This design comes from an exercise in tuning for small area and a short achievable clock period on the open sky130 flow, not from production work. At most, simulation tests tie the RTL to the original design; equivalence was not proved. Not every run is shown, and edits may drop behaviour that the tests do not exercise. The RTL of run 4 was laid out without a check of its function.

File: flow/constraint.sdc
create_clock -name core_clock -period 5.5 [get_ports {clock}]
set_input_delay 1.1000 -clock core_clock [delete_from_list [all_inputs] [get_ports {clock}]]
set_output_delay 1.1000 -clock core_clock [all_outputs]
set_load 0.01 [all_outputs]
File: flow/design.v
`timescale 1 ns / 1 ns
module div_signed(clock, clken, numer, denom, quotient, remain);
   parameter stages = 32;  
   localparam width = stages;
   parameter z_width = 2*width;  
   parameter width_n = width;  
   parameter width_d = width;  
   input clock;                
   input clken;                
   input [width_n -1:0] numer;  
   input [width_d -1:0] denom;  
   output [width_n -1:0] quotient;  
   output [width_d -1:0] remain;  
   reg [width_n-1:0] 	 quotient;
   reg [width_d-1:0] 	 remain;
   function [z_width:0] gen_s;
      input [z_width:0]  si;
      input [z_width:0]  di;
      begin
	 if(si[z_width])
	   gen_s = {si[z_width-1:0], 1'b0} + di;
	 else
	   gen_s = {si[z_width-1:0], 1'b0} - di;
      end
   endfunction
   function [width-1:0] gen_q;
      input [width-1:0] qi;
      input [z_width:0]   si;
      begin
	 gen_q = {qi[width-2:0], ~si[z_width]};
      end
   endfunction
   function [width-1:0] assign_s;
      input [z_width:0] si;
      input [z_width:0] di;
      reg [z_width:0] 	tmp;
      begin
	 if(si[z_width])
	   tmp = si + di;
	 else
	   tmp = si;
	 assign_s = tmp[z_width-1:z_width-width];
      end
   endfunction
   reg [width-1:0] q_pipe  [width-1:0];
   reg [z_width:0]   s_pipe  [width:0];
   reg [z_width:0]   d_pipe  [width:0];
   reg [width-1:0]     spipe1;
   reg [width-1:0] 	 spipe2;
   reg [width-1:0] 	 inumer;
   reg [width-1:0] 	 idenom;
   integer 	     n0, n1, n2;
   always @(numer)
     if (numer[width_n-1])
       inumer = ~numer + 1'b1;
     else
       inumer = numer;
   always @(denom)
     if (denom[width_d-1])
       idenom = ~denom + 1'b1;
     else
       idenom = denom;
   always @(idenom)
     begin
	d_pipe[0] 	<= {1'b0, idenom, {(z_width-width){1'b0}} };
     end
   always @(posedge clock)
     if(clken)
       for(n0=1; n0 <= width; n0=n0+1)
	 d_pipe[n0] <= d_pipe[n0-1];
   always @(inumer)
     begin
	s_pipe[0] <= {{(width){1'b0}}, inumer};
     end
   always @(posedge clock)
     if(clken)
       for(n1=1; n1 <= width; n1=n1+1)
	 s_pipe[n1] <= gen_s(s_pipe[n1-1], d_pipe[n1-1]);
   always @(posedge clock)
     q_pipe[0] <= 0;
   always @(posedge clock)
     if(clken)
       for(n2=1; n2 < width; n2=n2+1)
	 q_pipe[n2] <= gen_q(q_pipe[n2-1], s_pipe[n2]);
   integer n,m;
   always @(posedge clock)
     if(clken)
       begin
	  spipe1[0] <= numer[width-1];
	  for(n=1; n < width; n=n+1)
	    spipe1[n] <= spipe1[n-1];
	  spipe2[0] <= numer[width-1] ^ denom[width-1];
	  for(m=1; m < width; m=m+1)
	    spipe2[m] <= spipe2[m-1];
       end
   always @(posedge clock)
     if(clken)  
       remain <= spipe1[width-1] ? ~assign_s(s_pipe[width], d_pipe[width]) + 1'b1 : assign_s(s_pipe[width], d_pipe[width]);
   always @(posedge clock)
     if(clken)  
       quotient <= spipe2[width-1] ? ~gen_q(q_pipe[width-1], s_pipe[width]) + 1'b1 : gen_q(q_pipe[width-1], s_pipe[width]);
endmodule
File: flow/run.sh
#!/bin/bash
# synth_recipe.tcl (not shown) runs the flow's synth.tcl, then flattens the netlist and writes it again
# the make line also repeats each setting of config.mk as NAME=value (left out here)
make -C /OpenROAD-flow-scripts/flow DESIGN_CONFIG=/design/flow/config.mk WORK_HOME=/design/flow/orfs CLKGATE_MAP_FILE= SYNTH_SCRIPT=/design/flow/synth_recipe.tcl finish
File: flow/config.mk
export PLATFORM = sky130hd
export DESIGN_NAME = div_signed
export DESIGN_NICKNAME = div_signed
export VERILOG_FILES = /design/flow/design.v
export SDC_FILE = /design/flow/constraint.sdc
export NUM_CORES = 4
export LEC_CHECK = 0
export CAP_MARGIN = 20
export CORE_MARGIN = 2
export CORE_UTILIZATION = 40
export SLEW_MARGIN = 20
Fig. 1: run 1, zoomed window
Window x 476 to 496, y 476 to 496 um. Cells in grey, sequential cells in the stronger grey; small squares are vias.
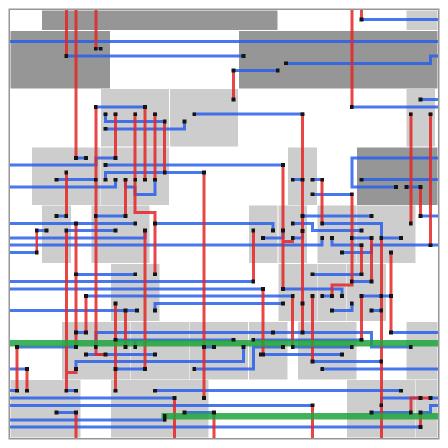
legend:
  M1:
    colour: blue
  M3:
    colour: green
  M2:
    colour: red
sequential cells in the window: 1
cells with their middle in the window: 26
most frequent: nor2_1 (4), nand2_1 (3), xnor2_1 (3)
netlist names of flops here include: s_pipe (1)

Fig. 2: run 1, clock distribution
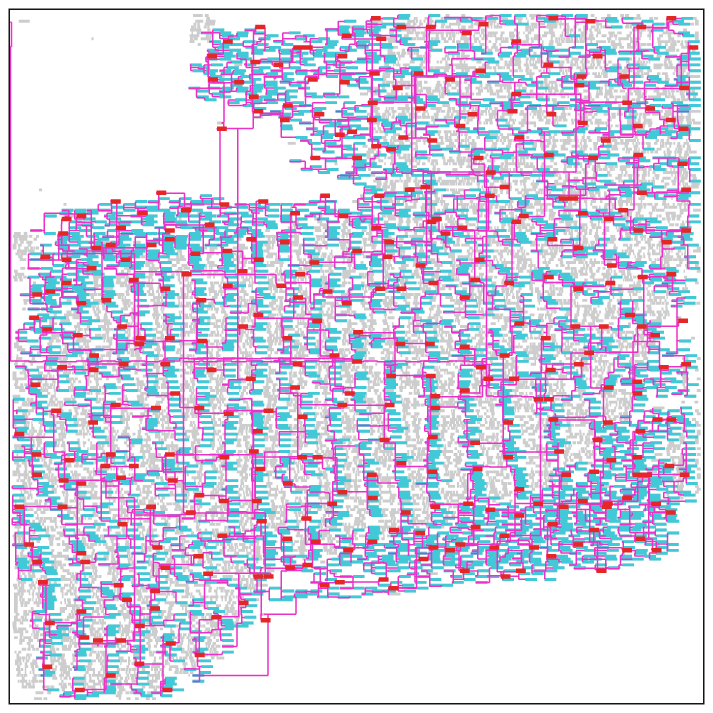
legend:
  flip-flops:
    colour: cyan
    count: 3,200
  clock-net drivers:
    colour: red
    count: 358
  clock wires:
    colour: magenta
    length: 42.1 mm
routed clock nets: 359
flops lie: widely spread

==> qor_table.md, run 1 <==
| Group | Quantity | Reported |
|---|---|---|
| outcome | Result of the run | no timing/DRC/antenna violations |
| cts | TritonCTS Buffers | 358 |
| detailed routing | Number of vias in the routed layout | 103,100 |
| placed design | Final Wtd Congestion | 0.8374 |
| logic synthesis | Xor-xnor portion of the synthesized cell area | 10.75% |
| setup path | Chain of cells forming the critical path | clkdlybuf4s50_1, or4_4, or3_4, or4_4, or3_4, or4_4, or4_4, nand4bb_4, ha_4, inv_1, ha_2, nand4_1, nor2_2, nand4b_1, nor2_4, nand2_2, or3_1 |
| cells and area | Cell area after layout | 0.1895 mm2 |
| grt | Tot GR Track Use | 15.89% |
| sta | RSZ-0062 raised after global routing | no |
| sta | Final-layout worst hold slack | 0.3512 ns |
| cts | Cell at the root of the clock tree | sky130_fd_sc_hd__clkbuf_16 |
| setup path | Reg2Reg Setup Slack | 0.36 ns |
| setup path | Worst R2R Path Depth | 18 |
| cells and area | Most frequent standard cell in the layout excluding fill and tap cells | sky130_fd_sc_hd__edfxtp_1 |
| cts | CTS sink count | 3,200 |
| placed design | DP Area | 0.1777 mm2 |
| cts | Clock-pin slew reported for the worst setup and hold paths after clock tree synthesis | 0.06 ns |
| setup path | Launching element type of the critical path | primary input |
| logic synthesis | Share of flip-flops with an asynchronous set or reset after synthesis | 0% |
| sta | Final worst slack | 0.2089 ns |
| run | Max-cap violations | 0 |
| cells and area | Fraction of layout instances using a drive strength above 1 | 7.976% |
| floorplanning | Area of the core | 0.4134 mm2 |
| setup path | RR Endpoint | s_pipe[30][64]$_DFFE_PP_ |
| floorplanning | Die height | 648.4 um |
| floorplanning | # rows | 236 |
| logic synthesis | Dominant combinational cell family by area after synthesis | compound AO/OA/AOI/OAI gates |
| sta | Setup TNS after final layout | 0 ns |
| logic synthesis | Number of instances in the synthesized netlist | 13,370 |
| setup path | Peak per-stage delay on the critical path | 0.49 ns |
| sta | Maximum frequency from static timing analysis | 189.0 MHz |
| sta | Period minus WS final | 5.291 ns |
| grt | Pin count of the biggest net entering global routing | 173 |
| cells and area | Most frequent cells in the layout | sky130_fd_sc_hd__edfxtp_1, sky130_fd_sc_hd__a21oi_1, sky130_fd_sc_hd__nor2_1 |
| setup path | Arrival time at the worst endpoint | 5.96 ns |
| setup path | Critical Path Most Common Cell | sky130_fd_sc_hd__or4_4 |
| setup path | Endpoint of the worst setup timing path | s_pipe[1][64]$_DFFE_PP_ |
| setup path | Critical setup path kind | primary input to flop |
| cells and area | Post-layout util | 45.84% |
| logic synthesis | Average instance area after synthesis | 12.42 um2 |
| cells and area | Layout Area Growth over Synthesis | 14.10% |
| cts | H-Tree Depth | 5 |
| logic synthesis | Area share of fa/ha/maj cells after synthesis | 8.371% |
| placed design | Port Buffers | 129 |
| setup path | Worst flop-to-flop path startpoint | d_pipe[29][38]$_DFFE_PP_ |
| logic synthesis | Fraction of synthesized cell area taken by the top area cell type | 57.86% |
| detailed routing | Drt total wl | 340,500 um |
| setup path | Data required time at the worst endpoint | 6.17 ns |
| detailed routing | Remaining antenna violation count after routing | 0 |
| sta | Final cycle utilization of the critical path | 96.20% |
| grt | Number of antenna violations at the first check in global routing | 14 |
| logic synthesis | Count leader, synth | sky130_fd_sc_hd__edfxtp_1 |
| hold path | Class of the tightest hold or removal check | flop to flop |
Fig. 3: run 1, full-chip view from the flow's report step
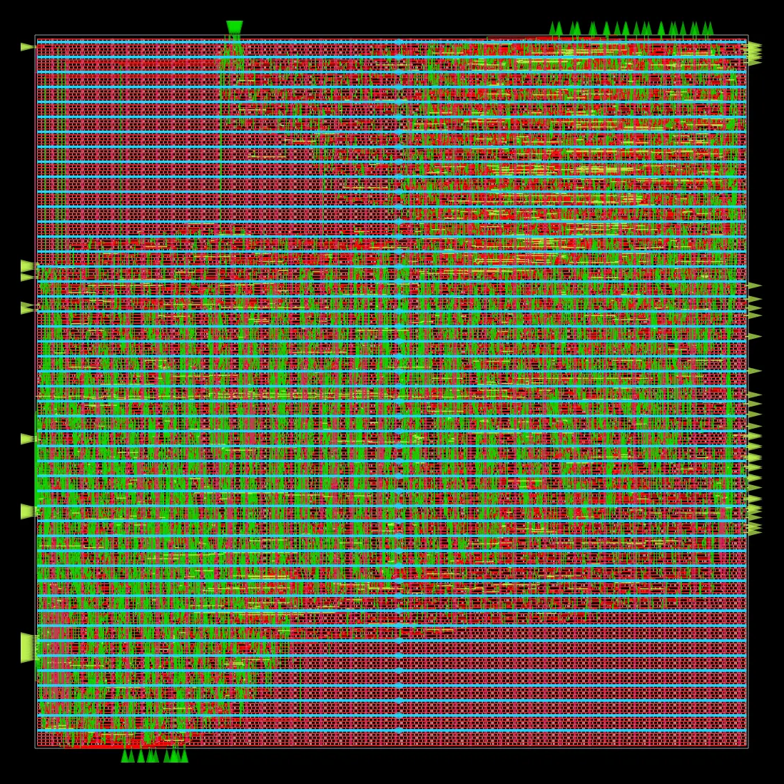
Die Area: 0.4204 mm2
Boundary Pins: 130

Fig. 4: run 1, signal metal coverage by tile
The die is cut into 32 by 32 equal tiles; dark blue is low, red is high, scaled to the fullest tile. Values are wire area over tile area, all layers added.
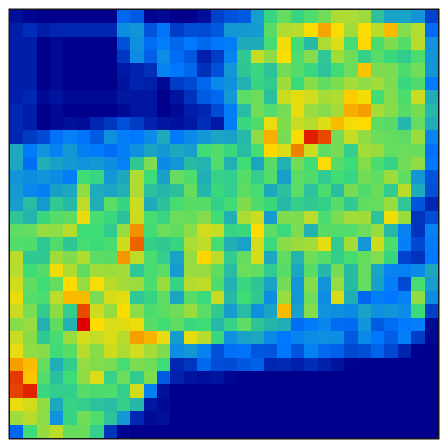
nearly empty tiles: 15%
mean over tiles: 0.13
fullest tile: 0.34

-- run 1: sequential cells by signal, summed over array words and instances (netlist names) --
signal / count
spipe2: 32
q_pipe: 496
s_pipe: 1552
spipe1: 32
quotient: 32
d_pipe: 1024
remain: 32
-- run 1: cell type report --
class / count / area, um2 / share of cell area [%]
antenna: 5 / 12.51 / 0.006603
timing repair buffer: 624 / 5399 / 2.849
sequential: 3200 / 96090 / 50.71
multi-input combinational: 9495 / 67580 / 35.66
tap: 5474 / 6849 / 3.614
clock inverter: 220 / 2271 / 1.198
inverter: 505 / 1896 / 1.000
clock buffer: 437 / 9404 / 4.962
-- run 1: worst min path at each step --
stage                                   from  slack [ns]                        to
floorplan             q_pipe[9][0]$_DFFE_PP_        0.40   q_pipe[10][1]$_DFFE_PP_
global placement    q_pipe[30][11]$_DFFE_PP_        0.40  q_pipe[31][12]$_DFFE_PP_
detailed placement    q_pipe[9][5]$_DFFE_PP_        0.40   q_pipe[10][6]$_DFFE_PP_
CTS                 s_pipe[15][19]$_DFFE_PP_        0.35  s_pipe[16][20]$_DFFE_PP_
global route        s_pipe[16][22]$_DFFE_PP_        0.36  s_pipe[17][23]$_DFFE_PP_
finish              s_pipe[15][19]$_DFFE_PP_        0.35  s_pipe[16][20]$_DFFE_PP_
-- run 1: worst max-delay path: cells and delay by family --
kind,cells,cell delay (ns)
and+or+nand+nor,13,3.98
buffers and inverters,2,0.48
adders and majority gates,2,0.39
-- run 1: layer usage --
metal / track usage, % / part of all wire [%] / up-vias
met2: 28.19 / 49 / 1679
met3: 2.026 / 3.9 / 608
li1: - / - / 51600
met4: 5.302 / 3.4 / 0
met1: 19.96 / 44 / 49260
met5: 0 / 0 / -
-- run 1: timing repair --
| action | in CTS | in global routing |
|---|---|---|
| gates resized for setup | 17 | 7 |
| pin swaps | 7 | 6 |
| buffers inserted | 3 | 1 |
| setup endpoints to repair | 27 | 18 |
| gates cloned | 0 | 0 |
Fig. 5: run 1, the metal 4 layer
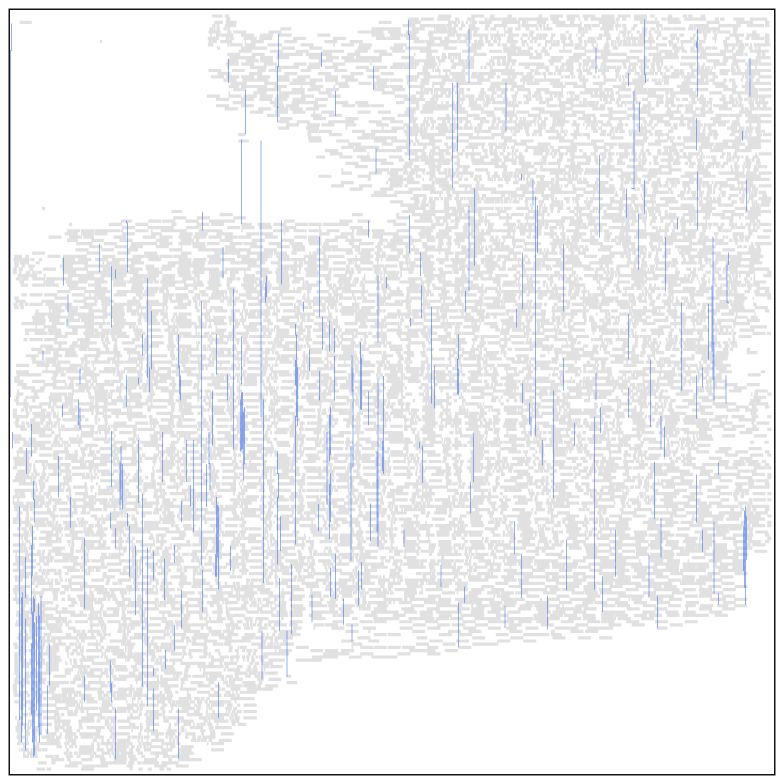

==> run 2, diff against run 1 <==
==> flow/design.v (replaced) <==
`timescale 1 ns / 1 ns
module div_signed(clock, clken, numer, denom, quotient, remain);
   input clock;
   input clken;
   input [31:0] numer;
   input [31:0] denom;
   output [31:0] quotient;
   output [31:0] remain;
   reg [31:0] quotient;
   reg [31:0] remain;
   reg [31:0] n0;
   reg [31:0] d0;
   always @(posedge clock)
     if (clken) begin
        n0 <= numer;
        d0 <= denom;
     end
   wire [31:0] an = n0[31] ? (~n0 + 32'd1) : n0;
   wire [31:0] ad = d0[31] ? (~d0 + 32'd1) : d0;
   wire        g1 = ~|ad[31:1] & (an[31] | ~ad[0]);
   reg [31:0]  d1;
   reg [0:0]   r1;
   reg [31:0]  nq1;    
   reg         sn1;    
   reg         sq1;    
   always @(posedge clock)
     if (clken) begin
        d1  <= ad;
        r1  <= g1 ? (an[31] ^ ad[0]) : an[31];
        nq1 <= {an[30:0], g1};
        sn1 <= n0[31];
        sq1 <= n0[31] ^ d0[31];
     end
   genvar j;
   generate
      for (j = 2; j <= 31; j = j + 1) begin : st
         wire [31:0]  dp;
         wire [j-2:0] rp;
         wire [31:0]  nqp;
         wire         snp, sqp;
         if (j == 2) begin : from1
            assign dp = d1;
            assign rp = r1;
            assign nqp = nq1;
            assign snp = sn1;
            assign sqp = sq1;
         end else begin : fromj
            assign dp = st[j-1].d;
            assign rp = st[j-1].r;
            assign nqp = st[j-1].nq;
            assign snp = st[j-1].sn;
            assign sqp = st[j-1].sq;
         end
         wire [j-1:0] rr = {rp, nqp[31]};
         wire [j:0]   df = {1'b0, rr} - {1'b0, dp[j-1:0]};
         wire         g  = ~|dp[31:j] & ~df[j];
         reg [31:0]  d;
         reg [j-1:0] r;
         reg [31:0]  nq;
         reg         sn, sq;
         always @(posedge clock)
           if (clken) begin
              d  <= dp;
              r  <= g ? df[j-1:0] : rr;
              nq <= {nqp[30:0], g};
              sn <= snp;
              sq <= sqp;
           end
      end
   endgenerate
   wire [31:0] dl  = st[31].d;
   wire [31:0] rl  = {st[31].r, st[31].nq[31]};
   wire [30:0] ql  = st[31].nq[30:0];
   wire [32:0] dfl = {1'b0, rl} - {1'b0, dl};
   wire        gl  = ~dfl[32];
   wire [31:0] ndf = dl - rl;           
   wire [31:0] nrl = ~rl + 32'd1;       
   wire [30:0] nql = ~ql + 31'd1;       
   always @(posedge clock)
     if (clken) begin
        remain <= st[31].sn ? (gl ? ndf : nrl) : (gl ? dfl[31:0] : rl);
        quotient <= st[31].sq ? (gl ? {~ql, 1'b1} : {nql, 1'b0}) : {ql, gl};
     end
endmodule
--- a/flow/config.mk
+++ b/flow/config.mk
@@ -8,4 +8,5 @@
 export CAP_MARGIN = 20
 export CORE_MARGIN = 2
 export CORE_UTILIZATION = 40
+export SETUP_SLACK_MARGIN = 3.0
 export SLEW_MARGIN = 20
Fig. 6: run 2, the metal 4 layer
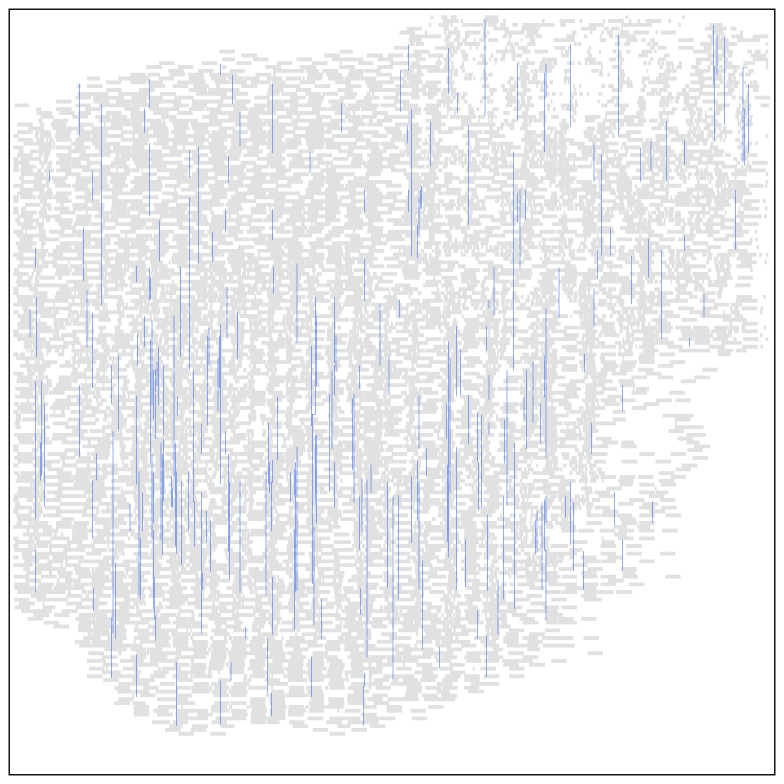
share of all routed wire: 4.2%
longest straight run: 155 um
nets with wire on the layer: 157
main direction: vertical
wire length on this layer: 10,700 um
drt total wl: 252,600 um
number of vias in the routed layout: 67,040

Fig. 7: run 2, full-chip view from the flow's report step
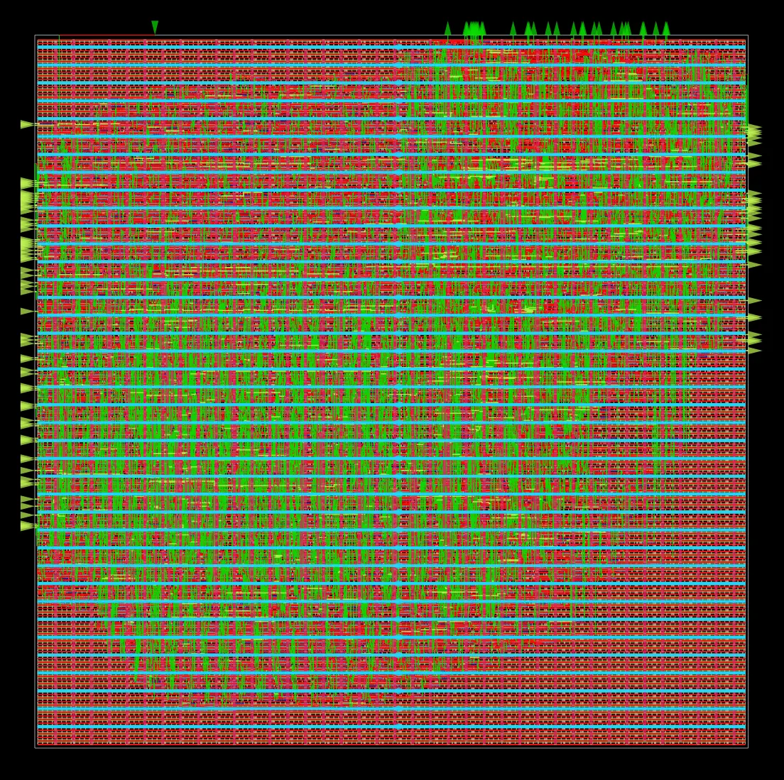
non-filler instance count after layout: 13,010
post-layout util: 50.36%
Die Area: 0.2941 mm2

Fig. 8: run 2, zoomed window
Window x 397 to 417, y 397 to 417 um. Cells in grey, sequential cells in the stronger grey; small squares are vias.
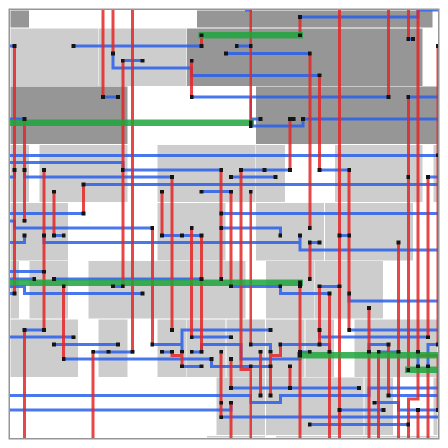
legend:
  M3:
    colour: green
  M1:
    colour: blue
  M2:
    colour: red
sequential cells in the window: 2
cells with their middle in the window: 27
netlist names of flops here include: st.d (1), st.r (1)
most frequent: inv_1 (3), ha_1 (3), buf_6 (3)

Fig. 9: run 2, signal metal coverage by tile
The die is cut into 27 by 27 equal tiles; dark blue is low, red is high, scaled to the fullest tile. Values are wire area over tile area, all layers added.
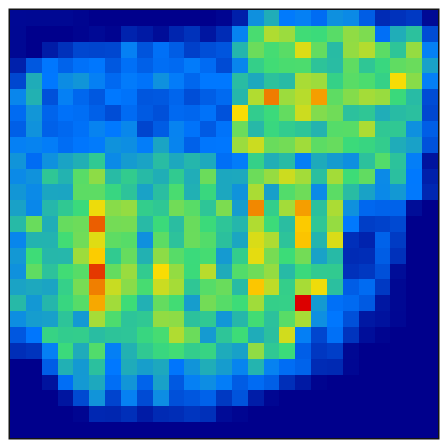
emptiest ninth of the die: south-east
nearly empty tiles: 18%
mean over tiles: 0.14
tiles over half the peak: 23%
fullest tile: 0.43
Tot GR Track Use: 16.50%
wire length per cell: 19.42 um

==> run 2 against run 1 <==
Effect of this change:
- design area down 23%
- die area down 30%
- via count is 35% lower
- core utilization up 4.5 points
- hold slack improved by 0.012 ns
- first-iteration DRC count fell by 35%
- still clean
==> qor_table.md, run 2 <==
| Group | Quantity | Reported |
|---|---|---|
| outcome | Result of the run | no timing/DRC/antenna violations |
| logic synthesis | Share of flip-flops with an asynchronous set or reset after synthesis | 0% |
| detailed routing | Number of iterations in the first detailed-routing pass | 5 |
| logic synthesis | Count leader, synth | sky130_fd_sc_hd__edfxtp_1 |
| setup path | Worst R2R Path Depth | 14 |
| logic synthesis | Cell type contributing the most total cell area after synthesis | sky130_fd_sc_hd__edfxtp_1 |
| cells and area | Final #Nets | 9,652 |
| setup path | Slowest-stage cell, CP | sky130_fd_sc_hd__edfxtp_1 |
| cells and area | Biggest registers after layout | st.d: 960 flops, st.nq: 960 flops, st.r: 495 flops |
| setup path | Count of buffer and inverter cells on the critical path | 0 |
| sta | Period minus WS final | 3.699 ns |
| setup path | Chain of cells forming the critical path | nor4_4, nand4_1, or3_4, or2_4, nor2_4, nand3_2, nand4bb_4, ha_4, or4_4, nor3_2, and3_1, nand4_1, nor4_4, mux2i_1 |
| setup path | Data required time at the worst endpoint | 6.12 ns |
| grt | Global routing met1 resource utilization | 17.96% |
| sta | Setup TNS after final layout | 0 ns |
| floorplanning | Area of the core | 0.2881 mm2 |
| placed design | Final Wtd Congestion | 0.8635 |
| floorplanning | Boundary Pins | 130 |
| logic synthesis | Fraction of synthesized cell area taken by the top area cell type | 69.18% |
| detailed routing | Number of DRC markers after the initial detailed-route iteration | 4,175 |
| setup path | Critical setup path kind | flop to flop |
| sta | Headroom to the max-slew limit | 30.12% |
| setup path | Critical path fanouts, max | 3 |
| setup path | Launching element type of the critical path | flop |
| sta | Maximum frequency from static timing analysis | 270.4 MHz |
| cells and area | Flip-flop and latch area | 0.08018 mm2 |
| hold path | Class of the tightest hold or removal check | flop to flop |
| cells and area | Layout Area Growth over Synthesis | 25.19% |
| setup path | Worst flop-to-flop path startpoint | n0[5]$_DFFE_PP_ |
| cts | Clock-pin slew reported for the worst setup and hold paths after clock tree synthesis | 0.06 ns |
| setup path | Arrival time at the worst endpoint | 4.32 ns |
| setup path | Crit-path leading delay family | simple AND/OR/NAND/NOR gates |
| sta | Number of failing hold endpoints at the final stage | 0 |
| cts | Cell at the root of the clock tree | sky130_fd_sc_hd__clkbuf_16 |
| setup path | Nature of the critical path endpoint | flop |
| grt | Met3 track demand over resource in global routing | 1.937% |
| grt | Number of antenna violations at the first check in global routing | 1 |
| cts | Clock Path Buffers | 4 |
| logic synthesis | Cell types occupying the most area after synthesis | sky130_fd_sc_hd__edfxtp_1, sky130_fd_sc_hd__ha_1, sky130_fd_sc_hd__xnor2_1, sky130_fd_sc_hd__inv_1, sky130_fd_sc_hd__mux2_2 |
| cts | H-Tree Depth | 5 |
| cts | CTS sink count | 2,670 |
| logic synthesis | Average instance area after synthesis | 14.46 um2 |
| placed design | Port Buffers | 129 |
| floorplanning | # rows | 197 |
| logic synthesis | Number of instances in the synthesized netlist | 8,014 |
| setup path | RR Endpoint | r1$_DFFE_PP_ |
| floorplanning | Die outline width | 542.3 um |
| cells and area | Most frequent cells in the layout | sky130_fd_sc_hd__edfxtp_1, sky130_fd_sc_hd__inv_1, sky130_fd_sc_hd__ha_1 |
| setup path | Reg2Reg Setup Slack | 1.80 ns |
| cells and area | Number of fillers in the final layout | 23,760 |
| detailed routing | Avg Vias per Cell | 5.154 |
| logic synthesis | Syn. warnings | 1 |
| logic synthesis | Commonest cells post-synth | sky130_fd_sc_hd__edfxtp_1, sky130_fd_sc_hd__inv_1, sky130_fd_sc_hd__ha_1 |
| cts | TritonCTS Buffers | 291 |
| cts | Clock network latency to the later pin of the worst-skew pair | 0.90 ns |
| setup path | Peak per-stage delay on the critical path | 0.43 ns |
| logic synthesis | Primary flip-flop cell chosen by synthesis mapping | sky130_fd_sc_hd__edfxtp_1 |
| floorplanning | Die height | 542.3 um |
| sta | Final-layout worst hold slack | 0.3633 ns |
| grt | Gr busiest metal | met2 |
| sta | Final cycle utilization of the critical path | 67.25% |
| grt | Pin count of the biggest net entering global routing | 145 |
| logic synthesis | Number of enable flip-flop cells after synthesis | 2,670 |
| hold path | Hold path start | st[26].nq[2]$_DFFE_PP_ |
| cells and area | Fraction of layout instances using a drive strength above 1 | 25.83% |
| cells and area | Multi-input gate area | 0.03974 mm2 |
| detailed routing | Remaining antenna violation count after routing | 0 |
| sta | RSZ-0062 raised after global routing | yes |
| cells and area | Most frequent standard cell in the layout excluding fill and tap cells | sky130_fd_sc_hd__edfxtp_1 |
| hold path | Hold Crit Endpoint | st[27].nq[3]$_DFFE_PP_ |
| run | Max-cap violations | 0 |
| grt | Met2 Resource Use GR | 31.89% |
==> run 2: cell families (layout without fill, tap and decap cells) <==
kind of cell	after synthesis	in the layout	synth area share (%)
AND/OR/NAND/NOR	1576	1580	6.561
XOR/XNOR	492	492	3.718
flip-flops	2670	2670	69.18
other	0	3	0
adder cells (fa/ha/maj)	594	594	6.620
AO/OA/AOI/OAI	1567	1587	8.550
multiplexers	276	276	2.646
buffers and inverters	839	2023	2.730
==> run 2: routing by layer <==
metal	up-vias	part of all wire [%]
met5	-	0
met4	0	4.2
met3	577	3.3
met2	1275	55
met1	33080	37
li1	32110	-
==> run 2: layout make-up <==
type                       count  area share, %
antenna                        3       0.005174
clock buffer                 359          5.326
clock inverter               164          1.155
inverter                     713          1.874
multi-input combinational   4529          27.39
sequential                  2670          55.25
tap                         3781          3.260
timing repair buffer         784          5.702
timing repair inverter         3        0.03622
==> run 2: what timing repair did <==
item / 4_1_cts / 5_1_grt
resized for setup: 1175 / 571
buffers inserted: 376 / 145
endpoints found under the setup margin: 650 / 658
pin swaps: 374 / 276
cloned: 63 / 13
==> run 2: worst max path at each step <==
stage	end	slack, ns	cells after the start
floorplan	r1$_DFFE_PP_	1.87	13
global placement	r1$_DFFE_PP_	1.31	14
detailed placement	st[26].r[12]$_DFFE_PP_	1.36	14
CTS	r1$_DFFE_PP_	1.79	14
global route	r1$_DFFE_PP_	1.62	14
finish	r1$_DFFE_PP_	1.80	14
==> run 2: per-stage QoR <==
stage / cell area [um2] / utilization (%) / instances / worst slack, ns
floorplan: 118200 / - / 8014 / 1.870
global placement: 124000 / 43.04 / 11880 / 1.312
detailed placement: 124000 / 43.04 / 11880 / 1.358
CTS: 141300 / 49.05 / 12850 / 1.787
global route: 145100 / 50.36 / 13000 / 1.623
finish: 145100 / 50.36 / 13010 / 1.801
Fig. 10: run 2, clock distribution
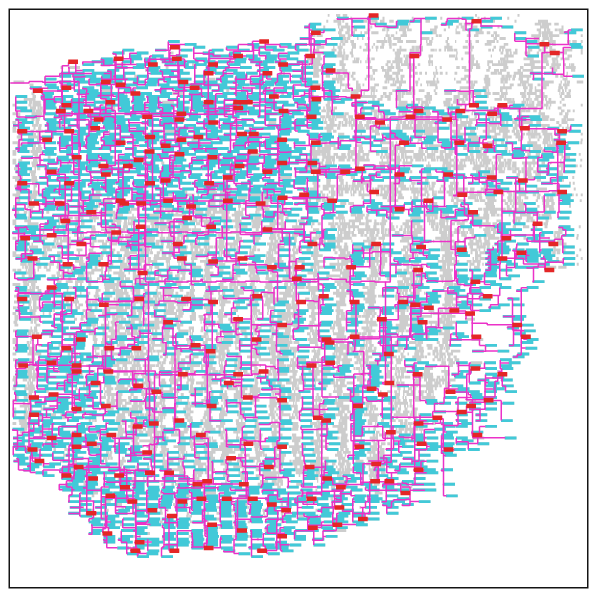

==> run 3, diff against run 2 <==
--- a/flow/config.mk
+++ b/flow/config.mk
@@ -8,5 +8,4 @@
 export CAP_MARGIN = 20
 export CORE_MARGIN = 2
 export CORE_UTILIZATION = 40
-export SETUP_SLACK_MARGIN = 3.0
 export SLEW_MARGIN = 20
Fig. 11: run 3, clock distribution
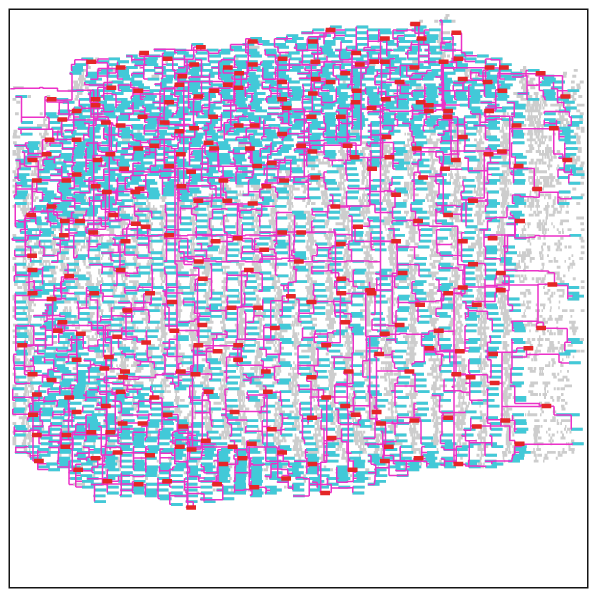
legend:
  flip-flops:
    colour: cyan
    count: 2,670
  clock wires:
    colour: magenta
    length: 30.9 mm
  clock-net drivers:
    colour: red
    count: 285
flops lie: widely spread
routed clock nets: 286

Fig. 12: run 3, full-chip view from the flow's report step
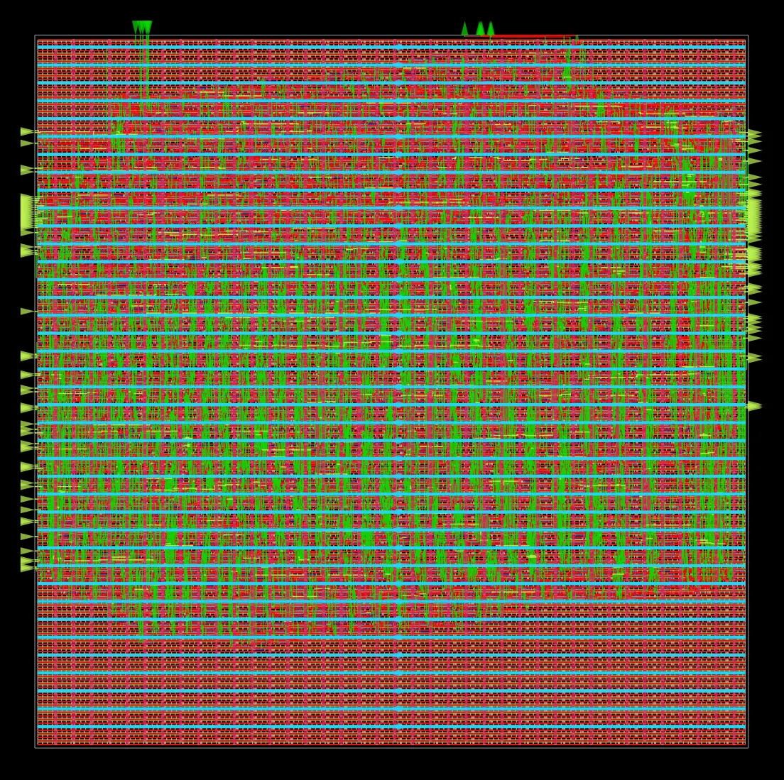
non-filler instance count after layout: 12,390
cell area after layout: 0.1313 mm2
die outline width: 542.3 um
# rows: 197
post-layout util: 45.58%

==> run 3 against run 2 <==
Effect of this change:
- hold slack better by 0.014 ns
- synthesized area stayed put
- still clean
- via count is 6.9% lower
- first-iteration DRC count is 27% lower
==> qor_table.md, run 3 <==
| Group | Quantity | Reported |
|---|---|---|
| detailed routing | Avg Vias per Cell | 5.040 |
| cells and area | Number of fillers in the final layout | 24,780 |
| logic synthesis | Syn. warnings | 1 |
| placed design | Hpwl dp | 141,800 um |
| cells and area | Biggest registers after layout | st.d: 960 flops, st.nq: 960 flops, st.r: 495 flops |
| setup path | Arrival time at the worst endpoint | 5.25 ns |
| setup path | Launching element type of the critical path | flop |
| logic synthesis | Primary flip-flop cell chosen by synthesis mapping | sky130_fd_sc_hd__edfxtp_1 |
| sta | Final cycle utilization of the critical path | 83.22% |
| floorplanning | Area of the core | 0.2881 mm2 |
| setup path | Crit-path leading delay family | simple AND/OR/NAND/NOR gates |
| detailed routing | Number of vias in the routed layout | 62,430 |
| cells and area | Most frequent cells in the layout | sky130_fd_sc_hd__edfxtp_1, sky130_fd_sc_hd__inv_1, sky130_fd_sc_hd__ha_1 |
| placed design | Port Buffers | 129 |
| cells and area | Layout Area Growth over Synthesis | 13.32% |
| setup path | Peak per-stage delay on the critical path | 0.53 ns |
| logic synthesis | Share of cell area taken by muxes after synthesis | 2.646% |
| setup path | Critical setup path kind | flop to flop |
| logic synthesis | Commonest cells post-synth | sky130_fd_sc_hd__edfxtp_1, sky130_fd_sc_hd__inv_1, sky130_fd_sc_hd__ha_1 |
| outcome | Result of the run | no timing/DRC/antenna violations |
| logic synthesis | Share of flip-flops with an asynchronous set or reset after synthesis | 0% |
| detailed routing | Wire length per cell | 16.12 um |
| cts | Post-cts repair resize count | 0 |
| sta | Actual slew at the worst max-slew pin | 0.9937 ns |
| setup path | Critical path fanouts, max | 4 |
| detailed routing | Number of iterations in the first detailed-routing pass | 5 |
| sta | RSZ-0062 raised after global routing | no |
| grt | First-pass GRT wire length | 325,800 um |
| cells and area | Fraction of layout instances using a drive strength above 1 | 8.750% |
| cts | CTS sink count | 2,670 |
| run | Max-cap violations | 0 |
| grt | Number of antenna violations at the first check in global routing | 0 |
| sta | Count of endpoints failing setup in the final report | 0 |
| placed design | Setup slack at placement | 0.8724 ns |
| floorplanning | Boundary Pins | 130 |
| cts | TritonCTS Buffers | 285 |
| hold path | Class of the tightest hold or removal check | flop to flop |
| setup path | Critical Path Most Common Cell | sky130_fd_sc_hd__nand4_1 |
| sta | Maximum frequency from static timing analysis | 218.5 MHz |
| floorplanning | Die Area | 0.2941 mm2 |
| setup path | Nature of the critical path endpoint | flop |
| setup path | Chain of cells forming the critical path | nor4_1, nand4_1, or3_1, or2_2, nor2_1, nand3_1, nand4bb_1, ha_1, or4_1, nor3_1, and3_1, nand4_1, nor4_2, mux2i_1 |
| logic synthesis | Dominant combinational cell family by area after synthesis | compound AO/OA/AOI/OAI gates |
| sta | Headroom to the max-slew limit | 33.75% |
| logic synthesis | Part of the Yosys area used for sequential elements | 69.18% |
| setup path | Count of buffer and inverter cells on the critical path | 0 |
| cts | Clock-pin slew reported for the worst setup and hold paths after clock tree synthesis | 0.06 ns |
| cts | Cell at the root of the clock tree | sky130_fd_sc_hd__clkbuf_16 |
| grt | Tot GR Track Use | 13.47% |
| logic synthesis | Post-Synthesis Net Count | 8,674 |
| cells and area | Final #Nets | 9,059 |
| sta | Setup TNS after final layout | 0 ns |
| setup path | Slowest-stage cell, CP | sky130_fd_sc_hd__or4_1 |
| detailed routing | Drt total wl | 199,700 um |
| floorplanning | Starting utilization of the core area | 40.22% |
| logic synthesis | Post-Synth Simple-Gate Area | 6.561% |
| cts | Clock network latency to the later pin of the worst-skew pair | 0.82 ns |
| cts | Buffers inserted by post-CTS timing repair | 0 |
| detailed routing | Number of DRC markers after the initial detailed-route iteration | 3,055 |
| sta | Final count of pins violating max slew | 0 |
| logic synthesis | Post-Synthesis Cell Area | 0.1159 mm2 |
| cells and area | Most frequent standard cell in the layout excluding fill and tap cells | sky130_fd_sc_hd__edfxtp_1 |
| logic synthesis | Cell type contributing the most total cell area after synthesis | sky130_fd_sc_hd__edfxtp_1 |
| grt | Pin count of the biggest net entering global routing | 165 |
| cts | Clock Path Buffers | 4 |
| placed design | DP Area | 0.1226 mm2 |
| sta | Clock Skew | 0.04097 ns |
| logic synthesis | Number of instances in the synthesized netlist | 8,014 |
| grt | Vias in the first global route | 65,760 |
| logic synthesis | Xor-xnor portion of the synthesized cell area | 3.718% |
| logic synthesis | Synthesis-stage register bit count | 2,670 |
| setup path | Data required time at the worst endpoint | 6.18 ns |
| placed design | Final Wtd Congestion | 0.8902 |
| logic synthesis | Synthesized-area fraction occupied by ao, oa, aoi and oai cells | 8.550% |
| logic synthesis | Area share of fa/ha/maj cells after synthesis | 6.620% |
| sta | Number of failing hold endpoints at the final stage | 0 |
| sta | Final worst slack | 0.9230 ns |
| cts | CTS Hold Buffers Added | 0 |
| detailed routing | Remaining antenna violation count after routing | 0 |
| logic synthesis | Count leader, synth | sky130_fd_sc_hd__edfxtp_1 |
| logic synthesis | Cell types occupying the most area after synthesis | sky130_fd_sc_hd__edfxtp_1, sky130_fd_sc_hd__ha_1, sky130_fd_sc_hd__xnor2_1, sky130_fd_sc_hd__inv_1, sky130_fd_sc_hd__mux2_2 |
| logic synthesis | Average instance area after synthesis | 14.46 um2 |
| setup path | Reg2Reg Setup Slack | 0.92 ns |
| logic synthesis | Number of enable flip-flop cells after synthesis | 2,670 |
| cells and area | Antenna fix cells | 0 |
| sta | Period minus WS final | 4.577 ns |
| logic synthesis | Fraction of synthesized cell area taken by the top area cell type | 69.18% |
| cts | H-Tree Depth | 5 |
Fig. 13: run 3, signal metal coverage by tile
The die is cut into 27 by 27 equal tiles; dark blue is low, red is high, scaled to the fullest tile. Values are wire area over tile area, all layers added.
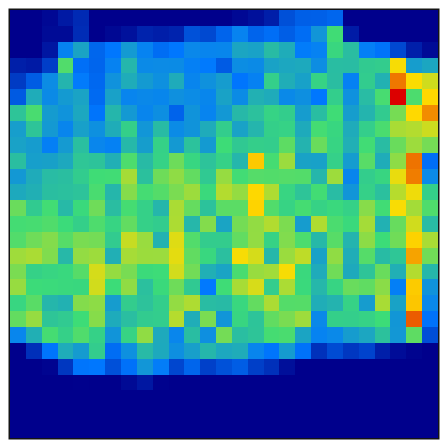
tiles over half the peak: 26%
nearly empty tiles: 21%
fullest tile: 0.32
emptiest ninth of the die: south-east
mean over tiles: 0.11

Fig. 14: run 3, zoomed window
Window x 397 to 417, y 397 to 417 um. Cells in grey, sequential cells in the stronger grey; small squares are vias.
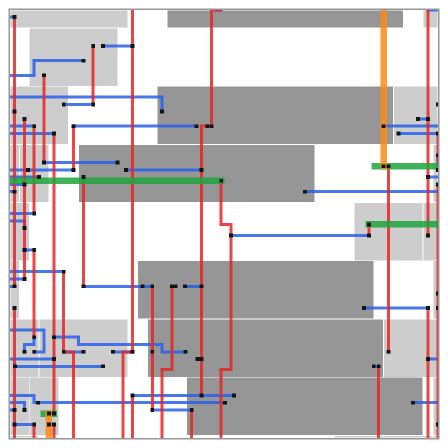
legend:
  M1:
    colour: blue
  M2:
    colour: red
  M4:
    colour: orange
  M3:
    colour: green
cells with their middle in the window: 13
most frequent: edfxtp_1 (5), inv_1 (2), mux2_2 (2)
sequential cells in the window: 5
netlist names of flops here include: st.d (3), st.r (2)

run 3: cell types whose count changed in the layout (fill, tap and decap cells not counted), sizes merged, moves of 3 or more:
| cell | previous run | this run |
|---|---|---|
| a21oi | 366 | 363 |
| o32a | 9 | 2 |
| diode | 3 | 0 |
| clkinv | 119 | 105 |
| bufinv | 27 | 19 |
| clkbuf | 371 | 351 |
| inv | 726 | 723 |
| buf | 708 | 96 |
| a21o | 178 | 171 |
| clkdlybuf4s50 | 64 | 128 |
| or3 | 46 | 43 |
run 3: layout make-up:
type	instances	area, um2	area share [%]
clock buffer	351	7507	5.716
clock inverter	143	1269	0.9660
inverter	713	2676	2.038
multi-input combinational	4505	32610	24.83
sequential	2670	80180	61.05
tap	3781	4731	3.602
timing repair buffer	224	2372	1.806
run 3: worst paths after layout:
kind / depth (start not counted) / end / start
min: 0 / st[10].nq[9]$_DFFE_PP_ / st[9].nq[8]$_DFFE_PP_
max reg2reg: 14 / r1$_DFFE_PP_ / n0[6]$_DFFE_PP_
min reg2reg: 0 / st[10].nq[9]$_DFFE_PP_ / st[9].nq[8]$_DFFE_PP_
max: 14 / r1$_DFFE_PP_ / n0[6]$_DFFE_PP_
run 3: per-layer routing:
| metal | wire [um] | track usage [%] | share of wire [%] |
|---|---|---|---|
| met1 | 72090 | 13.45 | 36 |
| met2 | 114000 | 27.18 | 57 |
| met3 | 5687 | 1.837 | 2.8 |
| met4 | 7976 | 5.868 | 4.0 |
| met5 | 0 | 0 | 0 |
run 3: per-stage QoR:
stage          hold WS [ns]  cells
6_report             0.3772  12390
5_1_grt              0.3873  12390
4_1_cts              0.3886  12390
3_5_place_dp         0.4045  11890
3_3_place_gp         0.4002  11890
2_1_floorplan        0.4003   8014
run 3: cells by family after synthesis:
family                     after synthesis
xor gates and xnor gates               492
DFF                                   2670
muxes                                  276
adders and majority gates              594
and+or+nand+nor                       1576
buffers and inverters                  839
AOI/OAI and AO/OA                     1567
Fig. 15: run 3, the metal 4 layer
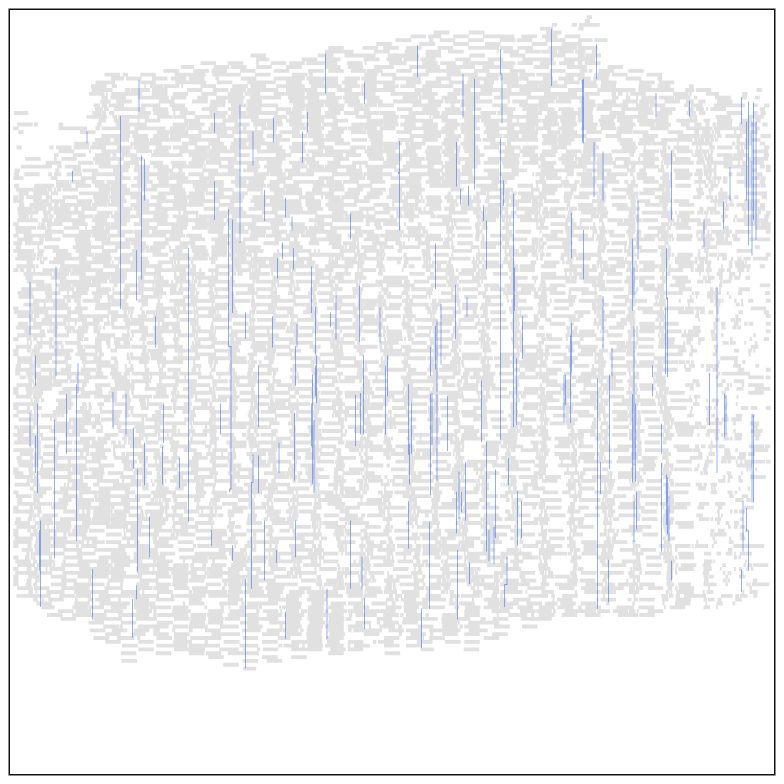

==> run 4, diff against run 3 <==
--- a/flow/design.v
+++ b/flow/design.v
@@ -17,7 +17,10 @@
      end
    wire [31:0] an = n0[31] ? (~n0 + 32'd1) : n0;
    wire [31:0] ad = d0[31] ? (~d0 + 32'd1) : d0;
-   wire        g1 = ~|ad[31:1] & (an[31] | ~ad[0]);
+   wire        nmin = n0 == 32'h80000000;
+   wire        dz   = d0 == 32'd0;
+   wire        d1s  = (d0 == 32'd1) | (d0 == 32'hffffffff);
+   wire        g1   = dz | (d1s & nmin);
    reg [31:0]  d1;
    reg [0:0]   r1;
    reg [31:0]  nq1;    
@@ -26,7 +29,7 @@
    always @(posedge clock)
      if (clken) begin
         d1  <= ad;
-        r1  <= g1 ? (an[31] ^ ad[0]) : an[31];
+        r1  <= nmin & ~d1s;
         nq1 <= {an[30:0], g1};
         sn1 <= n0[31];
         sq1 <= n0[31] ^ d0[31];
--- a/flow/config.mk
+++ b/flow/config.mk
@@ -8,4 +8,5 @@
 export CAP_MARGIN = 20
 export CORE_MARGIN = 2
 export CORE_UTILIZATION = 40
+export SETUP_SLACK_MARGIN = 3.0
 export SLEW_MARGIN = 20
Fig. 16: run 4, the metal 4 layer
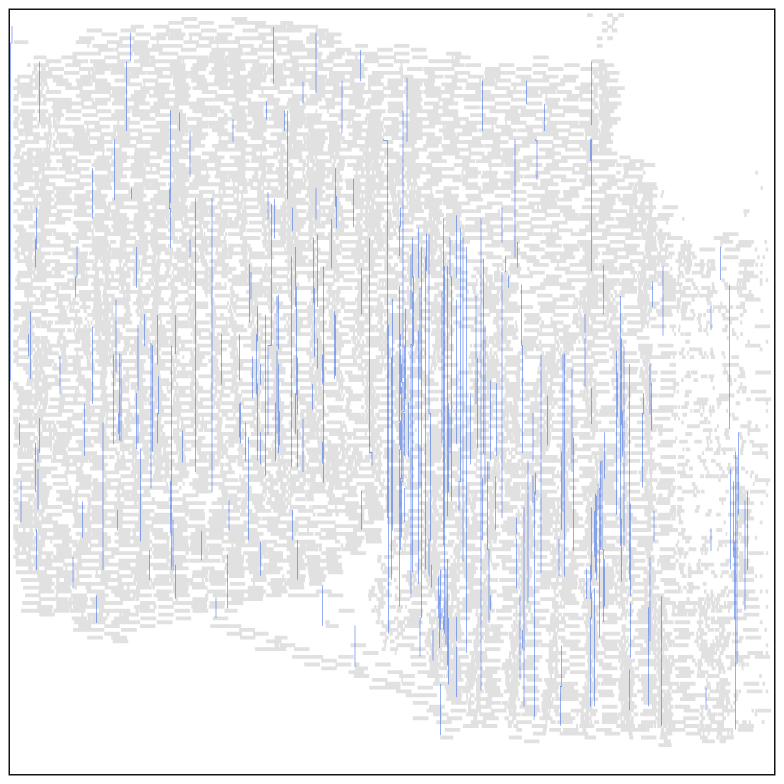
main direction: vertical
longest straight run: 334 um
wire length on this layer: 17,400 um
number of vias in the routed layout: 65,590
drt total wl: 244,500 um

Fig. 17: run 4, full-chip view from the flow's report step
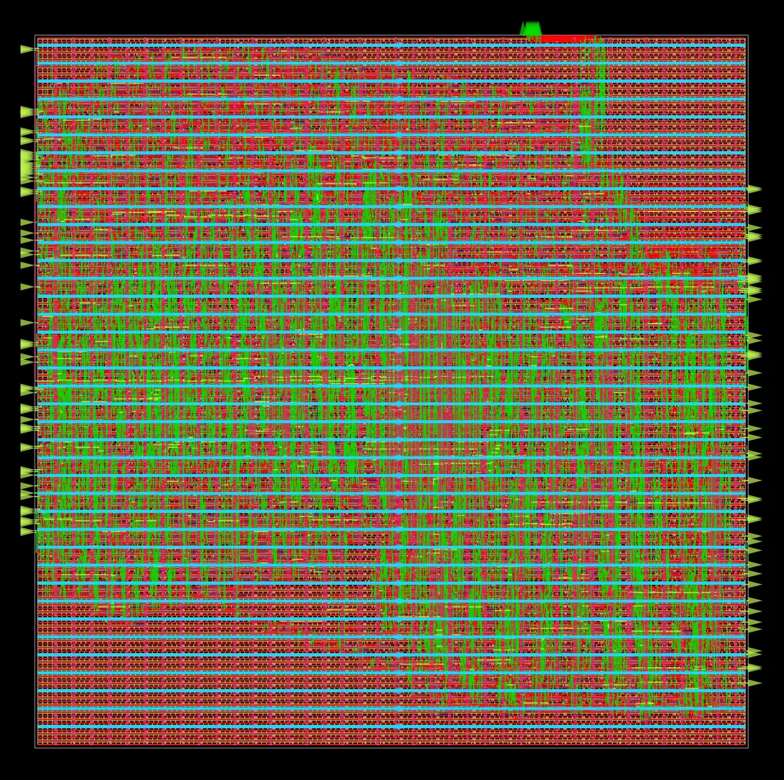
Die Area: 0.2925 mm2
cell area after layout: 0.1446 mm2
die height: 540.9 um

==> run 4 against run 3 <==
Effect of this change:
- non-clock buffer count up 615
- via count up 5.1%
- highest routed layer unchanged
- global-route usage up 2.7 points
- design area up 10%
- synthesized area down 0.53%
- clock skew up 0.027 ns
- die area down 0.53%
- register-to-register slack better by 0.56 ns
- still clean
- fmax up 14%
- core utilization up 4.7 points
- critical endpoint is now quotient[31]$_DFFE_PP_
==> qor_table.md, run 4 <==
| Group | Quantity | Reported |
|---|---|---|
| setup path | Critical path fanouts, max | 3 |
| detailed routing | Number of DRC markers after the initial detailed-route iteration | 3,431 |
| grt | First-pass GRT wire length | 373,200 um |
| grt | Gr ovfl total | 0 |
| grt | Number of antenna violations at the first check in global routing | 8 |
| floorplanning | Area of the core | 0.2874 mm2 |
| logic synthesis | Share of flip-flops with an asynchronous set or reset after synthesis | 0% |
| cells and area | Layout Area Growth over Synthesis | 25.41% |
| logic synthesis | Part of the Yosys area used for sequential elements | 69.55% |
| logic synthesis | Primary flip-flop cell chosen by synthesis mapping | sky130_fd_sc_hd__edfxtp_1 |
| cells and area | Most frequent cells in the layout | sky130_fd_sc_hd__edfxtp_1, sky130_fd_sc_hd__inv_1, sky130_fd_sc_hd__ha_1 |
| floorplanning | Die outline width | 540.9 um |
| cells and area | Final #Nets | 9,606 |
| detailed routing | Avg Vias per Cell | 5.064 |
| cts | TritonCTS Buffers | 297 |
| hold path | Hold Path Cell Cnt | 0 |
| cts | Clock-pin slew reported for the worst setup and hold paths after clock tree synthesis | 0.06 ns |
| sta | Clock Skew | 0.06763 ns |
| logic synthesis | Post-Synthesis Cell Area | 0.1153 mm2 |
| run | Max-cap violations | 0 |
| setup path | Data required time at the worst endpoint | 6.02 ns |
| cells and area | Flip-flop and latch area | 0.08018 mm2 |
| hold path | Class of the tightest hold or removal check | flop to flop |
| cts | CTS sink count | 2,670 |
| logic synthesis | Fraction of synthesized cell area taken by the top area cell type | 69.55% |
| logic synthesis | Count leader, synth | sky130_fd_sc_hd__edfxtp_1 |
| placed design | Hpwl dp | 150,500 um |
| cts | CTS Hold Buffers Added | 0 |
| logic synthesis | Post-Synthesis Net Count | 8,569 |
| sta | Setup TNS after final layout | 0 ns |
| setup path | Launching element type of the critical path | flop |
| cells and area | Number of fillers in the final layout | 23,610 |
| sta | RSZ-0062 raised after global routing | yes |
| cts | H-Tree Depth | 5 |
| setup path | Arrival time at the worst endpoint | 4.54 ns |
| logic synthesis | Number of enable flip-flop cells after synthesis | 2,670 |
| sta | Number of failing hold endpoints at the final stage | 0 |
| sta | Final cycle utilization of the critical path | 73.08% |
| cts | Cell at the root of the clock tree | sky130_fd_sc_hd__clkbuf_16 |
| sta | Maximum frequency from static timing analysis | 248.8 MHz |
| floorplanning | Starting utilization of the core area | 40.11% |
| sta | Final count of pins violating max slew | 0 |
| sta | Count of endpoints failing setup in the final report | 0 |
| cts | Clock Path Buffers | 4 |
| cts | Clock network latency to the later pin of the worst-skew pair | 0.84 ns |
| grt | Vias in the first global route | 69,050 |
| detailed routing | Remaining antenna violation count after routing | 0 |
| floorplanning | # rows | 197 |
| placed design | Port Buffers | 129 |
| logic synthesis | Average instance area after synthesis | 14.58 um2 |
| cells and area | Fraction of layout instances using a drive strength above 1 | 25.97% |
| setup path | Reg2Reg Setup Slack | 1.48 ns |
| setup path | Critical setup path kind | flop to flop |
| grt | Pin count of the biggest net entering global routing | 165 |
| placed design | Final Wtd Congestion | 0.8762 |
| sta | Actual slew at the worst max-slew pin | 1.052 ns |
| sta | Period minus WS final | 4.019 ns |
| cells and area | Biggest registers after layout | st.d: 960 flops, st.nq: 960 flops, st.r: 495 flops |
| cells and area | Most frequent standard cell in the layout excluding fill and tap cells | sky130_fd_sc_hd__edfxtp_1 |
| cells and area | Multi-input gate area | 0.03901 mm2 |
| detailed routing | Number of iterations in the first detailed-routing pass | 5 |
| outcome | Result of the run | no timing/DRC/antenna violations |
| logic synthesis | Number of instances in the synthesized netlist | 7,908 |
| logic synthesis | Syn. warnings | 1 |
| cells and area | Post-layout util | 50.31% |
| cells and area | Non-filler instance count after layout | 12,950 |
| logic synthesis | Number of distinct standard cells referenced by the synthesized netlist | 79 |
| setup path | Worst R2R Path Depth | 10 |
| logic synthesis | Commonest cells post-synth | sky130_fd_sc_hd__edfxtp_1, sky130_fd_sc_hd__inv_1, sky130_fd_sc_hd__ha_1 |
| logic synthesis | Cell type contributing the most total cell area after synthesis | sky130_fd_sc_hd__edfxtp_1 |
| detailed routing | DRC violation count after routing | 0 |
| cts | CTS tree | built |
| setup path | Nature of the critical path endpoint | flop |
| sta | Headroom to the max-slew limit | 28.02% |
| floorplanning | Boundary Pins | 130 |
| logic synthesis | Cell types occupying the most area after synthesis | sky130_fd_sc_hd__edfxtp_1, sky130_fd_sc_hd__ha_1, sky130_fd_sc_hd__xnor2_1, sky130_fd_sc_hd__inv_1, sky130_fd_sc_hd__o21ai_0 |
| sta | Final-layout worst hold slack | 0.4019 ns |
| placed design | Total placed cells including tap cells | 11,760 |
| logic synthesis | Synthesis-stage register bit count | 2,670 |
Fig. 18: run 4, signal metal coverage by tile
The die is cut into 27 by 27 equal tiles; dark blue is low, red is high, scaled to the fullest tile. Values are wire area over tile area, all layers added.
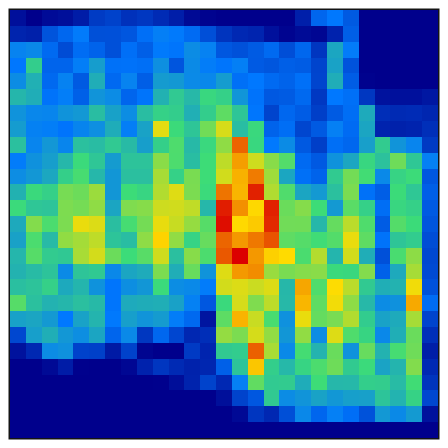
tiles over half the peak: 24%
fullest tile: 0.41
nearly empty tiles: 15%
wire length per cell: 18.88 um
Tot GR Track Use: 16.22%

Fig. 19: run 4, clock distribution
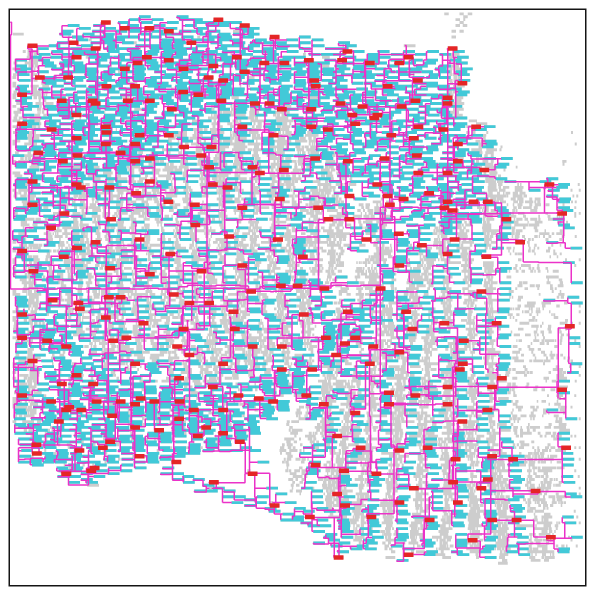
legend:
  flip-flops:
    colour: cyan
    count: 2,670
  clock wires:
    colour: magenta
    length: 32.1 mm
  clock-net drivers:
    colour: red
    count: 297
flops lie: widely spread

[run 4: stage by stage]
stage / setup WS [ns] / instance area, um2
after CTS: 1.434 / 140900
after detailed placement: 0.7837 / 123500
after global placement: 0.8134 / 123500
after global routing: 1.326 / 144600
final: 1.481 / 144600
after floorplan: 1.600 / 117700
[run 4: area by class of cell]
class	count	area share, %
Tap cell	3781	3.272
Antenna cell	12	0.02077
Sequential cell	2670	55.46
Timing Repair Buffer	839	6.185
Clock inverter	144	0.8195
Inverter	717	1.877
Multi-Input combinational cell	4420	26.98
Clock buffer	369	5.386
[run 4: per-layer routing]
layer	up-vias	global-route usage, %	share of wire, %
met5	-	0	0
met4	0	10.79	7.1
met3	642	2.017	2.6
met2	1107	32.44	57
met1	32130	15.09	33
li1	31710	-	-
[run 4: worst paths after layout]
kind	start	to
hold reg to reg	st[15].nq[15]$_DFFE_PP_	st[16].nq[16]$_DFFE_PP_
setup reg to reg	st[31].nq[11]$_DFFE_PP_	quotient[31]$_DFFE_PP_
hold / removal	st[15].nq[15]$_DFFE_PP_	st[16].nq[16]$_DFFE_PP_
setup / recovery	st[31].nq[11]$_DFFE_PP_	quotient[31]$_DFFE_PP_
[run 4: timing repair]
item	in CTS	in global routing
pin swaps	374	326
resized for setup	1166	524
endpoints found under the hold margin	0	0
setup endpoints to repair	674	633
buffers inserted	430	155
gates cloned	74	3
[run 4: worst max-delay path, cell delays in order (launching register included)]
cell and delay, ns:
sky130_fd_sc_hd__edfxtp_1 0.39, sky130_fd_sc_hd__or4_4 0.56, sky130_fd_sc_hd__or4_4 0.47, sky130_fd_sc_hd__or3_4 0.36
sky130_fd_sc_hd__or4_4 0.44, sky130_fd_sc_hd__or4_4 0.44, sky130_fd_sc_hd__or2_1 0.24, sky130_fd_sc_hd__or3_4 0.34
sky130_fd_sc_hd__or2_4 0.26, sky130_fd_sc_hd__o31ai_4 0.18, sky130_fd_sc_hd__xnor2_1 0.09
[run 4: logic make-up after synthesis]
family	count (synthesis)	share of synthesized area (%)
simple gates	1475	6.246
xor+xnor	526	3.996
flops	2670	69.55
buf+inv	848	2.762
fa+ha+maj	595	6.666
mux	247	2.384
compound gates	1547	8.399
Fig. 20: run 4, zoomed window
Window x 396 to 416, y 396 to 416 um. Cells in grey, sequential cells in the stronger grey; small squares are vias.
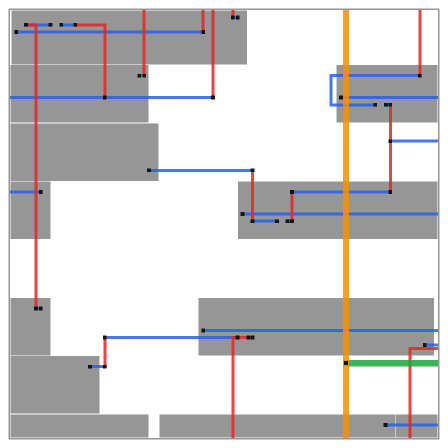

==> run 5, diff against run 4 <==
--- a/flow/design.v
+++ b/flow/design.v
@@ -8,6 +8,22 @@
    output [31:0] remain;
    reg [31:0] quotient;
    reg [31:0] remain;
+   function [32:0] ks_carry;
+      input [31:0] gi;
+      input [31:0] pi;
+      reg [32:0] g, p;
+      integer i, k;
+      begin
+         g = {gi, 1'b1};
+         p = {pi, 1'b1};
+         for (k = 1; k < 33; k = k * 2)
+           for (i = 32; i >= k; i = i - 1) begin
+              g[i] = g[i] | (p[i] & g[i-k]);
+              p[i] = p[i] & p[i-k];
+           end
+         ks_carry = g;
+      end
+   endfunction
    reg [31:0] n0;
    reg [31:0] d0;
    always @(posedge clock)
@@ -55,8 +71,12 @@
             assign sqp = st[j-1].sq;
          end
          wire [j-1:0] rr = {rp, nqp[31]};
-         wire [j:0]   df = {1'b0, rr} - {1'b0, dp[j-1:0]};
-         wire         g  = ~|dp[31:j] & ~df[j];
+         wire [j:0]   df;
+         wire [j:0]   cy;
+         assign df[j-1:0] = ~(rr ^ dp[j-1:0] ^ cy[j-1:0]);
+         assign df[j] = ~cy[j];
+         assign cy = ks_carry(rr & ~dp[j-1:0], rr | ~dp[j-1:0]);
+         wire         g  = ~|dp[31:j] & cy[j];
          reg [31:0]  d;
          reg [j-1:0] r;
          reg [31:0]  nq;
Fig. 21: run 5, zoomed window
Window x 411 to 431, y 411 to 431 um. Cells in grey, sequential cells in the stronger grey; small squares are vias.
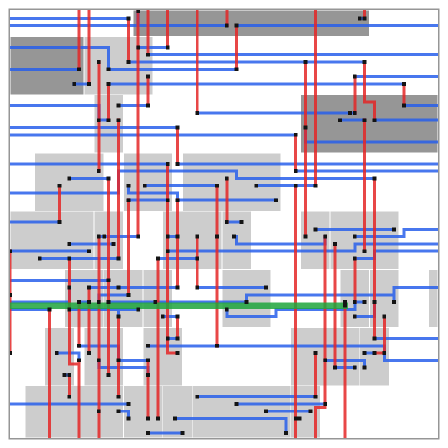
legend:
  M3:
    colour: green
  M2:
    colour: red
  M1:
    colour: blue
sequential cells in the window: 1
cells with their middle in the window: 28
most frequent: inv_1 (6), ha_1 (4)
netlist names of flops here include: st.r (1)

Fig. 22: run 5, the metal 4 layer
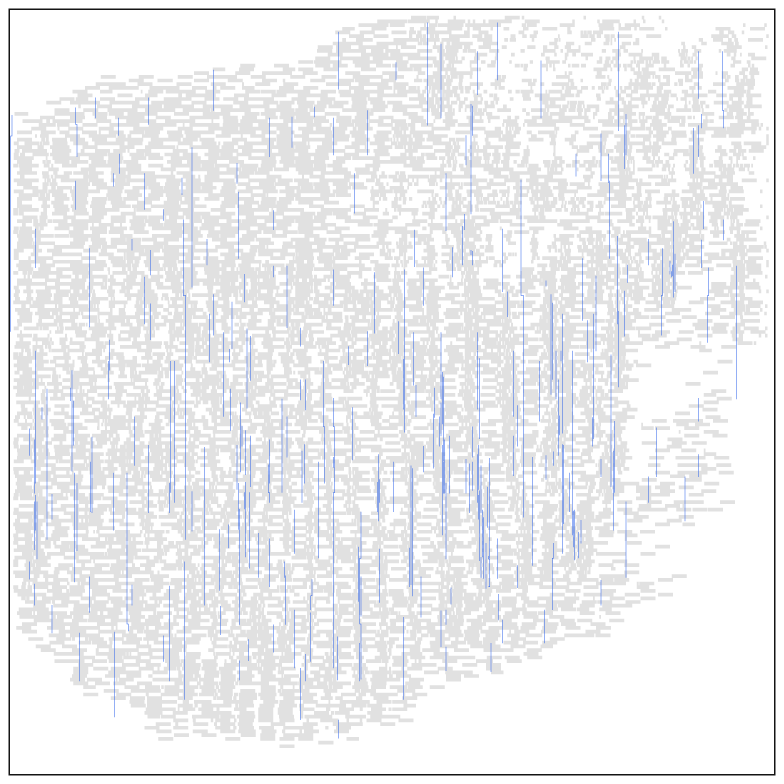
longest straight run: 180 um
nets with wire on the layer: 168
wire length on this layer: 10,800 um
main direction: vertical
drt total wl: 272,800 um
number of vias in the routed layout: 72,950

==> run 5 against run 4 <==
Effect of this change:
- final cell count increased by 13%
- non-clock buffer count increased by 17
- critical path type unchanged
- critical endpoint is now quotient[18]$_DFFE_PP_
- still clean
- clock skew increased by 0.029 ns
- critical path depth increased by 5
- hold slack got worse by 0.016 ns
- fmax increased by 8.3%
- synthesized area increased by 8.0%
==> qor_table.md, run 5 <==
| Group | Quantity | Reported |
|---|---|---|
| setup path | Launching element type of the critical path | flop |
| hold path | Hold Crit Endpoint | st[26].nq[19]$_DFFE_PP_ |
| hold path | Hold Path Cell Cnt | 0 |
| logic synthesis | Cell types occupying the most area after synthesis | sky130_fd_sc_hd__edfxtp_1, sky130_fd_sc_hd__ha_1, sky130_fd_sc_hd__inv_1, sky130_fd_sc_hd__mux2i_1, sky130_fd_sc_hd__xor2_1 |
| logic synthesis | Count leader, synth | sky130_fd_sc_hd__edfxtp_1 |
| detailed routing | Remaining antenna violation count after routing | 0 |
| cells and area | Flip-flop and latch area | 0.08018 mm2 |
| sta | Maximum frequency from static timing analysis | 269.3 MHz |
| detailed routing | Number of iterations in the first detailed-routing pass | 5 |
| floorplanning | Area of the core | 0.3094 mm2 |
| detailed routing | Avg Vias per Cell | 5.003 |
| placed design | Setup slack at placement | 1.043 ns |
| placed design | DP Area | 0.1325 mm2 |
| setup path | Peak per-stage delay on the critical path | 0.49 ns |
| setup path | Worst R2R Path Depth | 15 |
| logic synthesis | Cell type contributing the most total cell area after synthesis | sky130_fd_sc_hd__edfxtp_1 |
| grt | Gr ovfl total | 0 |
| detailed routing | Number of DRC markers after the initial detailed-route iteration | 4,054 |
| cts | H-Tree Depth | 5 |
| sta | Final count of pins violating max slew | 0 |
| cells and area | Number of multi-input combinational cells in the layout | 4,976 |
| cts | CTS Hold Buffers Added | 0 |
| logic synthesis | Post-Synthesis Cell Area | 0.1245 mm2 |
| floorplanning | Die outline width | 561.9 um |
| floorplanning | Boundary Pins | 130 |
| placed design | Final Wtd Congestion | 0.8655 |
| cts | Clock Path Buffers | 4 |
| logic synthesis | Average instance area after synthesis | 13.56 um2 |
| cells and area | Number of inverters outside the clock class in the layout | 1,426 |
| setup path | Slowest-stage cell, CP | sky130_fd_sc_hd__or3b_4 |
| cells and area | Seq area share | 51.50% |
| setup path | Nature of the critical path endpoint | flop |
| floorplanning | Starting utilization of the core area | 40.24% |
| setup path | Data required time at the worst endpoint | 6.11 ns |
| grt | Tot GR Track Use | 16.73% |
| detailed routing | Wire length per cell | 18.71 um |
| sta | RSZ-0062 raised after global routing | yes |
| cells and area | Layout Area Growth over Synthesis | 25.07% |
| setup path | RR Endpoint | quotient[18]$_DFFE_PP_ |
| sta | Headroom to the max-slew limit | 26.47% |
| logic synthesis | Number of enable flip-flop cells after synthesis | 2,670 |
| sta | Actual slew at the worst max-slew pin | 1.103 ns |
| detailed routing | DRC violation count after routing | 0 |
| cells and area | Number of fillers in the final layout | 25,760 |
| logic synthesis | Number of instances in the synthesized netlist | 9,177 |
| cells and area | Biggest area consumer among cell classes | sequential cells |
| cts | Clock network latency to the later pin of the worst-skew pair | 0.92 ns |
| logic synthesis | Synthesis-stage register bit count | 2,670 |
| grt | Pin count of the biggest net entering global routing | 175 |
| setup path | Critical setup path kind | flop to flop |
| placed design | Port Buffers | 129 |
| cts | CTS sink count | 2,670 |
| setup path | Reg2Reg Setup Slack | 1.79 ns |
| cells and area | Cell area after layout | 0.1557 mm2 |
| cells and area | Most frequent cells in the layout | sky130_fd_sc_hd__edfxtp_1, sky130_fd_sc_hd__inv_1, sky130_fd_sc_hd__ha_1 |
| cells and area | Final #Nets | 11,360 |
| cts | TritonCTS Buffers | 297 |
| cells and area | Antenna fix cells | 0 |
| sta | Final worst slack | 1.787 ns |
| logic synthesis | Post-Synthesis Net Count | 10,310 |
| logic synthesis | Commonest cells post-synth | sky130_fd_sc_hd__edfxtp_1, sky130_fd_sc_hd__inv_1, sky130_fd_sc_hd__ha_1 |
| cells and area | Non-clock buffer share of cell area | 6.057% |
| cells and area | Count of plain and timing-repair buffers in the layout | 856 |
| cells and area | Clock buffers | 360 |
| placed design | Total placed cells including tap cells | 13,390 |
| hold path | Hold path start | st[25].nq[18]$_DFFE_PP_ |
| logic synthesis | Fraction of synthesized cell area taken by the top area cell type | 64.41% |
| cts | Cell at the root of the clock tree | sky130_fd_sc_hd__clkbuf_16 |
| logic synthesis | Number of distinct standard cells referenced by the synthesized netlist | 94 |
| logic synthesis | Primary flip-flop cell chosen by synthesis mapping | sky130_fd_sc_hd__edfxtp_1 |
| cells and area | Most frequent standard cell in the layout excluding fill and tap cells | sky130_fd_sc_hd__edfxtp_1 |
| cells and area | Fraction of layout instances using a drive strength above 1 | 22.48% |
| outcome | Result of the run | no timing/DRC/antenna violations |
| run | Max-cap violations | 0 |
| logic synthesis | Part of the Yosys area used for sequential elements | 64.41% |
| hold path | Class of the tightest hold or removal check | flop to flop |
| sta | Period minus WS final | 3.713 ns |
| setup path | Critical path fanouts, max | 6 |
| cells and area | Clock network area share | 6.134% |
| floorplanning | Total number of tap cells | 4,120 |
| placed design | Hpwl dp | 174,200 um |
| cells and area | Biggest registers after layout | st.d: 960 flops, st.nq: 960 flops, st.r: 495 flops |
| sta | Number of failing hold endpoints at the final stage | 0 |
| cts | CTS tree | built |
| grt | First-pass GRT wire length | 416,600 um |
| floorplanning | Die Area | 0.3157 mm2 |
| setup path | Arrival time at the worst endpoint | 4.33 ns |
| cells and area | Multi-input gate area | 0.04595 mm2 |
| setup path | Worst flop-to-flop path startpoint | st[31].nq[31]$_DFFE_PP_ |
| sta | Final-layout worst hold slack | 0.3855 ns |
| floorplanning | # rows | 204 |
| logic synthesis | Syn. warnings | 1 |
| cts | Clock-pin slew reported for the worst setup and hold paths after clock tree synthesis | 0.06 ns |
| cells and area | Multi-input gate share of total cell area | 29.51% |
| grt | Vias in the first global route | 75,920 |
| sta | Clock Skew | 0.09632 ns |
| setup path | Chain of cells forming the critical path | inv_2, ha_4, fa_2, nor2b_2, o31a_1, o41a_1, o211ai_1, buf_4, a311oi_4, a41oi_2, a21o_4, inv_12, or3b_4, o31ai_4, xnor2_1 |
| sta | Setup TNS after final layout | 0 ns |
| sta | Count of endpoints failing setup in the final report | 0 |
| cells and area | Seq_cells | 2,670 |
| sta | Final cycle utilization of the critical path | 67.51% |
| logic synthesis | Share of flip-flops with an asynchronous set or reset after synthesis | 0% |
| grt | Number of antenna violations at the first check in global routing | 9 |
Fig. 23: run 5, full-chip view from the flow's report step
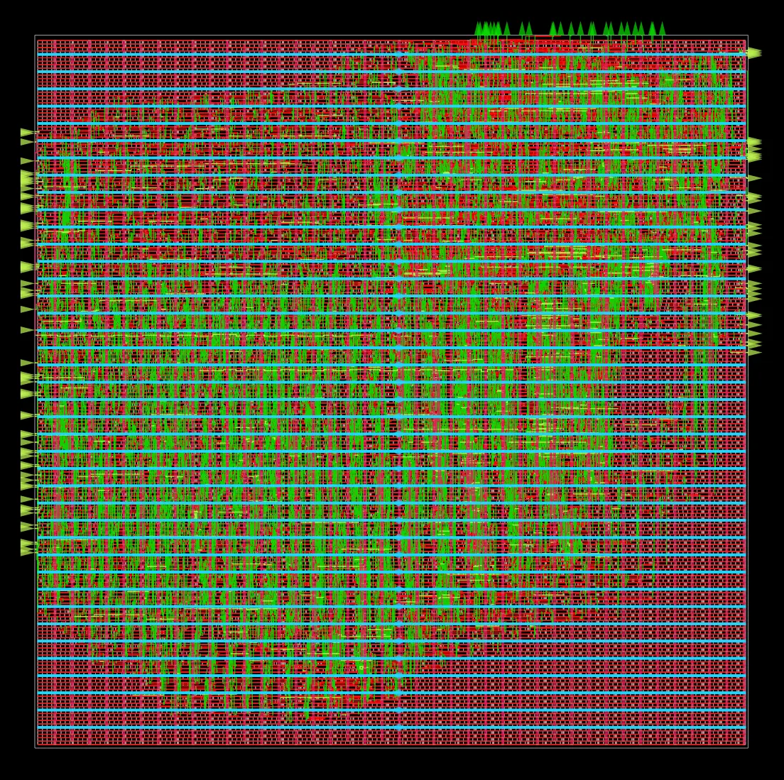
die height: 561.9 um
non-filler instance count after layout: 14,580
post-layout util: 50.33%

Fig. 24: run 5, clock distribution
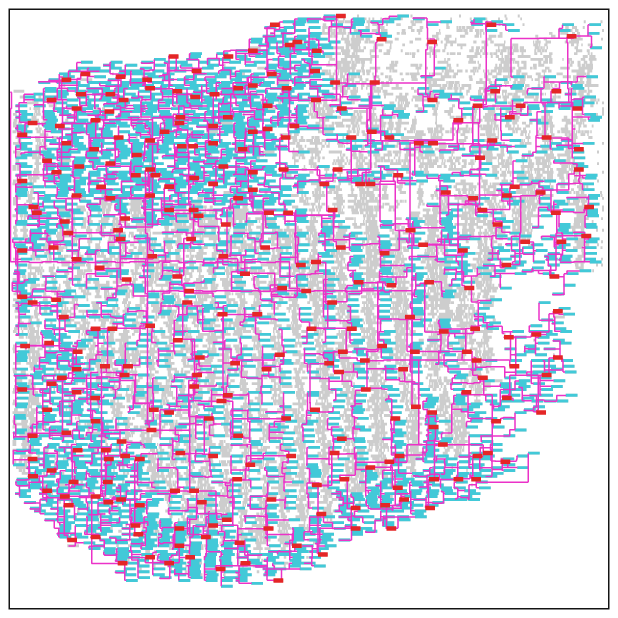
legend:
  clock wires:
    colour: magenta
    length: 34.1 mm
  clock-net drivers:
    colour: red
    count: 297
  flip-flops:
    colour: cyan
    count: 2,670
flops lie: widely spread
routed clock nets: 298

run 5: changes by cell type after synthesis, moves of 65 or more:
cell	change
sky130_fd_sc_hd__xor2_1	+139
sky130_fd_sc_hd__a21oi_1	+65
sky130_fd_sc_hd__mux2i_1	+241
sky130_fd_sc_hd__nand2_1	-157
sky130_fd_sc_hd__o21ai_0	-137
sky130_fd_sc_hd__inv_1	+704
sky130_fd_sc_hd__ha_1	+497
sky130_fd_sc_hd__o21bai_1	+92
sky130_fd_sc_hd__xnor2_1	-80
sky130_fd_sc_hd__mux2_2	-189
sky130_fd_sc_hd__a21o_1	-163
sky130_fd_sc_hd__nor2_1	+189
run 5: how the worst max path moves through the flow:
stage,depth (start not counted),end,slack (ns),startpoint
2_1_floorplan,14,quotient[14]$_DFFE_PP_,2.11,st[31].r[14]$_DFFE_PP_
3_3_place_gp,12,quotient[18]$_DFFE_PP_,1.02,st[31].r[1]$_DFFE_PP_
3_5_place_dp,12,quotient[18]$_DFFE_PP_,1.04,st[31].r[1]$_DFFE_PP_
4_1_cts,14,st[31].r[9]$_DFFE_PP_,1.81,st[30].r[3]$_DFFE_PP_
5_1_grt,16,st[31].r[8]$_DFFE_PP_,1.68,st[30].r[3]$_DFFE_PP_
6_report,15,quotient[18]$_DFFE_PP_,1.79,st[31].nq[31]$_DFFE_PP_
run 5: cells by family (layout without fill, tap and decap cells):
logic type / Yosys count / in the layout / share of synthesized area, %
mux: 301 / 301 / 2.445
flops: 2670 / 2670 / 64.41
xor+xnor: 585 / 585 / 4.116
fa+ha+maj: 1062 / 1062 / 10.69
buf+inv: 1541 / 2814 / 4.676
simple gates: 1534 / 1540 / 5.998
compound gates: 1484 / 1488 / 7.670
run 5: layer usage:
metal	GRT usage [%]	part of all wire, %
met4	6.826	4.0
met2	32.00	54
met5	0	0
met1	18.68	39
met3	1.908	3.1
run 5: critical path: cells and delay by family, from the launching register on:
family	cells	cell delay [ns]
xor+xnor	1	0.09
buf+inv	3	0.36
compound gates	7	1.71
fa+ha+maj	2	0.33
simple gates	2	0.54
flops	1	0.41
run 5: repair_timing:
item,CTS,global route
pin swaps,374,269
endpoints found under the setup margin,650,656
setup buffers,401,187
endpoints found under the hold margin,0,0
gates resized for setup,1451,480
cloned,66,6
Fig. 25: run 5, signal metal coverage by tile
The die is cut into 28 by 28 equal tiles; dark blue is low, red is high, scaled to the fullest tile. Values are wire area over tile area, all layers added.
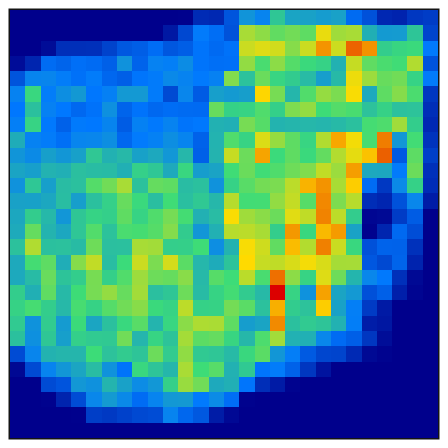

==> run 6, diff against run 5 <==
--- a/flow/config.mk
+++ b/flow/config.mk
@@ -7,6 +7,6 @@
 export LEC_CHECK = 0
 export CAP_MARGIN = 20
 export CORE_MARGIN = 2
-export CORE_UTILIZATION = 40
+export CORE_UTILIZATION = 60
 export SETUP_SLACK_MARGIN = 3.0
 export SLEW_MARGIN = 20
Fig. 26: run 6, signal metal coverage by tile
The die is cut into 23 by 23 equal tiles; dark blue is low, red is high, scaled to the fullest tile. Values are wire area over tile area, all layers added.
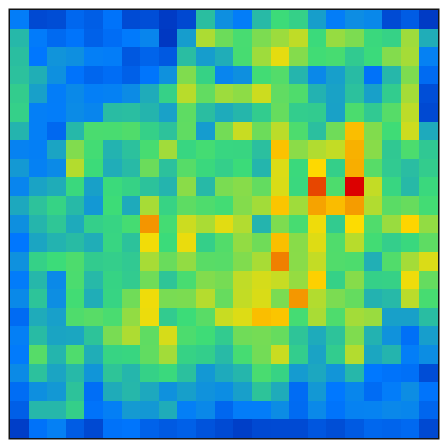
fullest tile: 0.50
emptiest ninth of the die: north-west
mean over tiles: 0.22
tiles over half the peak: 38%
drt total wl: 294,500 um
number of vias in the routed layout: 75,320
Tot GR Track Use: 27.02%
wire length per cell: 22.33 um

Fig. 27: run 6, clock distribution
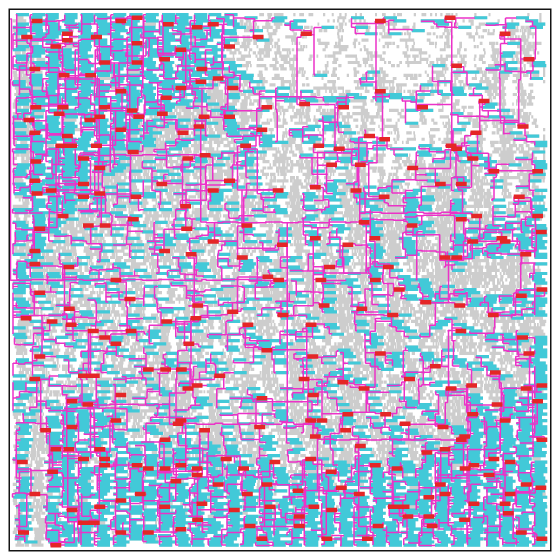
legend:
  clock wires:
    colour: magenta
    length: 31.7 mm
  clock-net drivers:
    colour: red
    count: 297
  flip-flops:
    colour: cyan
    count: 2,670
routed clock nets: 298
clock network latency to the later pin of the worst-skew pair: 0.97 ns
Clock Skew: 0.08653 ns

==> run 6 against run 5 <==
Effect of this change:
- still clean
- first-iteration DRC count rose by 39%
- fmax fell by 5.9%
- synthesized area did not move
- sequential share of layout area rose by 0.50 points
- via count rose by 3.3%
- core utilization rose by 24 points
- critical path depth rose by 13
- design area fell by 0.96%
- register-to-register slack got worse by 0.23 ns
- clock skew fell by 0.0098 ns
- global-route usage rose by 10 points
- largest cell class unchanged
==> qor_table.md, run 6 <==
| Group | Quantity | Reported |
|---|---|---|
| cts | CTS sink count | 2,670 |
| logic synthesis | Part of the Yosys area used for sequential elements | 64.41% |
| cts | Clock Path Buffers | 4 |
| run | Max-cap violations | 0 |
| sta | Headroom to the max-slew limit | 23.90% |
| cells and area | Non-filler instance count after layout | 13,190 |
| cts | Clock-pin slew reported for the worst setup and hold paths after clock tree synthesis | 0.05 ns |
| logic synthesis | Number of instances in the synthesized netlist | 9,177 |
| logic synthesis | Cell types occupying the most area after synthesis | sky130_fd_sc_hd__edfxtp_1, sky130_fd_sc_hd__ha_1, sky130_fd_sc_hd__inv_1, sky130_fd_sc_hd__mux2i_1, sky130_fd_sc_hd__xor2_1 |
| detailed routing | Number of DRC markers after the initial detailed-route iteration | 5,645 |
| setup path | Launching element type of the critical path | flop |
| setup path | Critical setup path kind | flop to flop |
| setup path | Critical Path Most Common Cell | sky130_fd_sc_hd__buf_4 |
| sta | Final-layout worst hold slack | 0.3776 ns |
| placed design | Total placed cells including tap cells | 11,980 |
| cts | H-Tree Depth | 5 |
| sta | Actual slew at the worst max-slew pin | 1.133 ns |
| detailed routing | DRC violation count after routing | 0 |
| sta | Final count of pins violating max slew | 0 |
| logic synthesis | Fraction of synthesized cell area taken by the top area cell type | 64.41% |
| setup path | Data required time at the worst endpoint | 6.23 ns |
| cts | TritonCTS Buffers | 297 |
| floorplanning | Boundary Pins | 130 |
| placed design | Final Wtd Congestion | 0.8903 |
| placed design | DP Area | 0.1310 mm2 |
| setup path | Arrival time at the worst endpoint | 4.68 ns |
| grt | Gr ovfl total | 0 |
| floorplanning | Area of the core | 0.2067 mm2 |
| logic synthesis | Average instance area after synthesis | 13.56 um2 |
| logic synthesis | Count leader, synth | sky130_fd_sc_hd__edfxtp_1 |
| sta | Setup TNS after final layout | 0 ns |
| sta | RSZ-0062 raised after global routing | yes |
| logic synthesis | Post-Synthesis Cell Area | 0.1245 mm2 |
| grt | Vias in the first global route | 75,930 |
| setup path | Nature of the critical path endpoint | flop |
| cells and area | Fraction of layout instances using a drive strength above 1 | 22.71% |
| floorplanning | Starting utilization of the core area | 60.24% |
| setup path | Slowest-stage cell, CP | sky130_fd_sc_hd__edfxtp_1 |
| sta | Period minus WS final | 3.946 ns |
| logic synthesis | Number of enable flip-flop cells after synthesis | 2,670 |
| cells and area | Most frequent cells in the layout | sky130_fd_sc_hd__edfxtp_1, sky130_fd_sc_hd__inv_1, sky130_fd_sc_hd__ha_1 |
| detailed routing | Number of iterations in the first detailed-routing pass | 6 |
| logic synthesis | Commonest cells post-synth | sky130_fd_sc_hd__edfxtp_1, sky130_fd_sc_hd__inv_1, sky130_fd_sc_hd__ha_1 |
| setup path | Critical path fanouts, max | 2 |
| placed design | Hpwl dp | 183,600 um |
| logic synthesis | Syn. warnings | 1 |
| sta | Final cycle utilization of the critical path | 71.75% |
| setup path | Peak per-stage delay on the critical path | 0.42 ns |
| setup path | Count of buffer and inverter cells on the critical path | 27 |
| placed design | Setup slack at placement | 0.9711 ns |
| floorplanning | # rows | 167 |
| cells and area | Final #Nets | 11,410 |
| sta | Count of endpoints failing setup in the final report | 0 |
| cells and area | Layout Area Growth over Synthesis | 23.87% |
| cells and area | Biggest registers after layout | st.d: 960 flops, st.nq: 960 flops, st.r: 495 flops |
| logic synthesis | Primary flip-flop cell chosen by synthesis mapping | sky130_fd_sc_hd__edfxtp_1 |
| cells and area | Post-layout util | 74.62% |
| logic synthesis | Synthesis-stage register bit count | 2,670 |
| cts | CTS Hold Buffers Added | 0 |
| outcome | Result of the run | no timing/DRC/antenna violations |
| sta | Number of failing hold endpoints at the final stage | 0 |
| logic synthesis | Post-Synthesis Net Count | 10,310 |
| cts | CTS tree | built |
| sta | Final worst slack | 1.554 ns |
| grt | First-pass GRT wire length | 436,200 um |
| cts | Cell at the root of the clock tree | sky130_fd_sc_hd__clkbuf_16 |
| logic synthesis | Number of distinct standard cells referenced by the synthesized netlist | 94 |
| logic synthesis | Cell type contributing the most total cell area after synthesis | sky130_fd_sc_hd__edfxtp_1 |
| logic synthesis | Share of flip-flops with an asynchronous set or reset after synthesis | 0% |
| sta | Maximum frequency from static timing analysis | 253.4 MHz |
| detailed routing | Avg Vias per Cell | 5.710 |
| floorplanning | Die Area | 0.2111 mm2 |
| cells and area | Most frequent standard cell in the layout excluding fill and tap cells | sky130_fd_sc_hd__edfxtp_1 |
| placed design | Port Buffers | 129 |
| grt | Pin count of the biggest net entering global routing | 133 |
| hold path | Class of the tightest hold or removal check | flop to flop |
| grt | Number of antenna violations at the first check in global routing | 13 |
| detailed routing | Remaining antenna violation count after routing | 0 |
| setup path | Crit-path leading delay family | buffers and inverters |
Fig. 28: run 6, the metal 4 layer
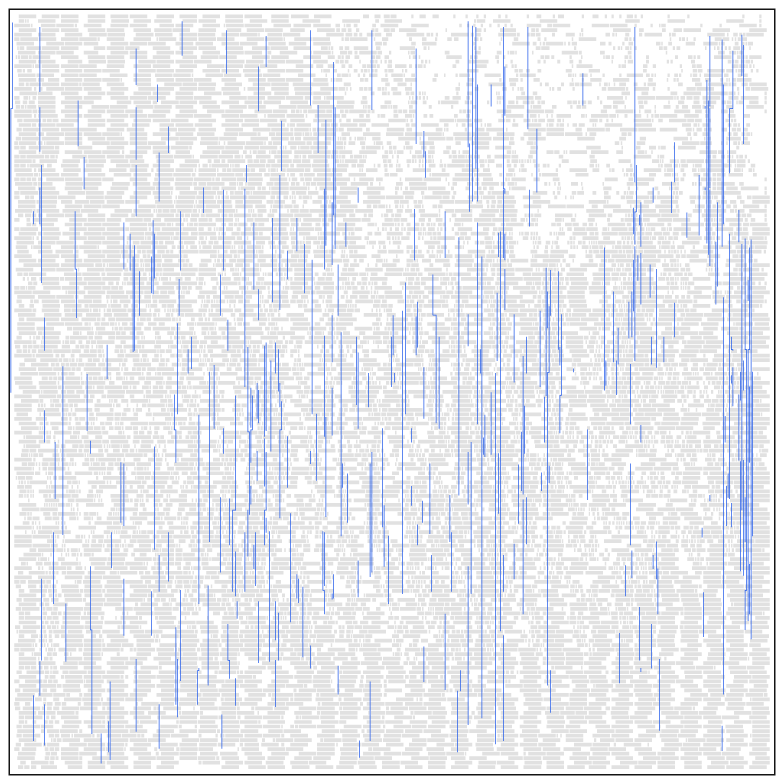
main direction: vertical
share of all routed wire: 4.8%
wire length on this layer: 14,100 um
longest straight run: 277 um
nets with wire on the layer: 222

Fig. 29: run 6, full-chip view from the flow's report step
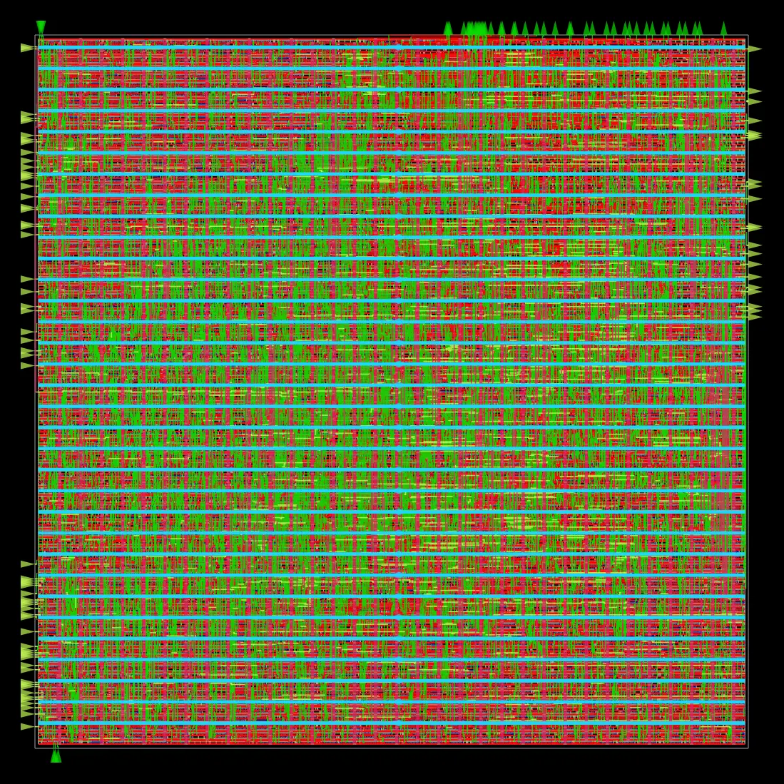
cell area after layout: 0.1542 mm2
die outline width: 459.5 um

-- run 6: cell counts after synthesis --
No cell type changed its count.
-- run 6: final cells by class --
type                            count  area, um2
Timing Repair Buffer              907      10040
Tap cell                         2704       3383
Multi-Input combinational cell   4975      46030
Clock buffer                      361       7779
Timing Repair inverter              1      11.26
Antenna cell                        5      12.51
Sequential cell                  2670      80180
Fill cell                       12540      52460
Inverter                         1425       5431
Clock inverter                    142       1339
-- run 6: final timing paths --
path                          startpoint                endpoint  slack (ns)  depth (start not counted)
setup / recovery   st[30].r[3]$_DFFE_PP_   st[31].r[4]$_DFFE_PP_        1.55                         28
hold / removal    st[12].nq[4]$_DFFE_PP_  st[13].nq[5]$_DFFE_PP_        0.38                          0
setup reg to reg   st[30].r[3]$_DFFE_PP_   st[31].r[4]$_DFFE_PP_        1.55                         28
hold reg to reg   st[12].nq[4]$_DFFE_PP_  st[13].nq[5]$_DFFE_PP_        0.38                          0
-- run 6: cells by family (layout without fill, tap and decap cells) --
group | after synthesis | after routing | synth area share [%]
mux | 301 | 301 | 2.445
fa+ha+maj | 1062 | 1062 | 10.69
flops | 2670 | 2670 | 64.41
xor+xnor | 585 | 585 | 4.116
compound gates | 1484 | 1489 | 7.670
other cells | 0 | 5 | 0
buf+inv | 1541 | 2836 | 4.676
simple gates | 1534 | 1538 | 5.998
-- run 6: metal layers --
metal / vias to the layer above / part of all wire [%] / wire [um] / GRT usage [%]
li1: 35160 / - / - / -
met1: 37530 / 39 / 114200 / 32.69
met2: 1913 / 52 / 152600 / 48.67
met3: 717 / 4.6 / 13520 / 3.720
met4: 0 / 4.8 / 14140 / 10.78
met5: - / 0 / 0 / 0
-- run 6: what timing repair did --
action / CTS / global route
pin swaps: 361 / 323
endpoints found under the setup margin: 657 / 660
gates resized for setup: 1385 / 592
endpoints found under the hold margin: 0 / 0
cloned: 58 / 11
setup buffers: 406 / 228
-- run 6: worst reg2reg max path: cells and delay by family (launching register included) --
| kind | cells | cell delay [ns] |
|---|---|---|
| flip-flops | 1 | 0.42 |
| multiplexers | 1 | 0.16 |
| buffers and inverters | 27 | 3.24 |
Fig. 30: run 6, zoomed window
Window x 335 to 355, y 335 to 355 um. Cells in grey, sequential cells in the stronger grey; small squares are vias.
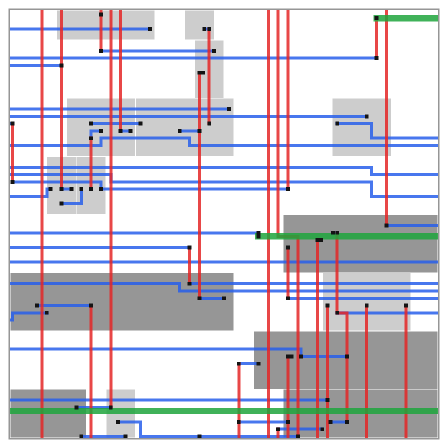

==> run 7, diff against run 6 <==
==> flow/flow/run.sh (new file) <==
#!/bin/bash
# Own layout flow: the standard flow (standard.sh), with one change in
# synthesis: the combinational logic is mapped by ABC with a delay-driven
# script (flow/abc_map.script) instead of ORFS's default speed script, and no
# half/full adder cells are extracted before ABC, so that ABC sees the whole
# adder logic.  Registers are mapped exactly as in the standard synthesis.
set -euo pipefail
here=$(pwd)
flowdir=$(cd "$(dirname "${BASH_SOURCE[0]}")" && pwd)

# a copy of ORFS's scripts with the ABC script replaced
rm -rf "$here/scripts"
cp -r "$FLOW_HOME/scripts" "$here/scripts"
cp "$flowdir/abc_map.script" "$here/scripts/abc_speed.script"

# standard.sh with the changed scripts folder and no adder-cell map
sed -e "s|^make -C \(.*\) DESIGN_CONFIG=|make -C \1 SCRIPTS_DIR=$here/scripts ADDER_MAP_FILE= DESIGN_CONFIG=|" \
    "$here/standard.sh" > "$here/own_standard.sh"
grep -q "SCRIPTS_DIR=$here/scripts" "$here/own_standard.sh"

bash "$here/own_standard.sh" > "$here/make.log" 2>&1
==> flow/flow/abc_map.script (new file) <==
strash
dch
map -D 1500
buffer -c
topo
stime -c
upsize -c
dnsize -c
==> flow/standard.sh (new file) <==
#!/bin/bash
# synth_recipe.tcl (not shown) runs the flow's synth.tcl, then flattens the netlist and writes it again
# the make line also repeats each setting of config.mk as NAME=value (left out here)
make -C /OpenROAD-flow-scripts/flow DESIGN_CONFIG=/design/flow/config.mk WORK_HOME=/design/flow/orfs CLKGATE_MAP_FILE= SYNTH_SCRIPT=/design/flow/synth_recipe.tcl "${@:-finish}"
--- a/flow/config.mk
+++ b/flow/config.mk
@@ -7,6 +7,6 @@
 export LEC_CHECK = 0
 export CAP_MARGIN = 20
 export CORE_MARGIN = 2
-export CORE_UTILIZATION = 60
+export CORE_UTILIZATION = 40
 export SETUP_SLACK_MARGIN = 3.0
 export SLEW_MARGIN = 20
removed: flow/run.sh
Fig. 31: run 7, zoomed window
Window x 399 to 419, y 399 to 419 um. Cells in grey, sequential cells in the stronger grey; small squares are vias.
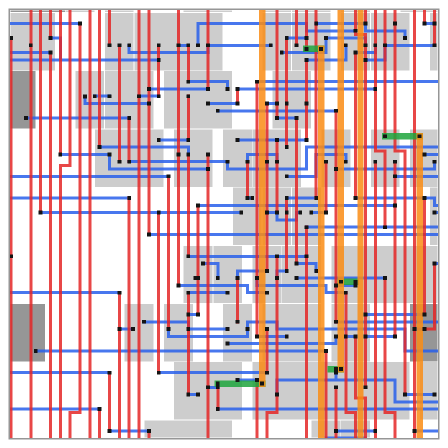
legend:
  M2:
    colour: red
  M3:
    colour: green
  M1:
    colour: blue
  M4:
    colour: orange
sequential cells in the window: 0
cells with their middle in the window: 31
most frequent: inv_1 (6)

Fig. 32: run 7, clock distribution
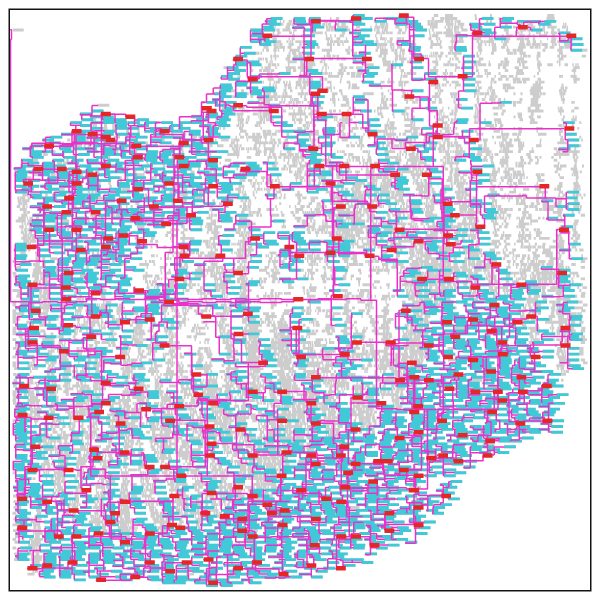
legend:
  clock-net drivers:
    colour: red
    count: 294
  clock wires:
    colour: magenta
    length: 33.2 mm
  flip-flops:
    colour: cyan
    count: 2,670
flops lie: widely spread
routed clock nets: 295

==> run 7 against run 6 <==
Effect of this change:
- first-iteration DRC count decreased by 1.3%
- non-clock buffer count up 105
- via count rose by 6.3%
- hold slack better by 0.012 ns
- sequential share of layout area increased by 1.2 points
- critical endpoint is now st[18].r[14]$_DFFE_PP_
- synthesized area fell by 5.9%
- critical path depth shrank 12
- largest cell class unchanged
- flip-flop and latch count did not move
- still clean
==> qor_table.md, run 7 <==
| Group | Quantity | Reported |
|---|---|---|
| detailed routing | Remaining antenna violation count after routing | 0 |
| sta | Final worst slack | 2.610 ns |
| cells and area | Biggest registers after layout | st.d: 960 flops, st.nq: 960 flops, st.r: 495 flops |
| hold path | Class of the tightest hold or removal check | flop to flop |
| setup path | Critical path fanouts, max | 8 |
| setup path | Arrival time at the worst endpoint | 3.50 ns |
| cts | CTS Hold Buffers Added | 0 |
| cells and area | Non-filler instance count after layout | 15,740 |
| logic synthesis | Cell types occupying the most area after synthesis | sky130_fd_sc_hd__edfxtp_1, sky130_fd_sc_hd__nor2_1, sky130_fd_sc_hd__nand2_1, sky130_fd_sc_hd__inv_1, sky130_fd_sc_hd__o21ai_0 |
| cts | CTS tree | built |
| grt | Vias in the first global route | 79,880 |
| logic synthesis | Primary flip-flop cell chosen by synthesis mapping | sky130_fd_sc_hd__edfxtp_1 |
| cells and area | Most frequent standard cell in the layout excluding fill and tap cells | sky130_fd_sc_hd__edfxtp_1 |
| detailed routing | Avg Vias per Cell | 5.089 |
| grt | Number of antenna violations at the first check in global routing | 13 |
| cells and area | Layout Area Growth over Synthesis | 28.68% |
| cts | H-Tree Depth | 5 |
| cells and area | Final #Nets | 11,670 |
| logic synthesis | Count leader, synth | sky130_fd_sc_hd__edfxtp_1 |
| cts | Clock-pin slew reported for the worst setup and hold paths after clock tree synthesis | 0.06 ns |
| cells and area | Post-layout util | 51.78% |
| cts | TritonCTS Buffers | 294 |
| placed design | Final Wtd Congestion | 0.9157 |
| detailed routing | DRC violation count after routing | 0 |
| logic synthesis | Fraction of synthesized cell area taken by the top area cell type | 68.45% |
| sta | RSZ-0062 raised after global routing | yes |
| setup path | Data required time at the worst endpoint | 6.11 ns |
| placed design | Port Buffers | 129 |
| logic synthesis | Part of the Yosys area used for sequential elements | 68.45% |
| sta | Period minus WS final | 2.890 ns |
| logic synthesis | Number of distinct standard cells referenced by the synthesized netlist | 95 |
| setup path | Launching element type of the critical path | flop |
| hold path | Hold Path Cell Cnt | 0 |
| sta | Actual slew at the worst max-slew pin | 1.229 ns |
| sta | Count of endpoints failing setup in the final report | 0 |
| sta | Clock Skew | 0.06373 ns |
| setup path | Nature of the critical path endpoint | flop |
| setup path | Slowest-stage cell, CP | sky130_fd_sc_hd__edfxtp_1 |
| setup path | Critical setup path kind | flop to flop |
| logic synthesis | Post-Synthesis Cell Area | 0.1171 mm2 |
| sta | Setup TNS after final layout | 0 ns |
| sta | Maximum frequency from static timing analysis | 346.0 MHz |
| cts | Clock network latency to the later pin of the worst-skew pair | 0.91 ns |
| floorplanning | Area of the core | 0.2911 mm2 |
| cts | Cell at the root of the clock tree | sky130_fd_sc_hd__clkbuf_16 |
| placed design | Hpwl dp | 202,400 um |
| cts | CTS sink count | 2,670 |
| sta | Final-layout worst hold slack | 0.3900 ns |
| cells and area | Number of fillers in the final layout | 24,560 |
| sta | Final count of pins violating max slew | 0 |
| detailed routing | Number of DRC markers after the initial detailed-route iteration | 5,574 |
| logic synthesis | Number of instances in the synthesized netlist | 10,350 |
| setup path | Peak per-stage delay on the critical path | 0.39 ns |
| outcome | Result of the run | no timing/DRC/antenna violations |
| grt | First-pass GRT wire length | 469,600 um |
| logic synthesis | Synthesis-stage register bit count | 2,670 |
| logic synthesis | Commonest cells post-synth | sky130_fd_sc_hd__edfxtp_1, sky130_fd_sc_hd__nor2_1, sky130_fd_sc_hd__nand2_1 |
| setup path | Count of buffer and inverter cells on the critical path | 3 |
| placed design | Setup slack at placement | 1.739 ns |
Fig. 33: run 7, full-chip view from the flow's report step
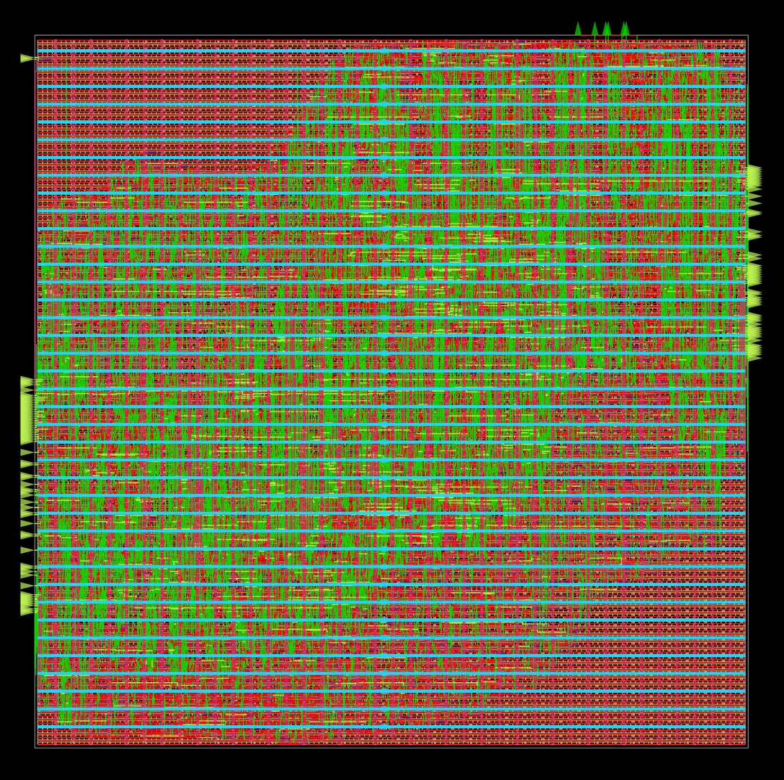
Die Area: 0.2972 mm2
# rows: 198
drt total wl: 319,000 um
cell area after layout: 0.1507 mm2

Fig. 34: run 7, signal metal coverage by tile
The die is cut into 27 by 27 equal tiles; dark blue is low, red is high, scaled to the fullest tile. Values are wire area over tile area, all layers added.
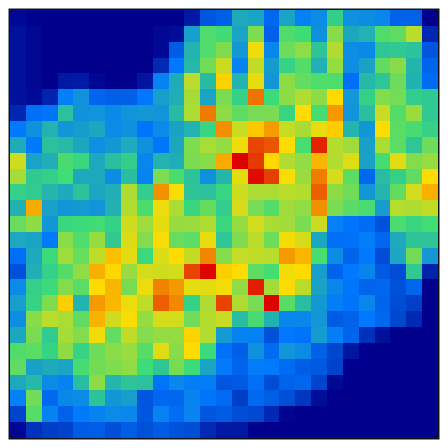
tiles over half the peak: 38%
emptiest ninth of the die: south-east
mean over tiles: 0.17
fullest tile: 0.43
nearly empty tiles: 13%
wire length per cell: 20.27 um
number of vias in the routed layout: 80,090
Tot GR Track Use: 20.35%

## run 7: cell count changes in the layout (fill, tap and decap cells not counted), sizes merged, moves of 69 or more
| cell | before | now |
|---|---|---|
| o21ai | 384 | 920 |
| xnor2 | 286 | 202 |
| nor2b | 74 | 0 |
| nand2b | 79 | 0 |
| xor2 | 299 | 398 |
| nand2 | 330 | 1616 |
| nor2 | 490 | 1637 |
| mux2i | 276 | 3 |
| or3 | 71 | 2 |
| nand3 | 67 | 154 |
| ha | 1060 | 0 |
| o21bai | 139 | 65 |
| buf | 836 | 934 |
## run 7: logic make-up after synthesis
group / count (synthesis) / synth area share [%]
AND/OR/NAND/NOR: 3714 / 13.08
flip-flops: 2670 / 68.45
AO/OA/AOI/OAI: 1786 / 8.735
buffers and inverters: 1576 / 5.224
XOR/XNOR: 600 / 4.486
multiplexers: 3 / 0.02564
## run 7: worst paths after layout
path,slack (ns),to,startpoint
worst min register to register,0.39,st[20].nq[11]$_DFFE_PP_,st[19].nq[10]$_DFFE_PP_
worst min-delay path,0.39,st[20].nq[11]$_DFFE_PP_,st[19].nq[10]$_DFFE_PP_
worst max register to register,2.61,st[18].r[14]$_DFFE_PP_,st[17].r[0]$_DFFE_PP_
worst max-delay path,2.61,st[18].r[14]$_DFFE_PP_,st[17].r[0]$_DFFE_PP_
## run 7: area by class of cell
type	instances	area (um2)	area share, %
diodes	4	10.01	0.006641
clock buffers	362	7719	5.121
clock inverters	165	1705	1.131
inverters	1462	5557	3.687
multi-input cells	6163	40100	26.60
flip-flops and latches	2670	80180	53.19
well taps	3900	4880	3.237
repair buffers	1012	10580	7.022
## run 7: per-layer routing
metal  wire, um  share of wire [%]  GRT usage, %  vias up
met2     168700                 53         38.05     1988
met3      13360                4.2         2.622      695
li1           -                  -             -    38280
met1     122700                 38         23.35    39130
met4      14240                4.5         8.020        0
met5          0                  0             0        -
## run 7: what timing repair did
| item | in CTS | in global routing |
|---|---|---|
| cloned | 97 | 20 |
| buffers inserted | 470 | 277 |
| endpoints found under the setup margin | 660 | 639 |
| resized for setup | 1872 | 1194 |
| pin swaps | 301 | 438 |
Fig. 35: run 7, the metal 4 layer
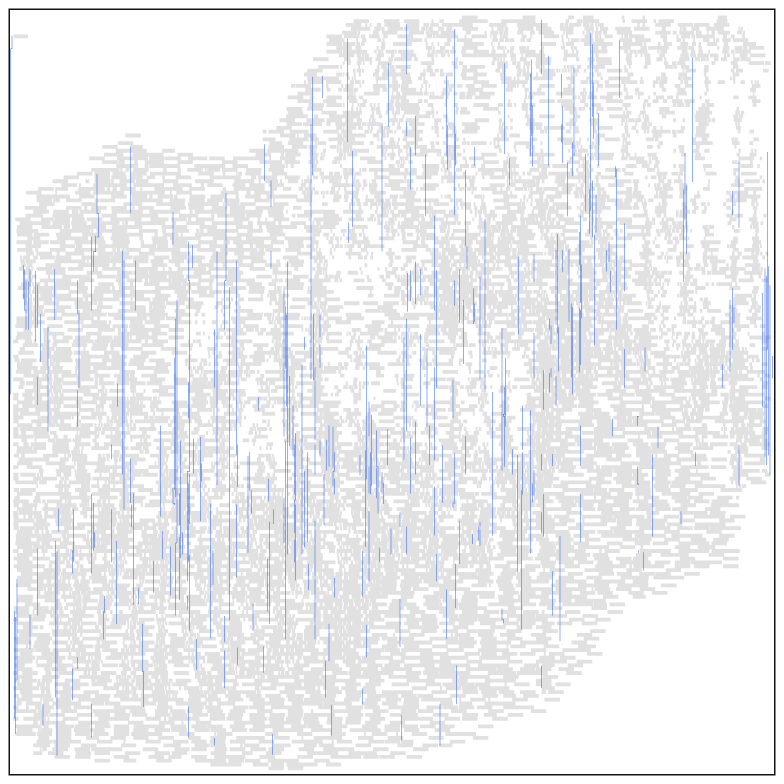

==> run 8, diff against run 7 <==
--- a/flow/config.mk
+++ b/flow/config.mk
@@ -8,5 +8,6 @@
 export CAP_MARGIN = 20
 export CORE_MARGIN = 2
 export CORE_UTILIZATION = 40
+export CTS_BUF_LIST = sky130_fd_sc_hd__clkbuf_8
 export SETUP_SLACK_MARGIN = 3.0
 export SLEW_MARGIN = 20
Fig. 36: run 8, the metal 4 layer
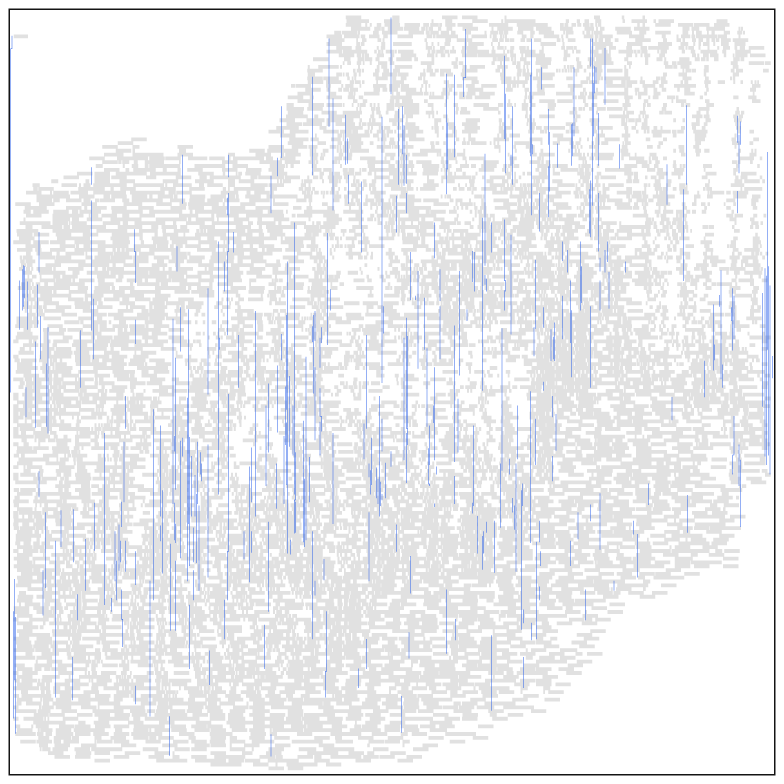
nets with wire on the layer: 219
wire length on this layer: 13,900 um
longest straight run: 245 um
drt total wl: 315,300 um
number of vias in the routed layout: 80,430

Fig. 37: run 8, clock distribution
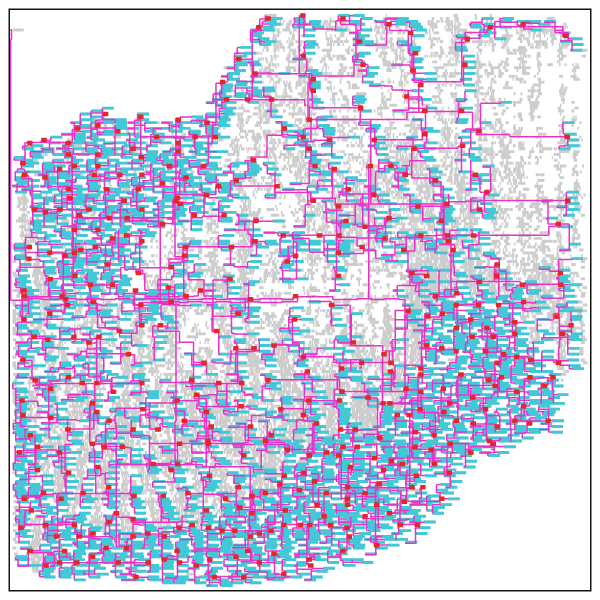
legend:
  clock-net drivers:
    colour: red
    count: 436
  flip-flops:
    colour: cyan
    count: 2,670
  clock wires:
    colour: magenta
    length: 34.4 mm
flops lie: widely spread
routed clock nets: 437
clock network latency to the later pin of the worst-skew pair: 1.12 ns
Clock Skew: 0.1276 ns

==> run 8 against run 7 <==
Effect of this change:
- first-iteration DRC count shrank 0.32%
- critical path depth shrank 3
- critical path type unchanged
- largest cell class unchanged
- final cell count grew 1.6%
==> qor_table.md, run 8 <==
| Group | Quantity | Reported |
|---|---|---|
| logic synthesis | Primary flip-flop cell chosen by synthesis mapping | sky130_fd_sc_hd__edfxtp_1 |
| cts | CTS sink count | 2,670 |
| setup path | Peak per-stage delay on the critical path | 0.49 ns |
| sta | Count of endpoints failing setup in the final report | 0 |
| sta | Setup TNS after final layout | 0 ns |
| detailed routing | Routed wl met3 | 13,870 um |
| logic synthesis | Synthesis-stage register bit count | 2,670 |
| cts | Cell at the root of the clock tree | sky130_fd_sc_hd__clkbuf_8 |
| placed design | Hpwl dp | 202,400 um |
| cts | Clock Path Buffers | 4 |
| cts | TritonCTS Buffers | 436 |
| logic synthesis | Count leader, synth | sky130_fd_sc_hd__edfxtp_1 |
| setup path | Reg2Reg Setup Slack | 2.54 ns |
| logic synthesis | Number of enable flip-flop cells after synthesis | 2,670 |
| detailed routing | Remaining antenna violation count after routing | 0 |
| logic synthesis | Part of the Yosys area used for sequential elements | 68.45% |
| setup path | Chain of cells forming the critical path | nand2_2, a31oi_4, o311ai_4, a31oi_4, o21ai_2, and3_4, nor2_4, nor4_2, o21bai_4, buf_6, buf_12, buf_16, a21oi_4 |
| sta | Actual slew at the worst max-slew pin | 1.119 ns |
| placed design | DP Area | 0.1236 mm2 |
| logic synthesis | Commonest cells post-synth | sky130_fd_sc_hd__edfxtp_1, sky130_fd_sc_hd__nor2_1, sky130_fd_sc_hd__nand2_1 |
| setup path | Count of buffer and inverter cells on the critical path | 3 |
| setup path | Critical Path Most Common Cell | sky130_fd_sc_hd__a31oi_4 |
| cts | CTS Hold Buffers Added | 0 |
| detailed routing | Number of DRC markers after the initial detailed-route iteration | 5,556 |
| detailed routing | DRC violation count after routing | 0 |
| setup path | Launching element type of the critical path | flop |
| grt | Gr ovfl total | 0 |
| sta | RSZ-0062 raised after global routing | yes |
| setup path | Data required time at the worst endpoint | 6.31 ns |
| outcome | Result of the run | no timing/DRC/antenna violations |
| setup path | Crit-path leading delay family | compound AO/OA/AOI/OAI gates |
| placed design | Total placed cells including tap cells | 14,340 |
| grt | First-pass GRT wire length | 468,600 um |
| cts | H-Tree Depth | 5 |
| setup path | Critical setup path kind | flop to flop |
| floorplanning | Boundary Pins | 130 |
| setup path | Slowest-stage cell, CP | sky130_fd_sc_hd__edfxtp_1 |
| logic synthesis | Share of flip-flops with an asynchronous set or reset after synthesis | 0% |
| placed design | Setup slack at placement | 1.739 ns |
| logic synthesis | Fraction of synthesized cell area taken by the top area cell type | 68.45% |
| logic synthesis | Average instance area after synthesis | 11.32 um2 |
| floorplanning | Starting utilization of the core area | 40.24% |
| grt | Number of antenna violations at the first check in global routing | 14 |
| logic synthesis | Cell types occupying the most area after synthesis | sky130_fd_sc_hd__edfxtp_1, sky130_fd_sc_hd__nor2_1, sky130_fd_sc_hd__nand2_1, sky130_fd_sc_hd__inv_1, sky130_fd_sc_hd__o21ai_0 |
| sta | Maximum frequency from static timing analysis | 338.2 MHz |
| placed design | Final Wtd Congestion | 0.9157 |
| sta | Headroom to the max-slew limit | 25.38% |
| cells and area | Layout Area Growth over Synthesis | 26.93% |
| grt | Tot GR Track Use | 20.25% |
| logic synthesis | Post-Synthesis Net Count | 10,420 |
| setup path | Nature of the critical path endpoint | flop |
| sta | Period minus WS final | 2.957 ns |
| cells and area | Most frequent standard cell in the layout excluding fill and tap cells | sky130_fd_sc_hd__edfxtp_1 |
| cts | Clock-pin slew reported for the worst setup and hold paths after clock tree synthesis | 0.06 ns |
| logic synthesis | Syn. warnings | 1 |
| cells and area | Fraction of layout instances using a drive strength above 1 | 25.90% |
Fig. 38: run 8, zoomed window
Window x 399 to 419, y 399 to 419 um. Cells in grey, sequential cells in the stronger grey; small squares are vias.
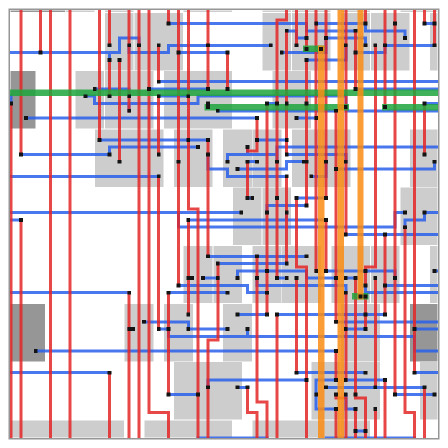
legend:
  M3:
    colour: green
  M1:
    colour: blue
  M2:
    colour: red
  M4:
    colour: orange
sequential cells in the window: 0
cells with their middle in the window: 32
most frequent: inv_1 (6), nor2_1 (6), nand2_1 (6)

Fig. 39: run 8, full-chip view from the flow's report step
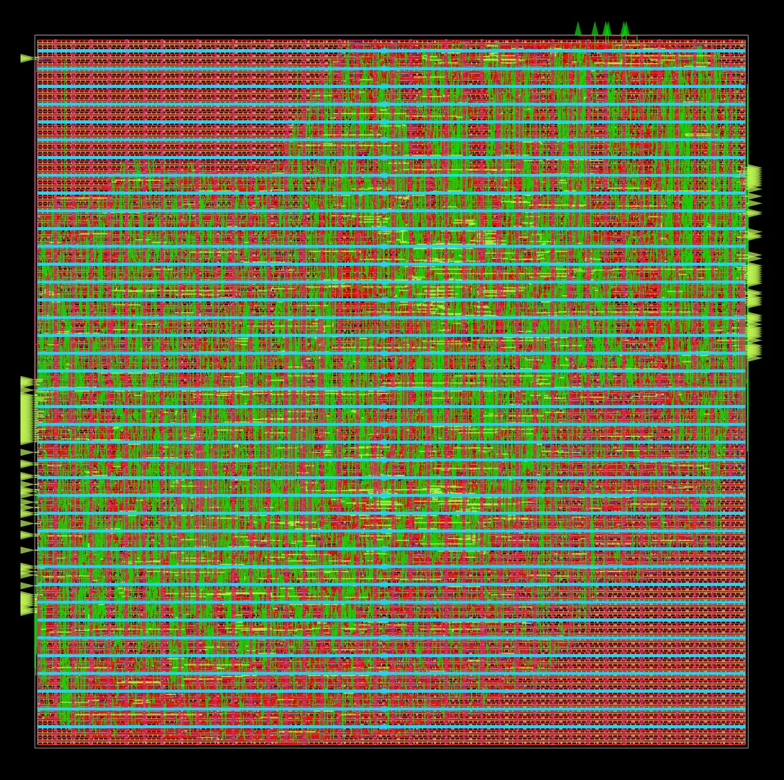
non-filler instance count after layout: 15,990
die outline width: 545.1 um
cell area after layout: 0.1487 mm2

run 8: changes by cell type in the layout (fill, tap and decap cells not counted), moves of 24 or more:
cell                        before   now
sky130_fd_sc_hd__nand2_4       216   178
sky130_fd_sc_hd__clkinv_1       66   123
sky130_fd_sc_hd__o21ai_1       194   170
sky130_fd_sc_hd__nand2_1      1111  1139
sky130_fd_sc_hd__clkbuf_16     312     5
sky130_fd_sc_hd__clkbuf_8        0   441
sky130_fd_sc_hd__clkbuf_1       63     0
sky130_fd_sc_hd__inv_1        1348  1505
run 8: per-layer routing:
layer	vias up	track usage, %
met5	-	0
met4	0	8.560
met3	730	2.946
met2	2079	37.61
met1	39070	23.00
li1	38550	-
run 8: layout make-up:
| type | instances | area [um2] | share of cell area, % |
|---|---|---|---|
| antenna | 4 | 10.01 | 0.006732 |
| clock buffer | 441 | 6070 | 4.082 |
| clock inverter | 353 | 1978 | 1.330 |
| inverter | 1462 | 5539 | 3.726 |
| multi-input combinational | 6161 | 39660 | 26.68 |
| sequential | 2670 | 80180 | 53.93 |
| tap | 3900 | 4880 | 3.282 |
| timing repair buffer | 996 | 10360 | 6.970 |
run 8: what timing repair did:
action / CTS / global route
buffers inserted: 455 / 273
gates cloned: 104 / 12
pin swaps: 306 / 423
gates resized for setup: 1844 / 1091
endpoints found under the setup margin: 659 / 642
run 8: path summary, 6_finish.rpt:
kind	cells past startpoint	from	to
hold reg to reg	0	d1[0]$_DFFE_PP_	st[2].d[0]$_DFFE_PP_
setup / recovery	13	st[26].d[2]$_DFFE_PP_	st[27].r[23]$_DFFE_PP_
setup reg to reg	13	st[26].d[2]$_DFFE_PP_	st[27].r[23]$_DFFE_PP_
hold / removal	0	d1[0]$_DFFE_PP_	st[2].d[0]$_DFFE_PP_
run 8: logic make-up after synthesis:
kind of cell	share of synthesized area (%)
AO/OA/AOI/OAI	8.735
XOR/XNOR	4.486
buffers and inverters	5.224
flip-flops	68.45
multiplexers	0.02564
AND/OR/NAND/NOR	13.08

==> re-timing with driven ports <==
In the flow no input, the clock included, has a driving cell. The finished layouts below were timed again as built, in two steps.
Step 1, drivers: a clkbuf_16 drives clock and a buf_2 each remaining input, both assumed.
Step 2 moves the port delays by t, midway between the first and last clock arrival at a register: inputs arrive t later, outputs are due t later. That takes back most of the time a late clock gives input paths.
Three values: no drivers, after step 1, after step 2; two values: the first two.
run | shift t [ns] | slack for setup (ns) | hold WS [ns] | worst register clock-pin slew, ns
run 1 | 1.017 | 0.209 / 0.256 / -0.761 | 0.351 / 0.351 / 0.351 | 0.06 / 0.06
run 2 | 0.967 | 1.801 / 1.801 / 1.801 | 0.363 / 0.363 / 0.363 | 0.06 / 0.06
run 3 | 0.901 | 0.923 / 0.923 / 0.923 | 0.377 / 0.377 / 0.377 | 0.06 / 0.06
run 4 | 0.926 | 1.481 / 1.481 / 1.481 | 0.402 / 0.402 / 0.402 | 0.06 / 0.06
run 5 | 0.961 | 1.787 / 1.787 / 1.787 | 0.386 / 0.386 / 0.386 | 0.06 / 0.06
run 6 | 1.003 | 1.554 / 1.554 / 1.554 | 0.378 / 0.378 / 0.378 | 0.07 / 0.07
run 7 | 0.972 | 2.610 / 2.610 / 2.201 | 0.390 / 0.390 / 0.390 | 0.07 / 0.07
run 8 | 1.151 | 2.543 / 2.543 / 2.201 | 0.365 / 0.365 / 0.365 | 0.07 / 0.07
With both steps, setup timing fails in run 1, where it was met with ideal ports. The setup slack of run 1, which loses most, moves by +0.047 ns with the drivers and by -0.970 ns with both steps.
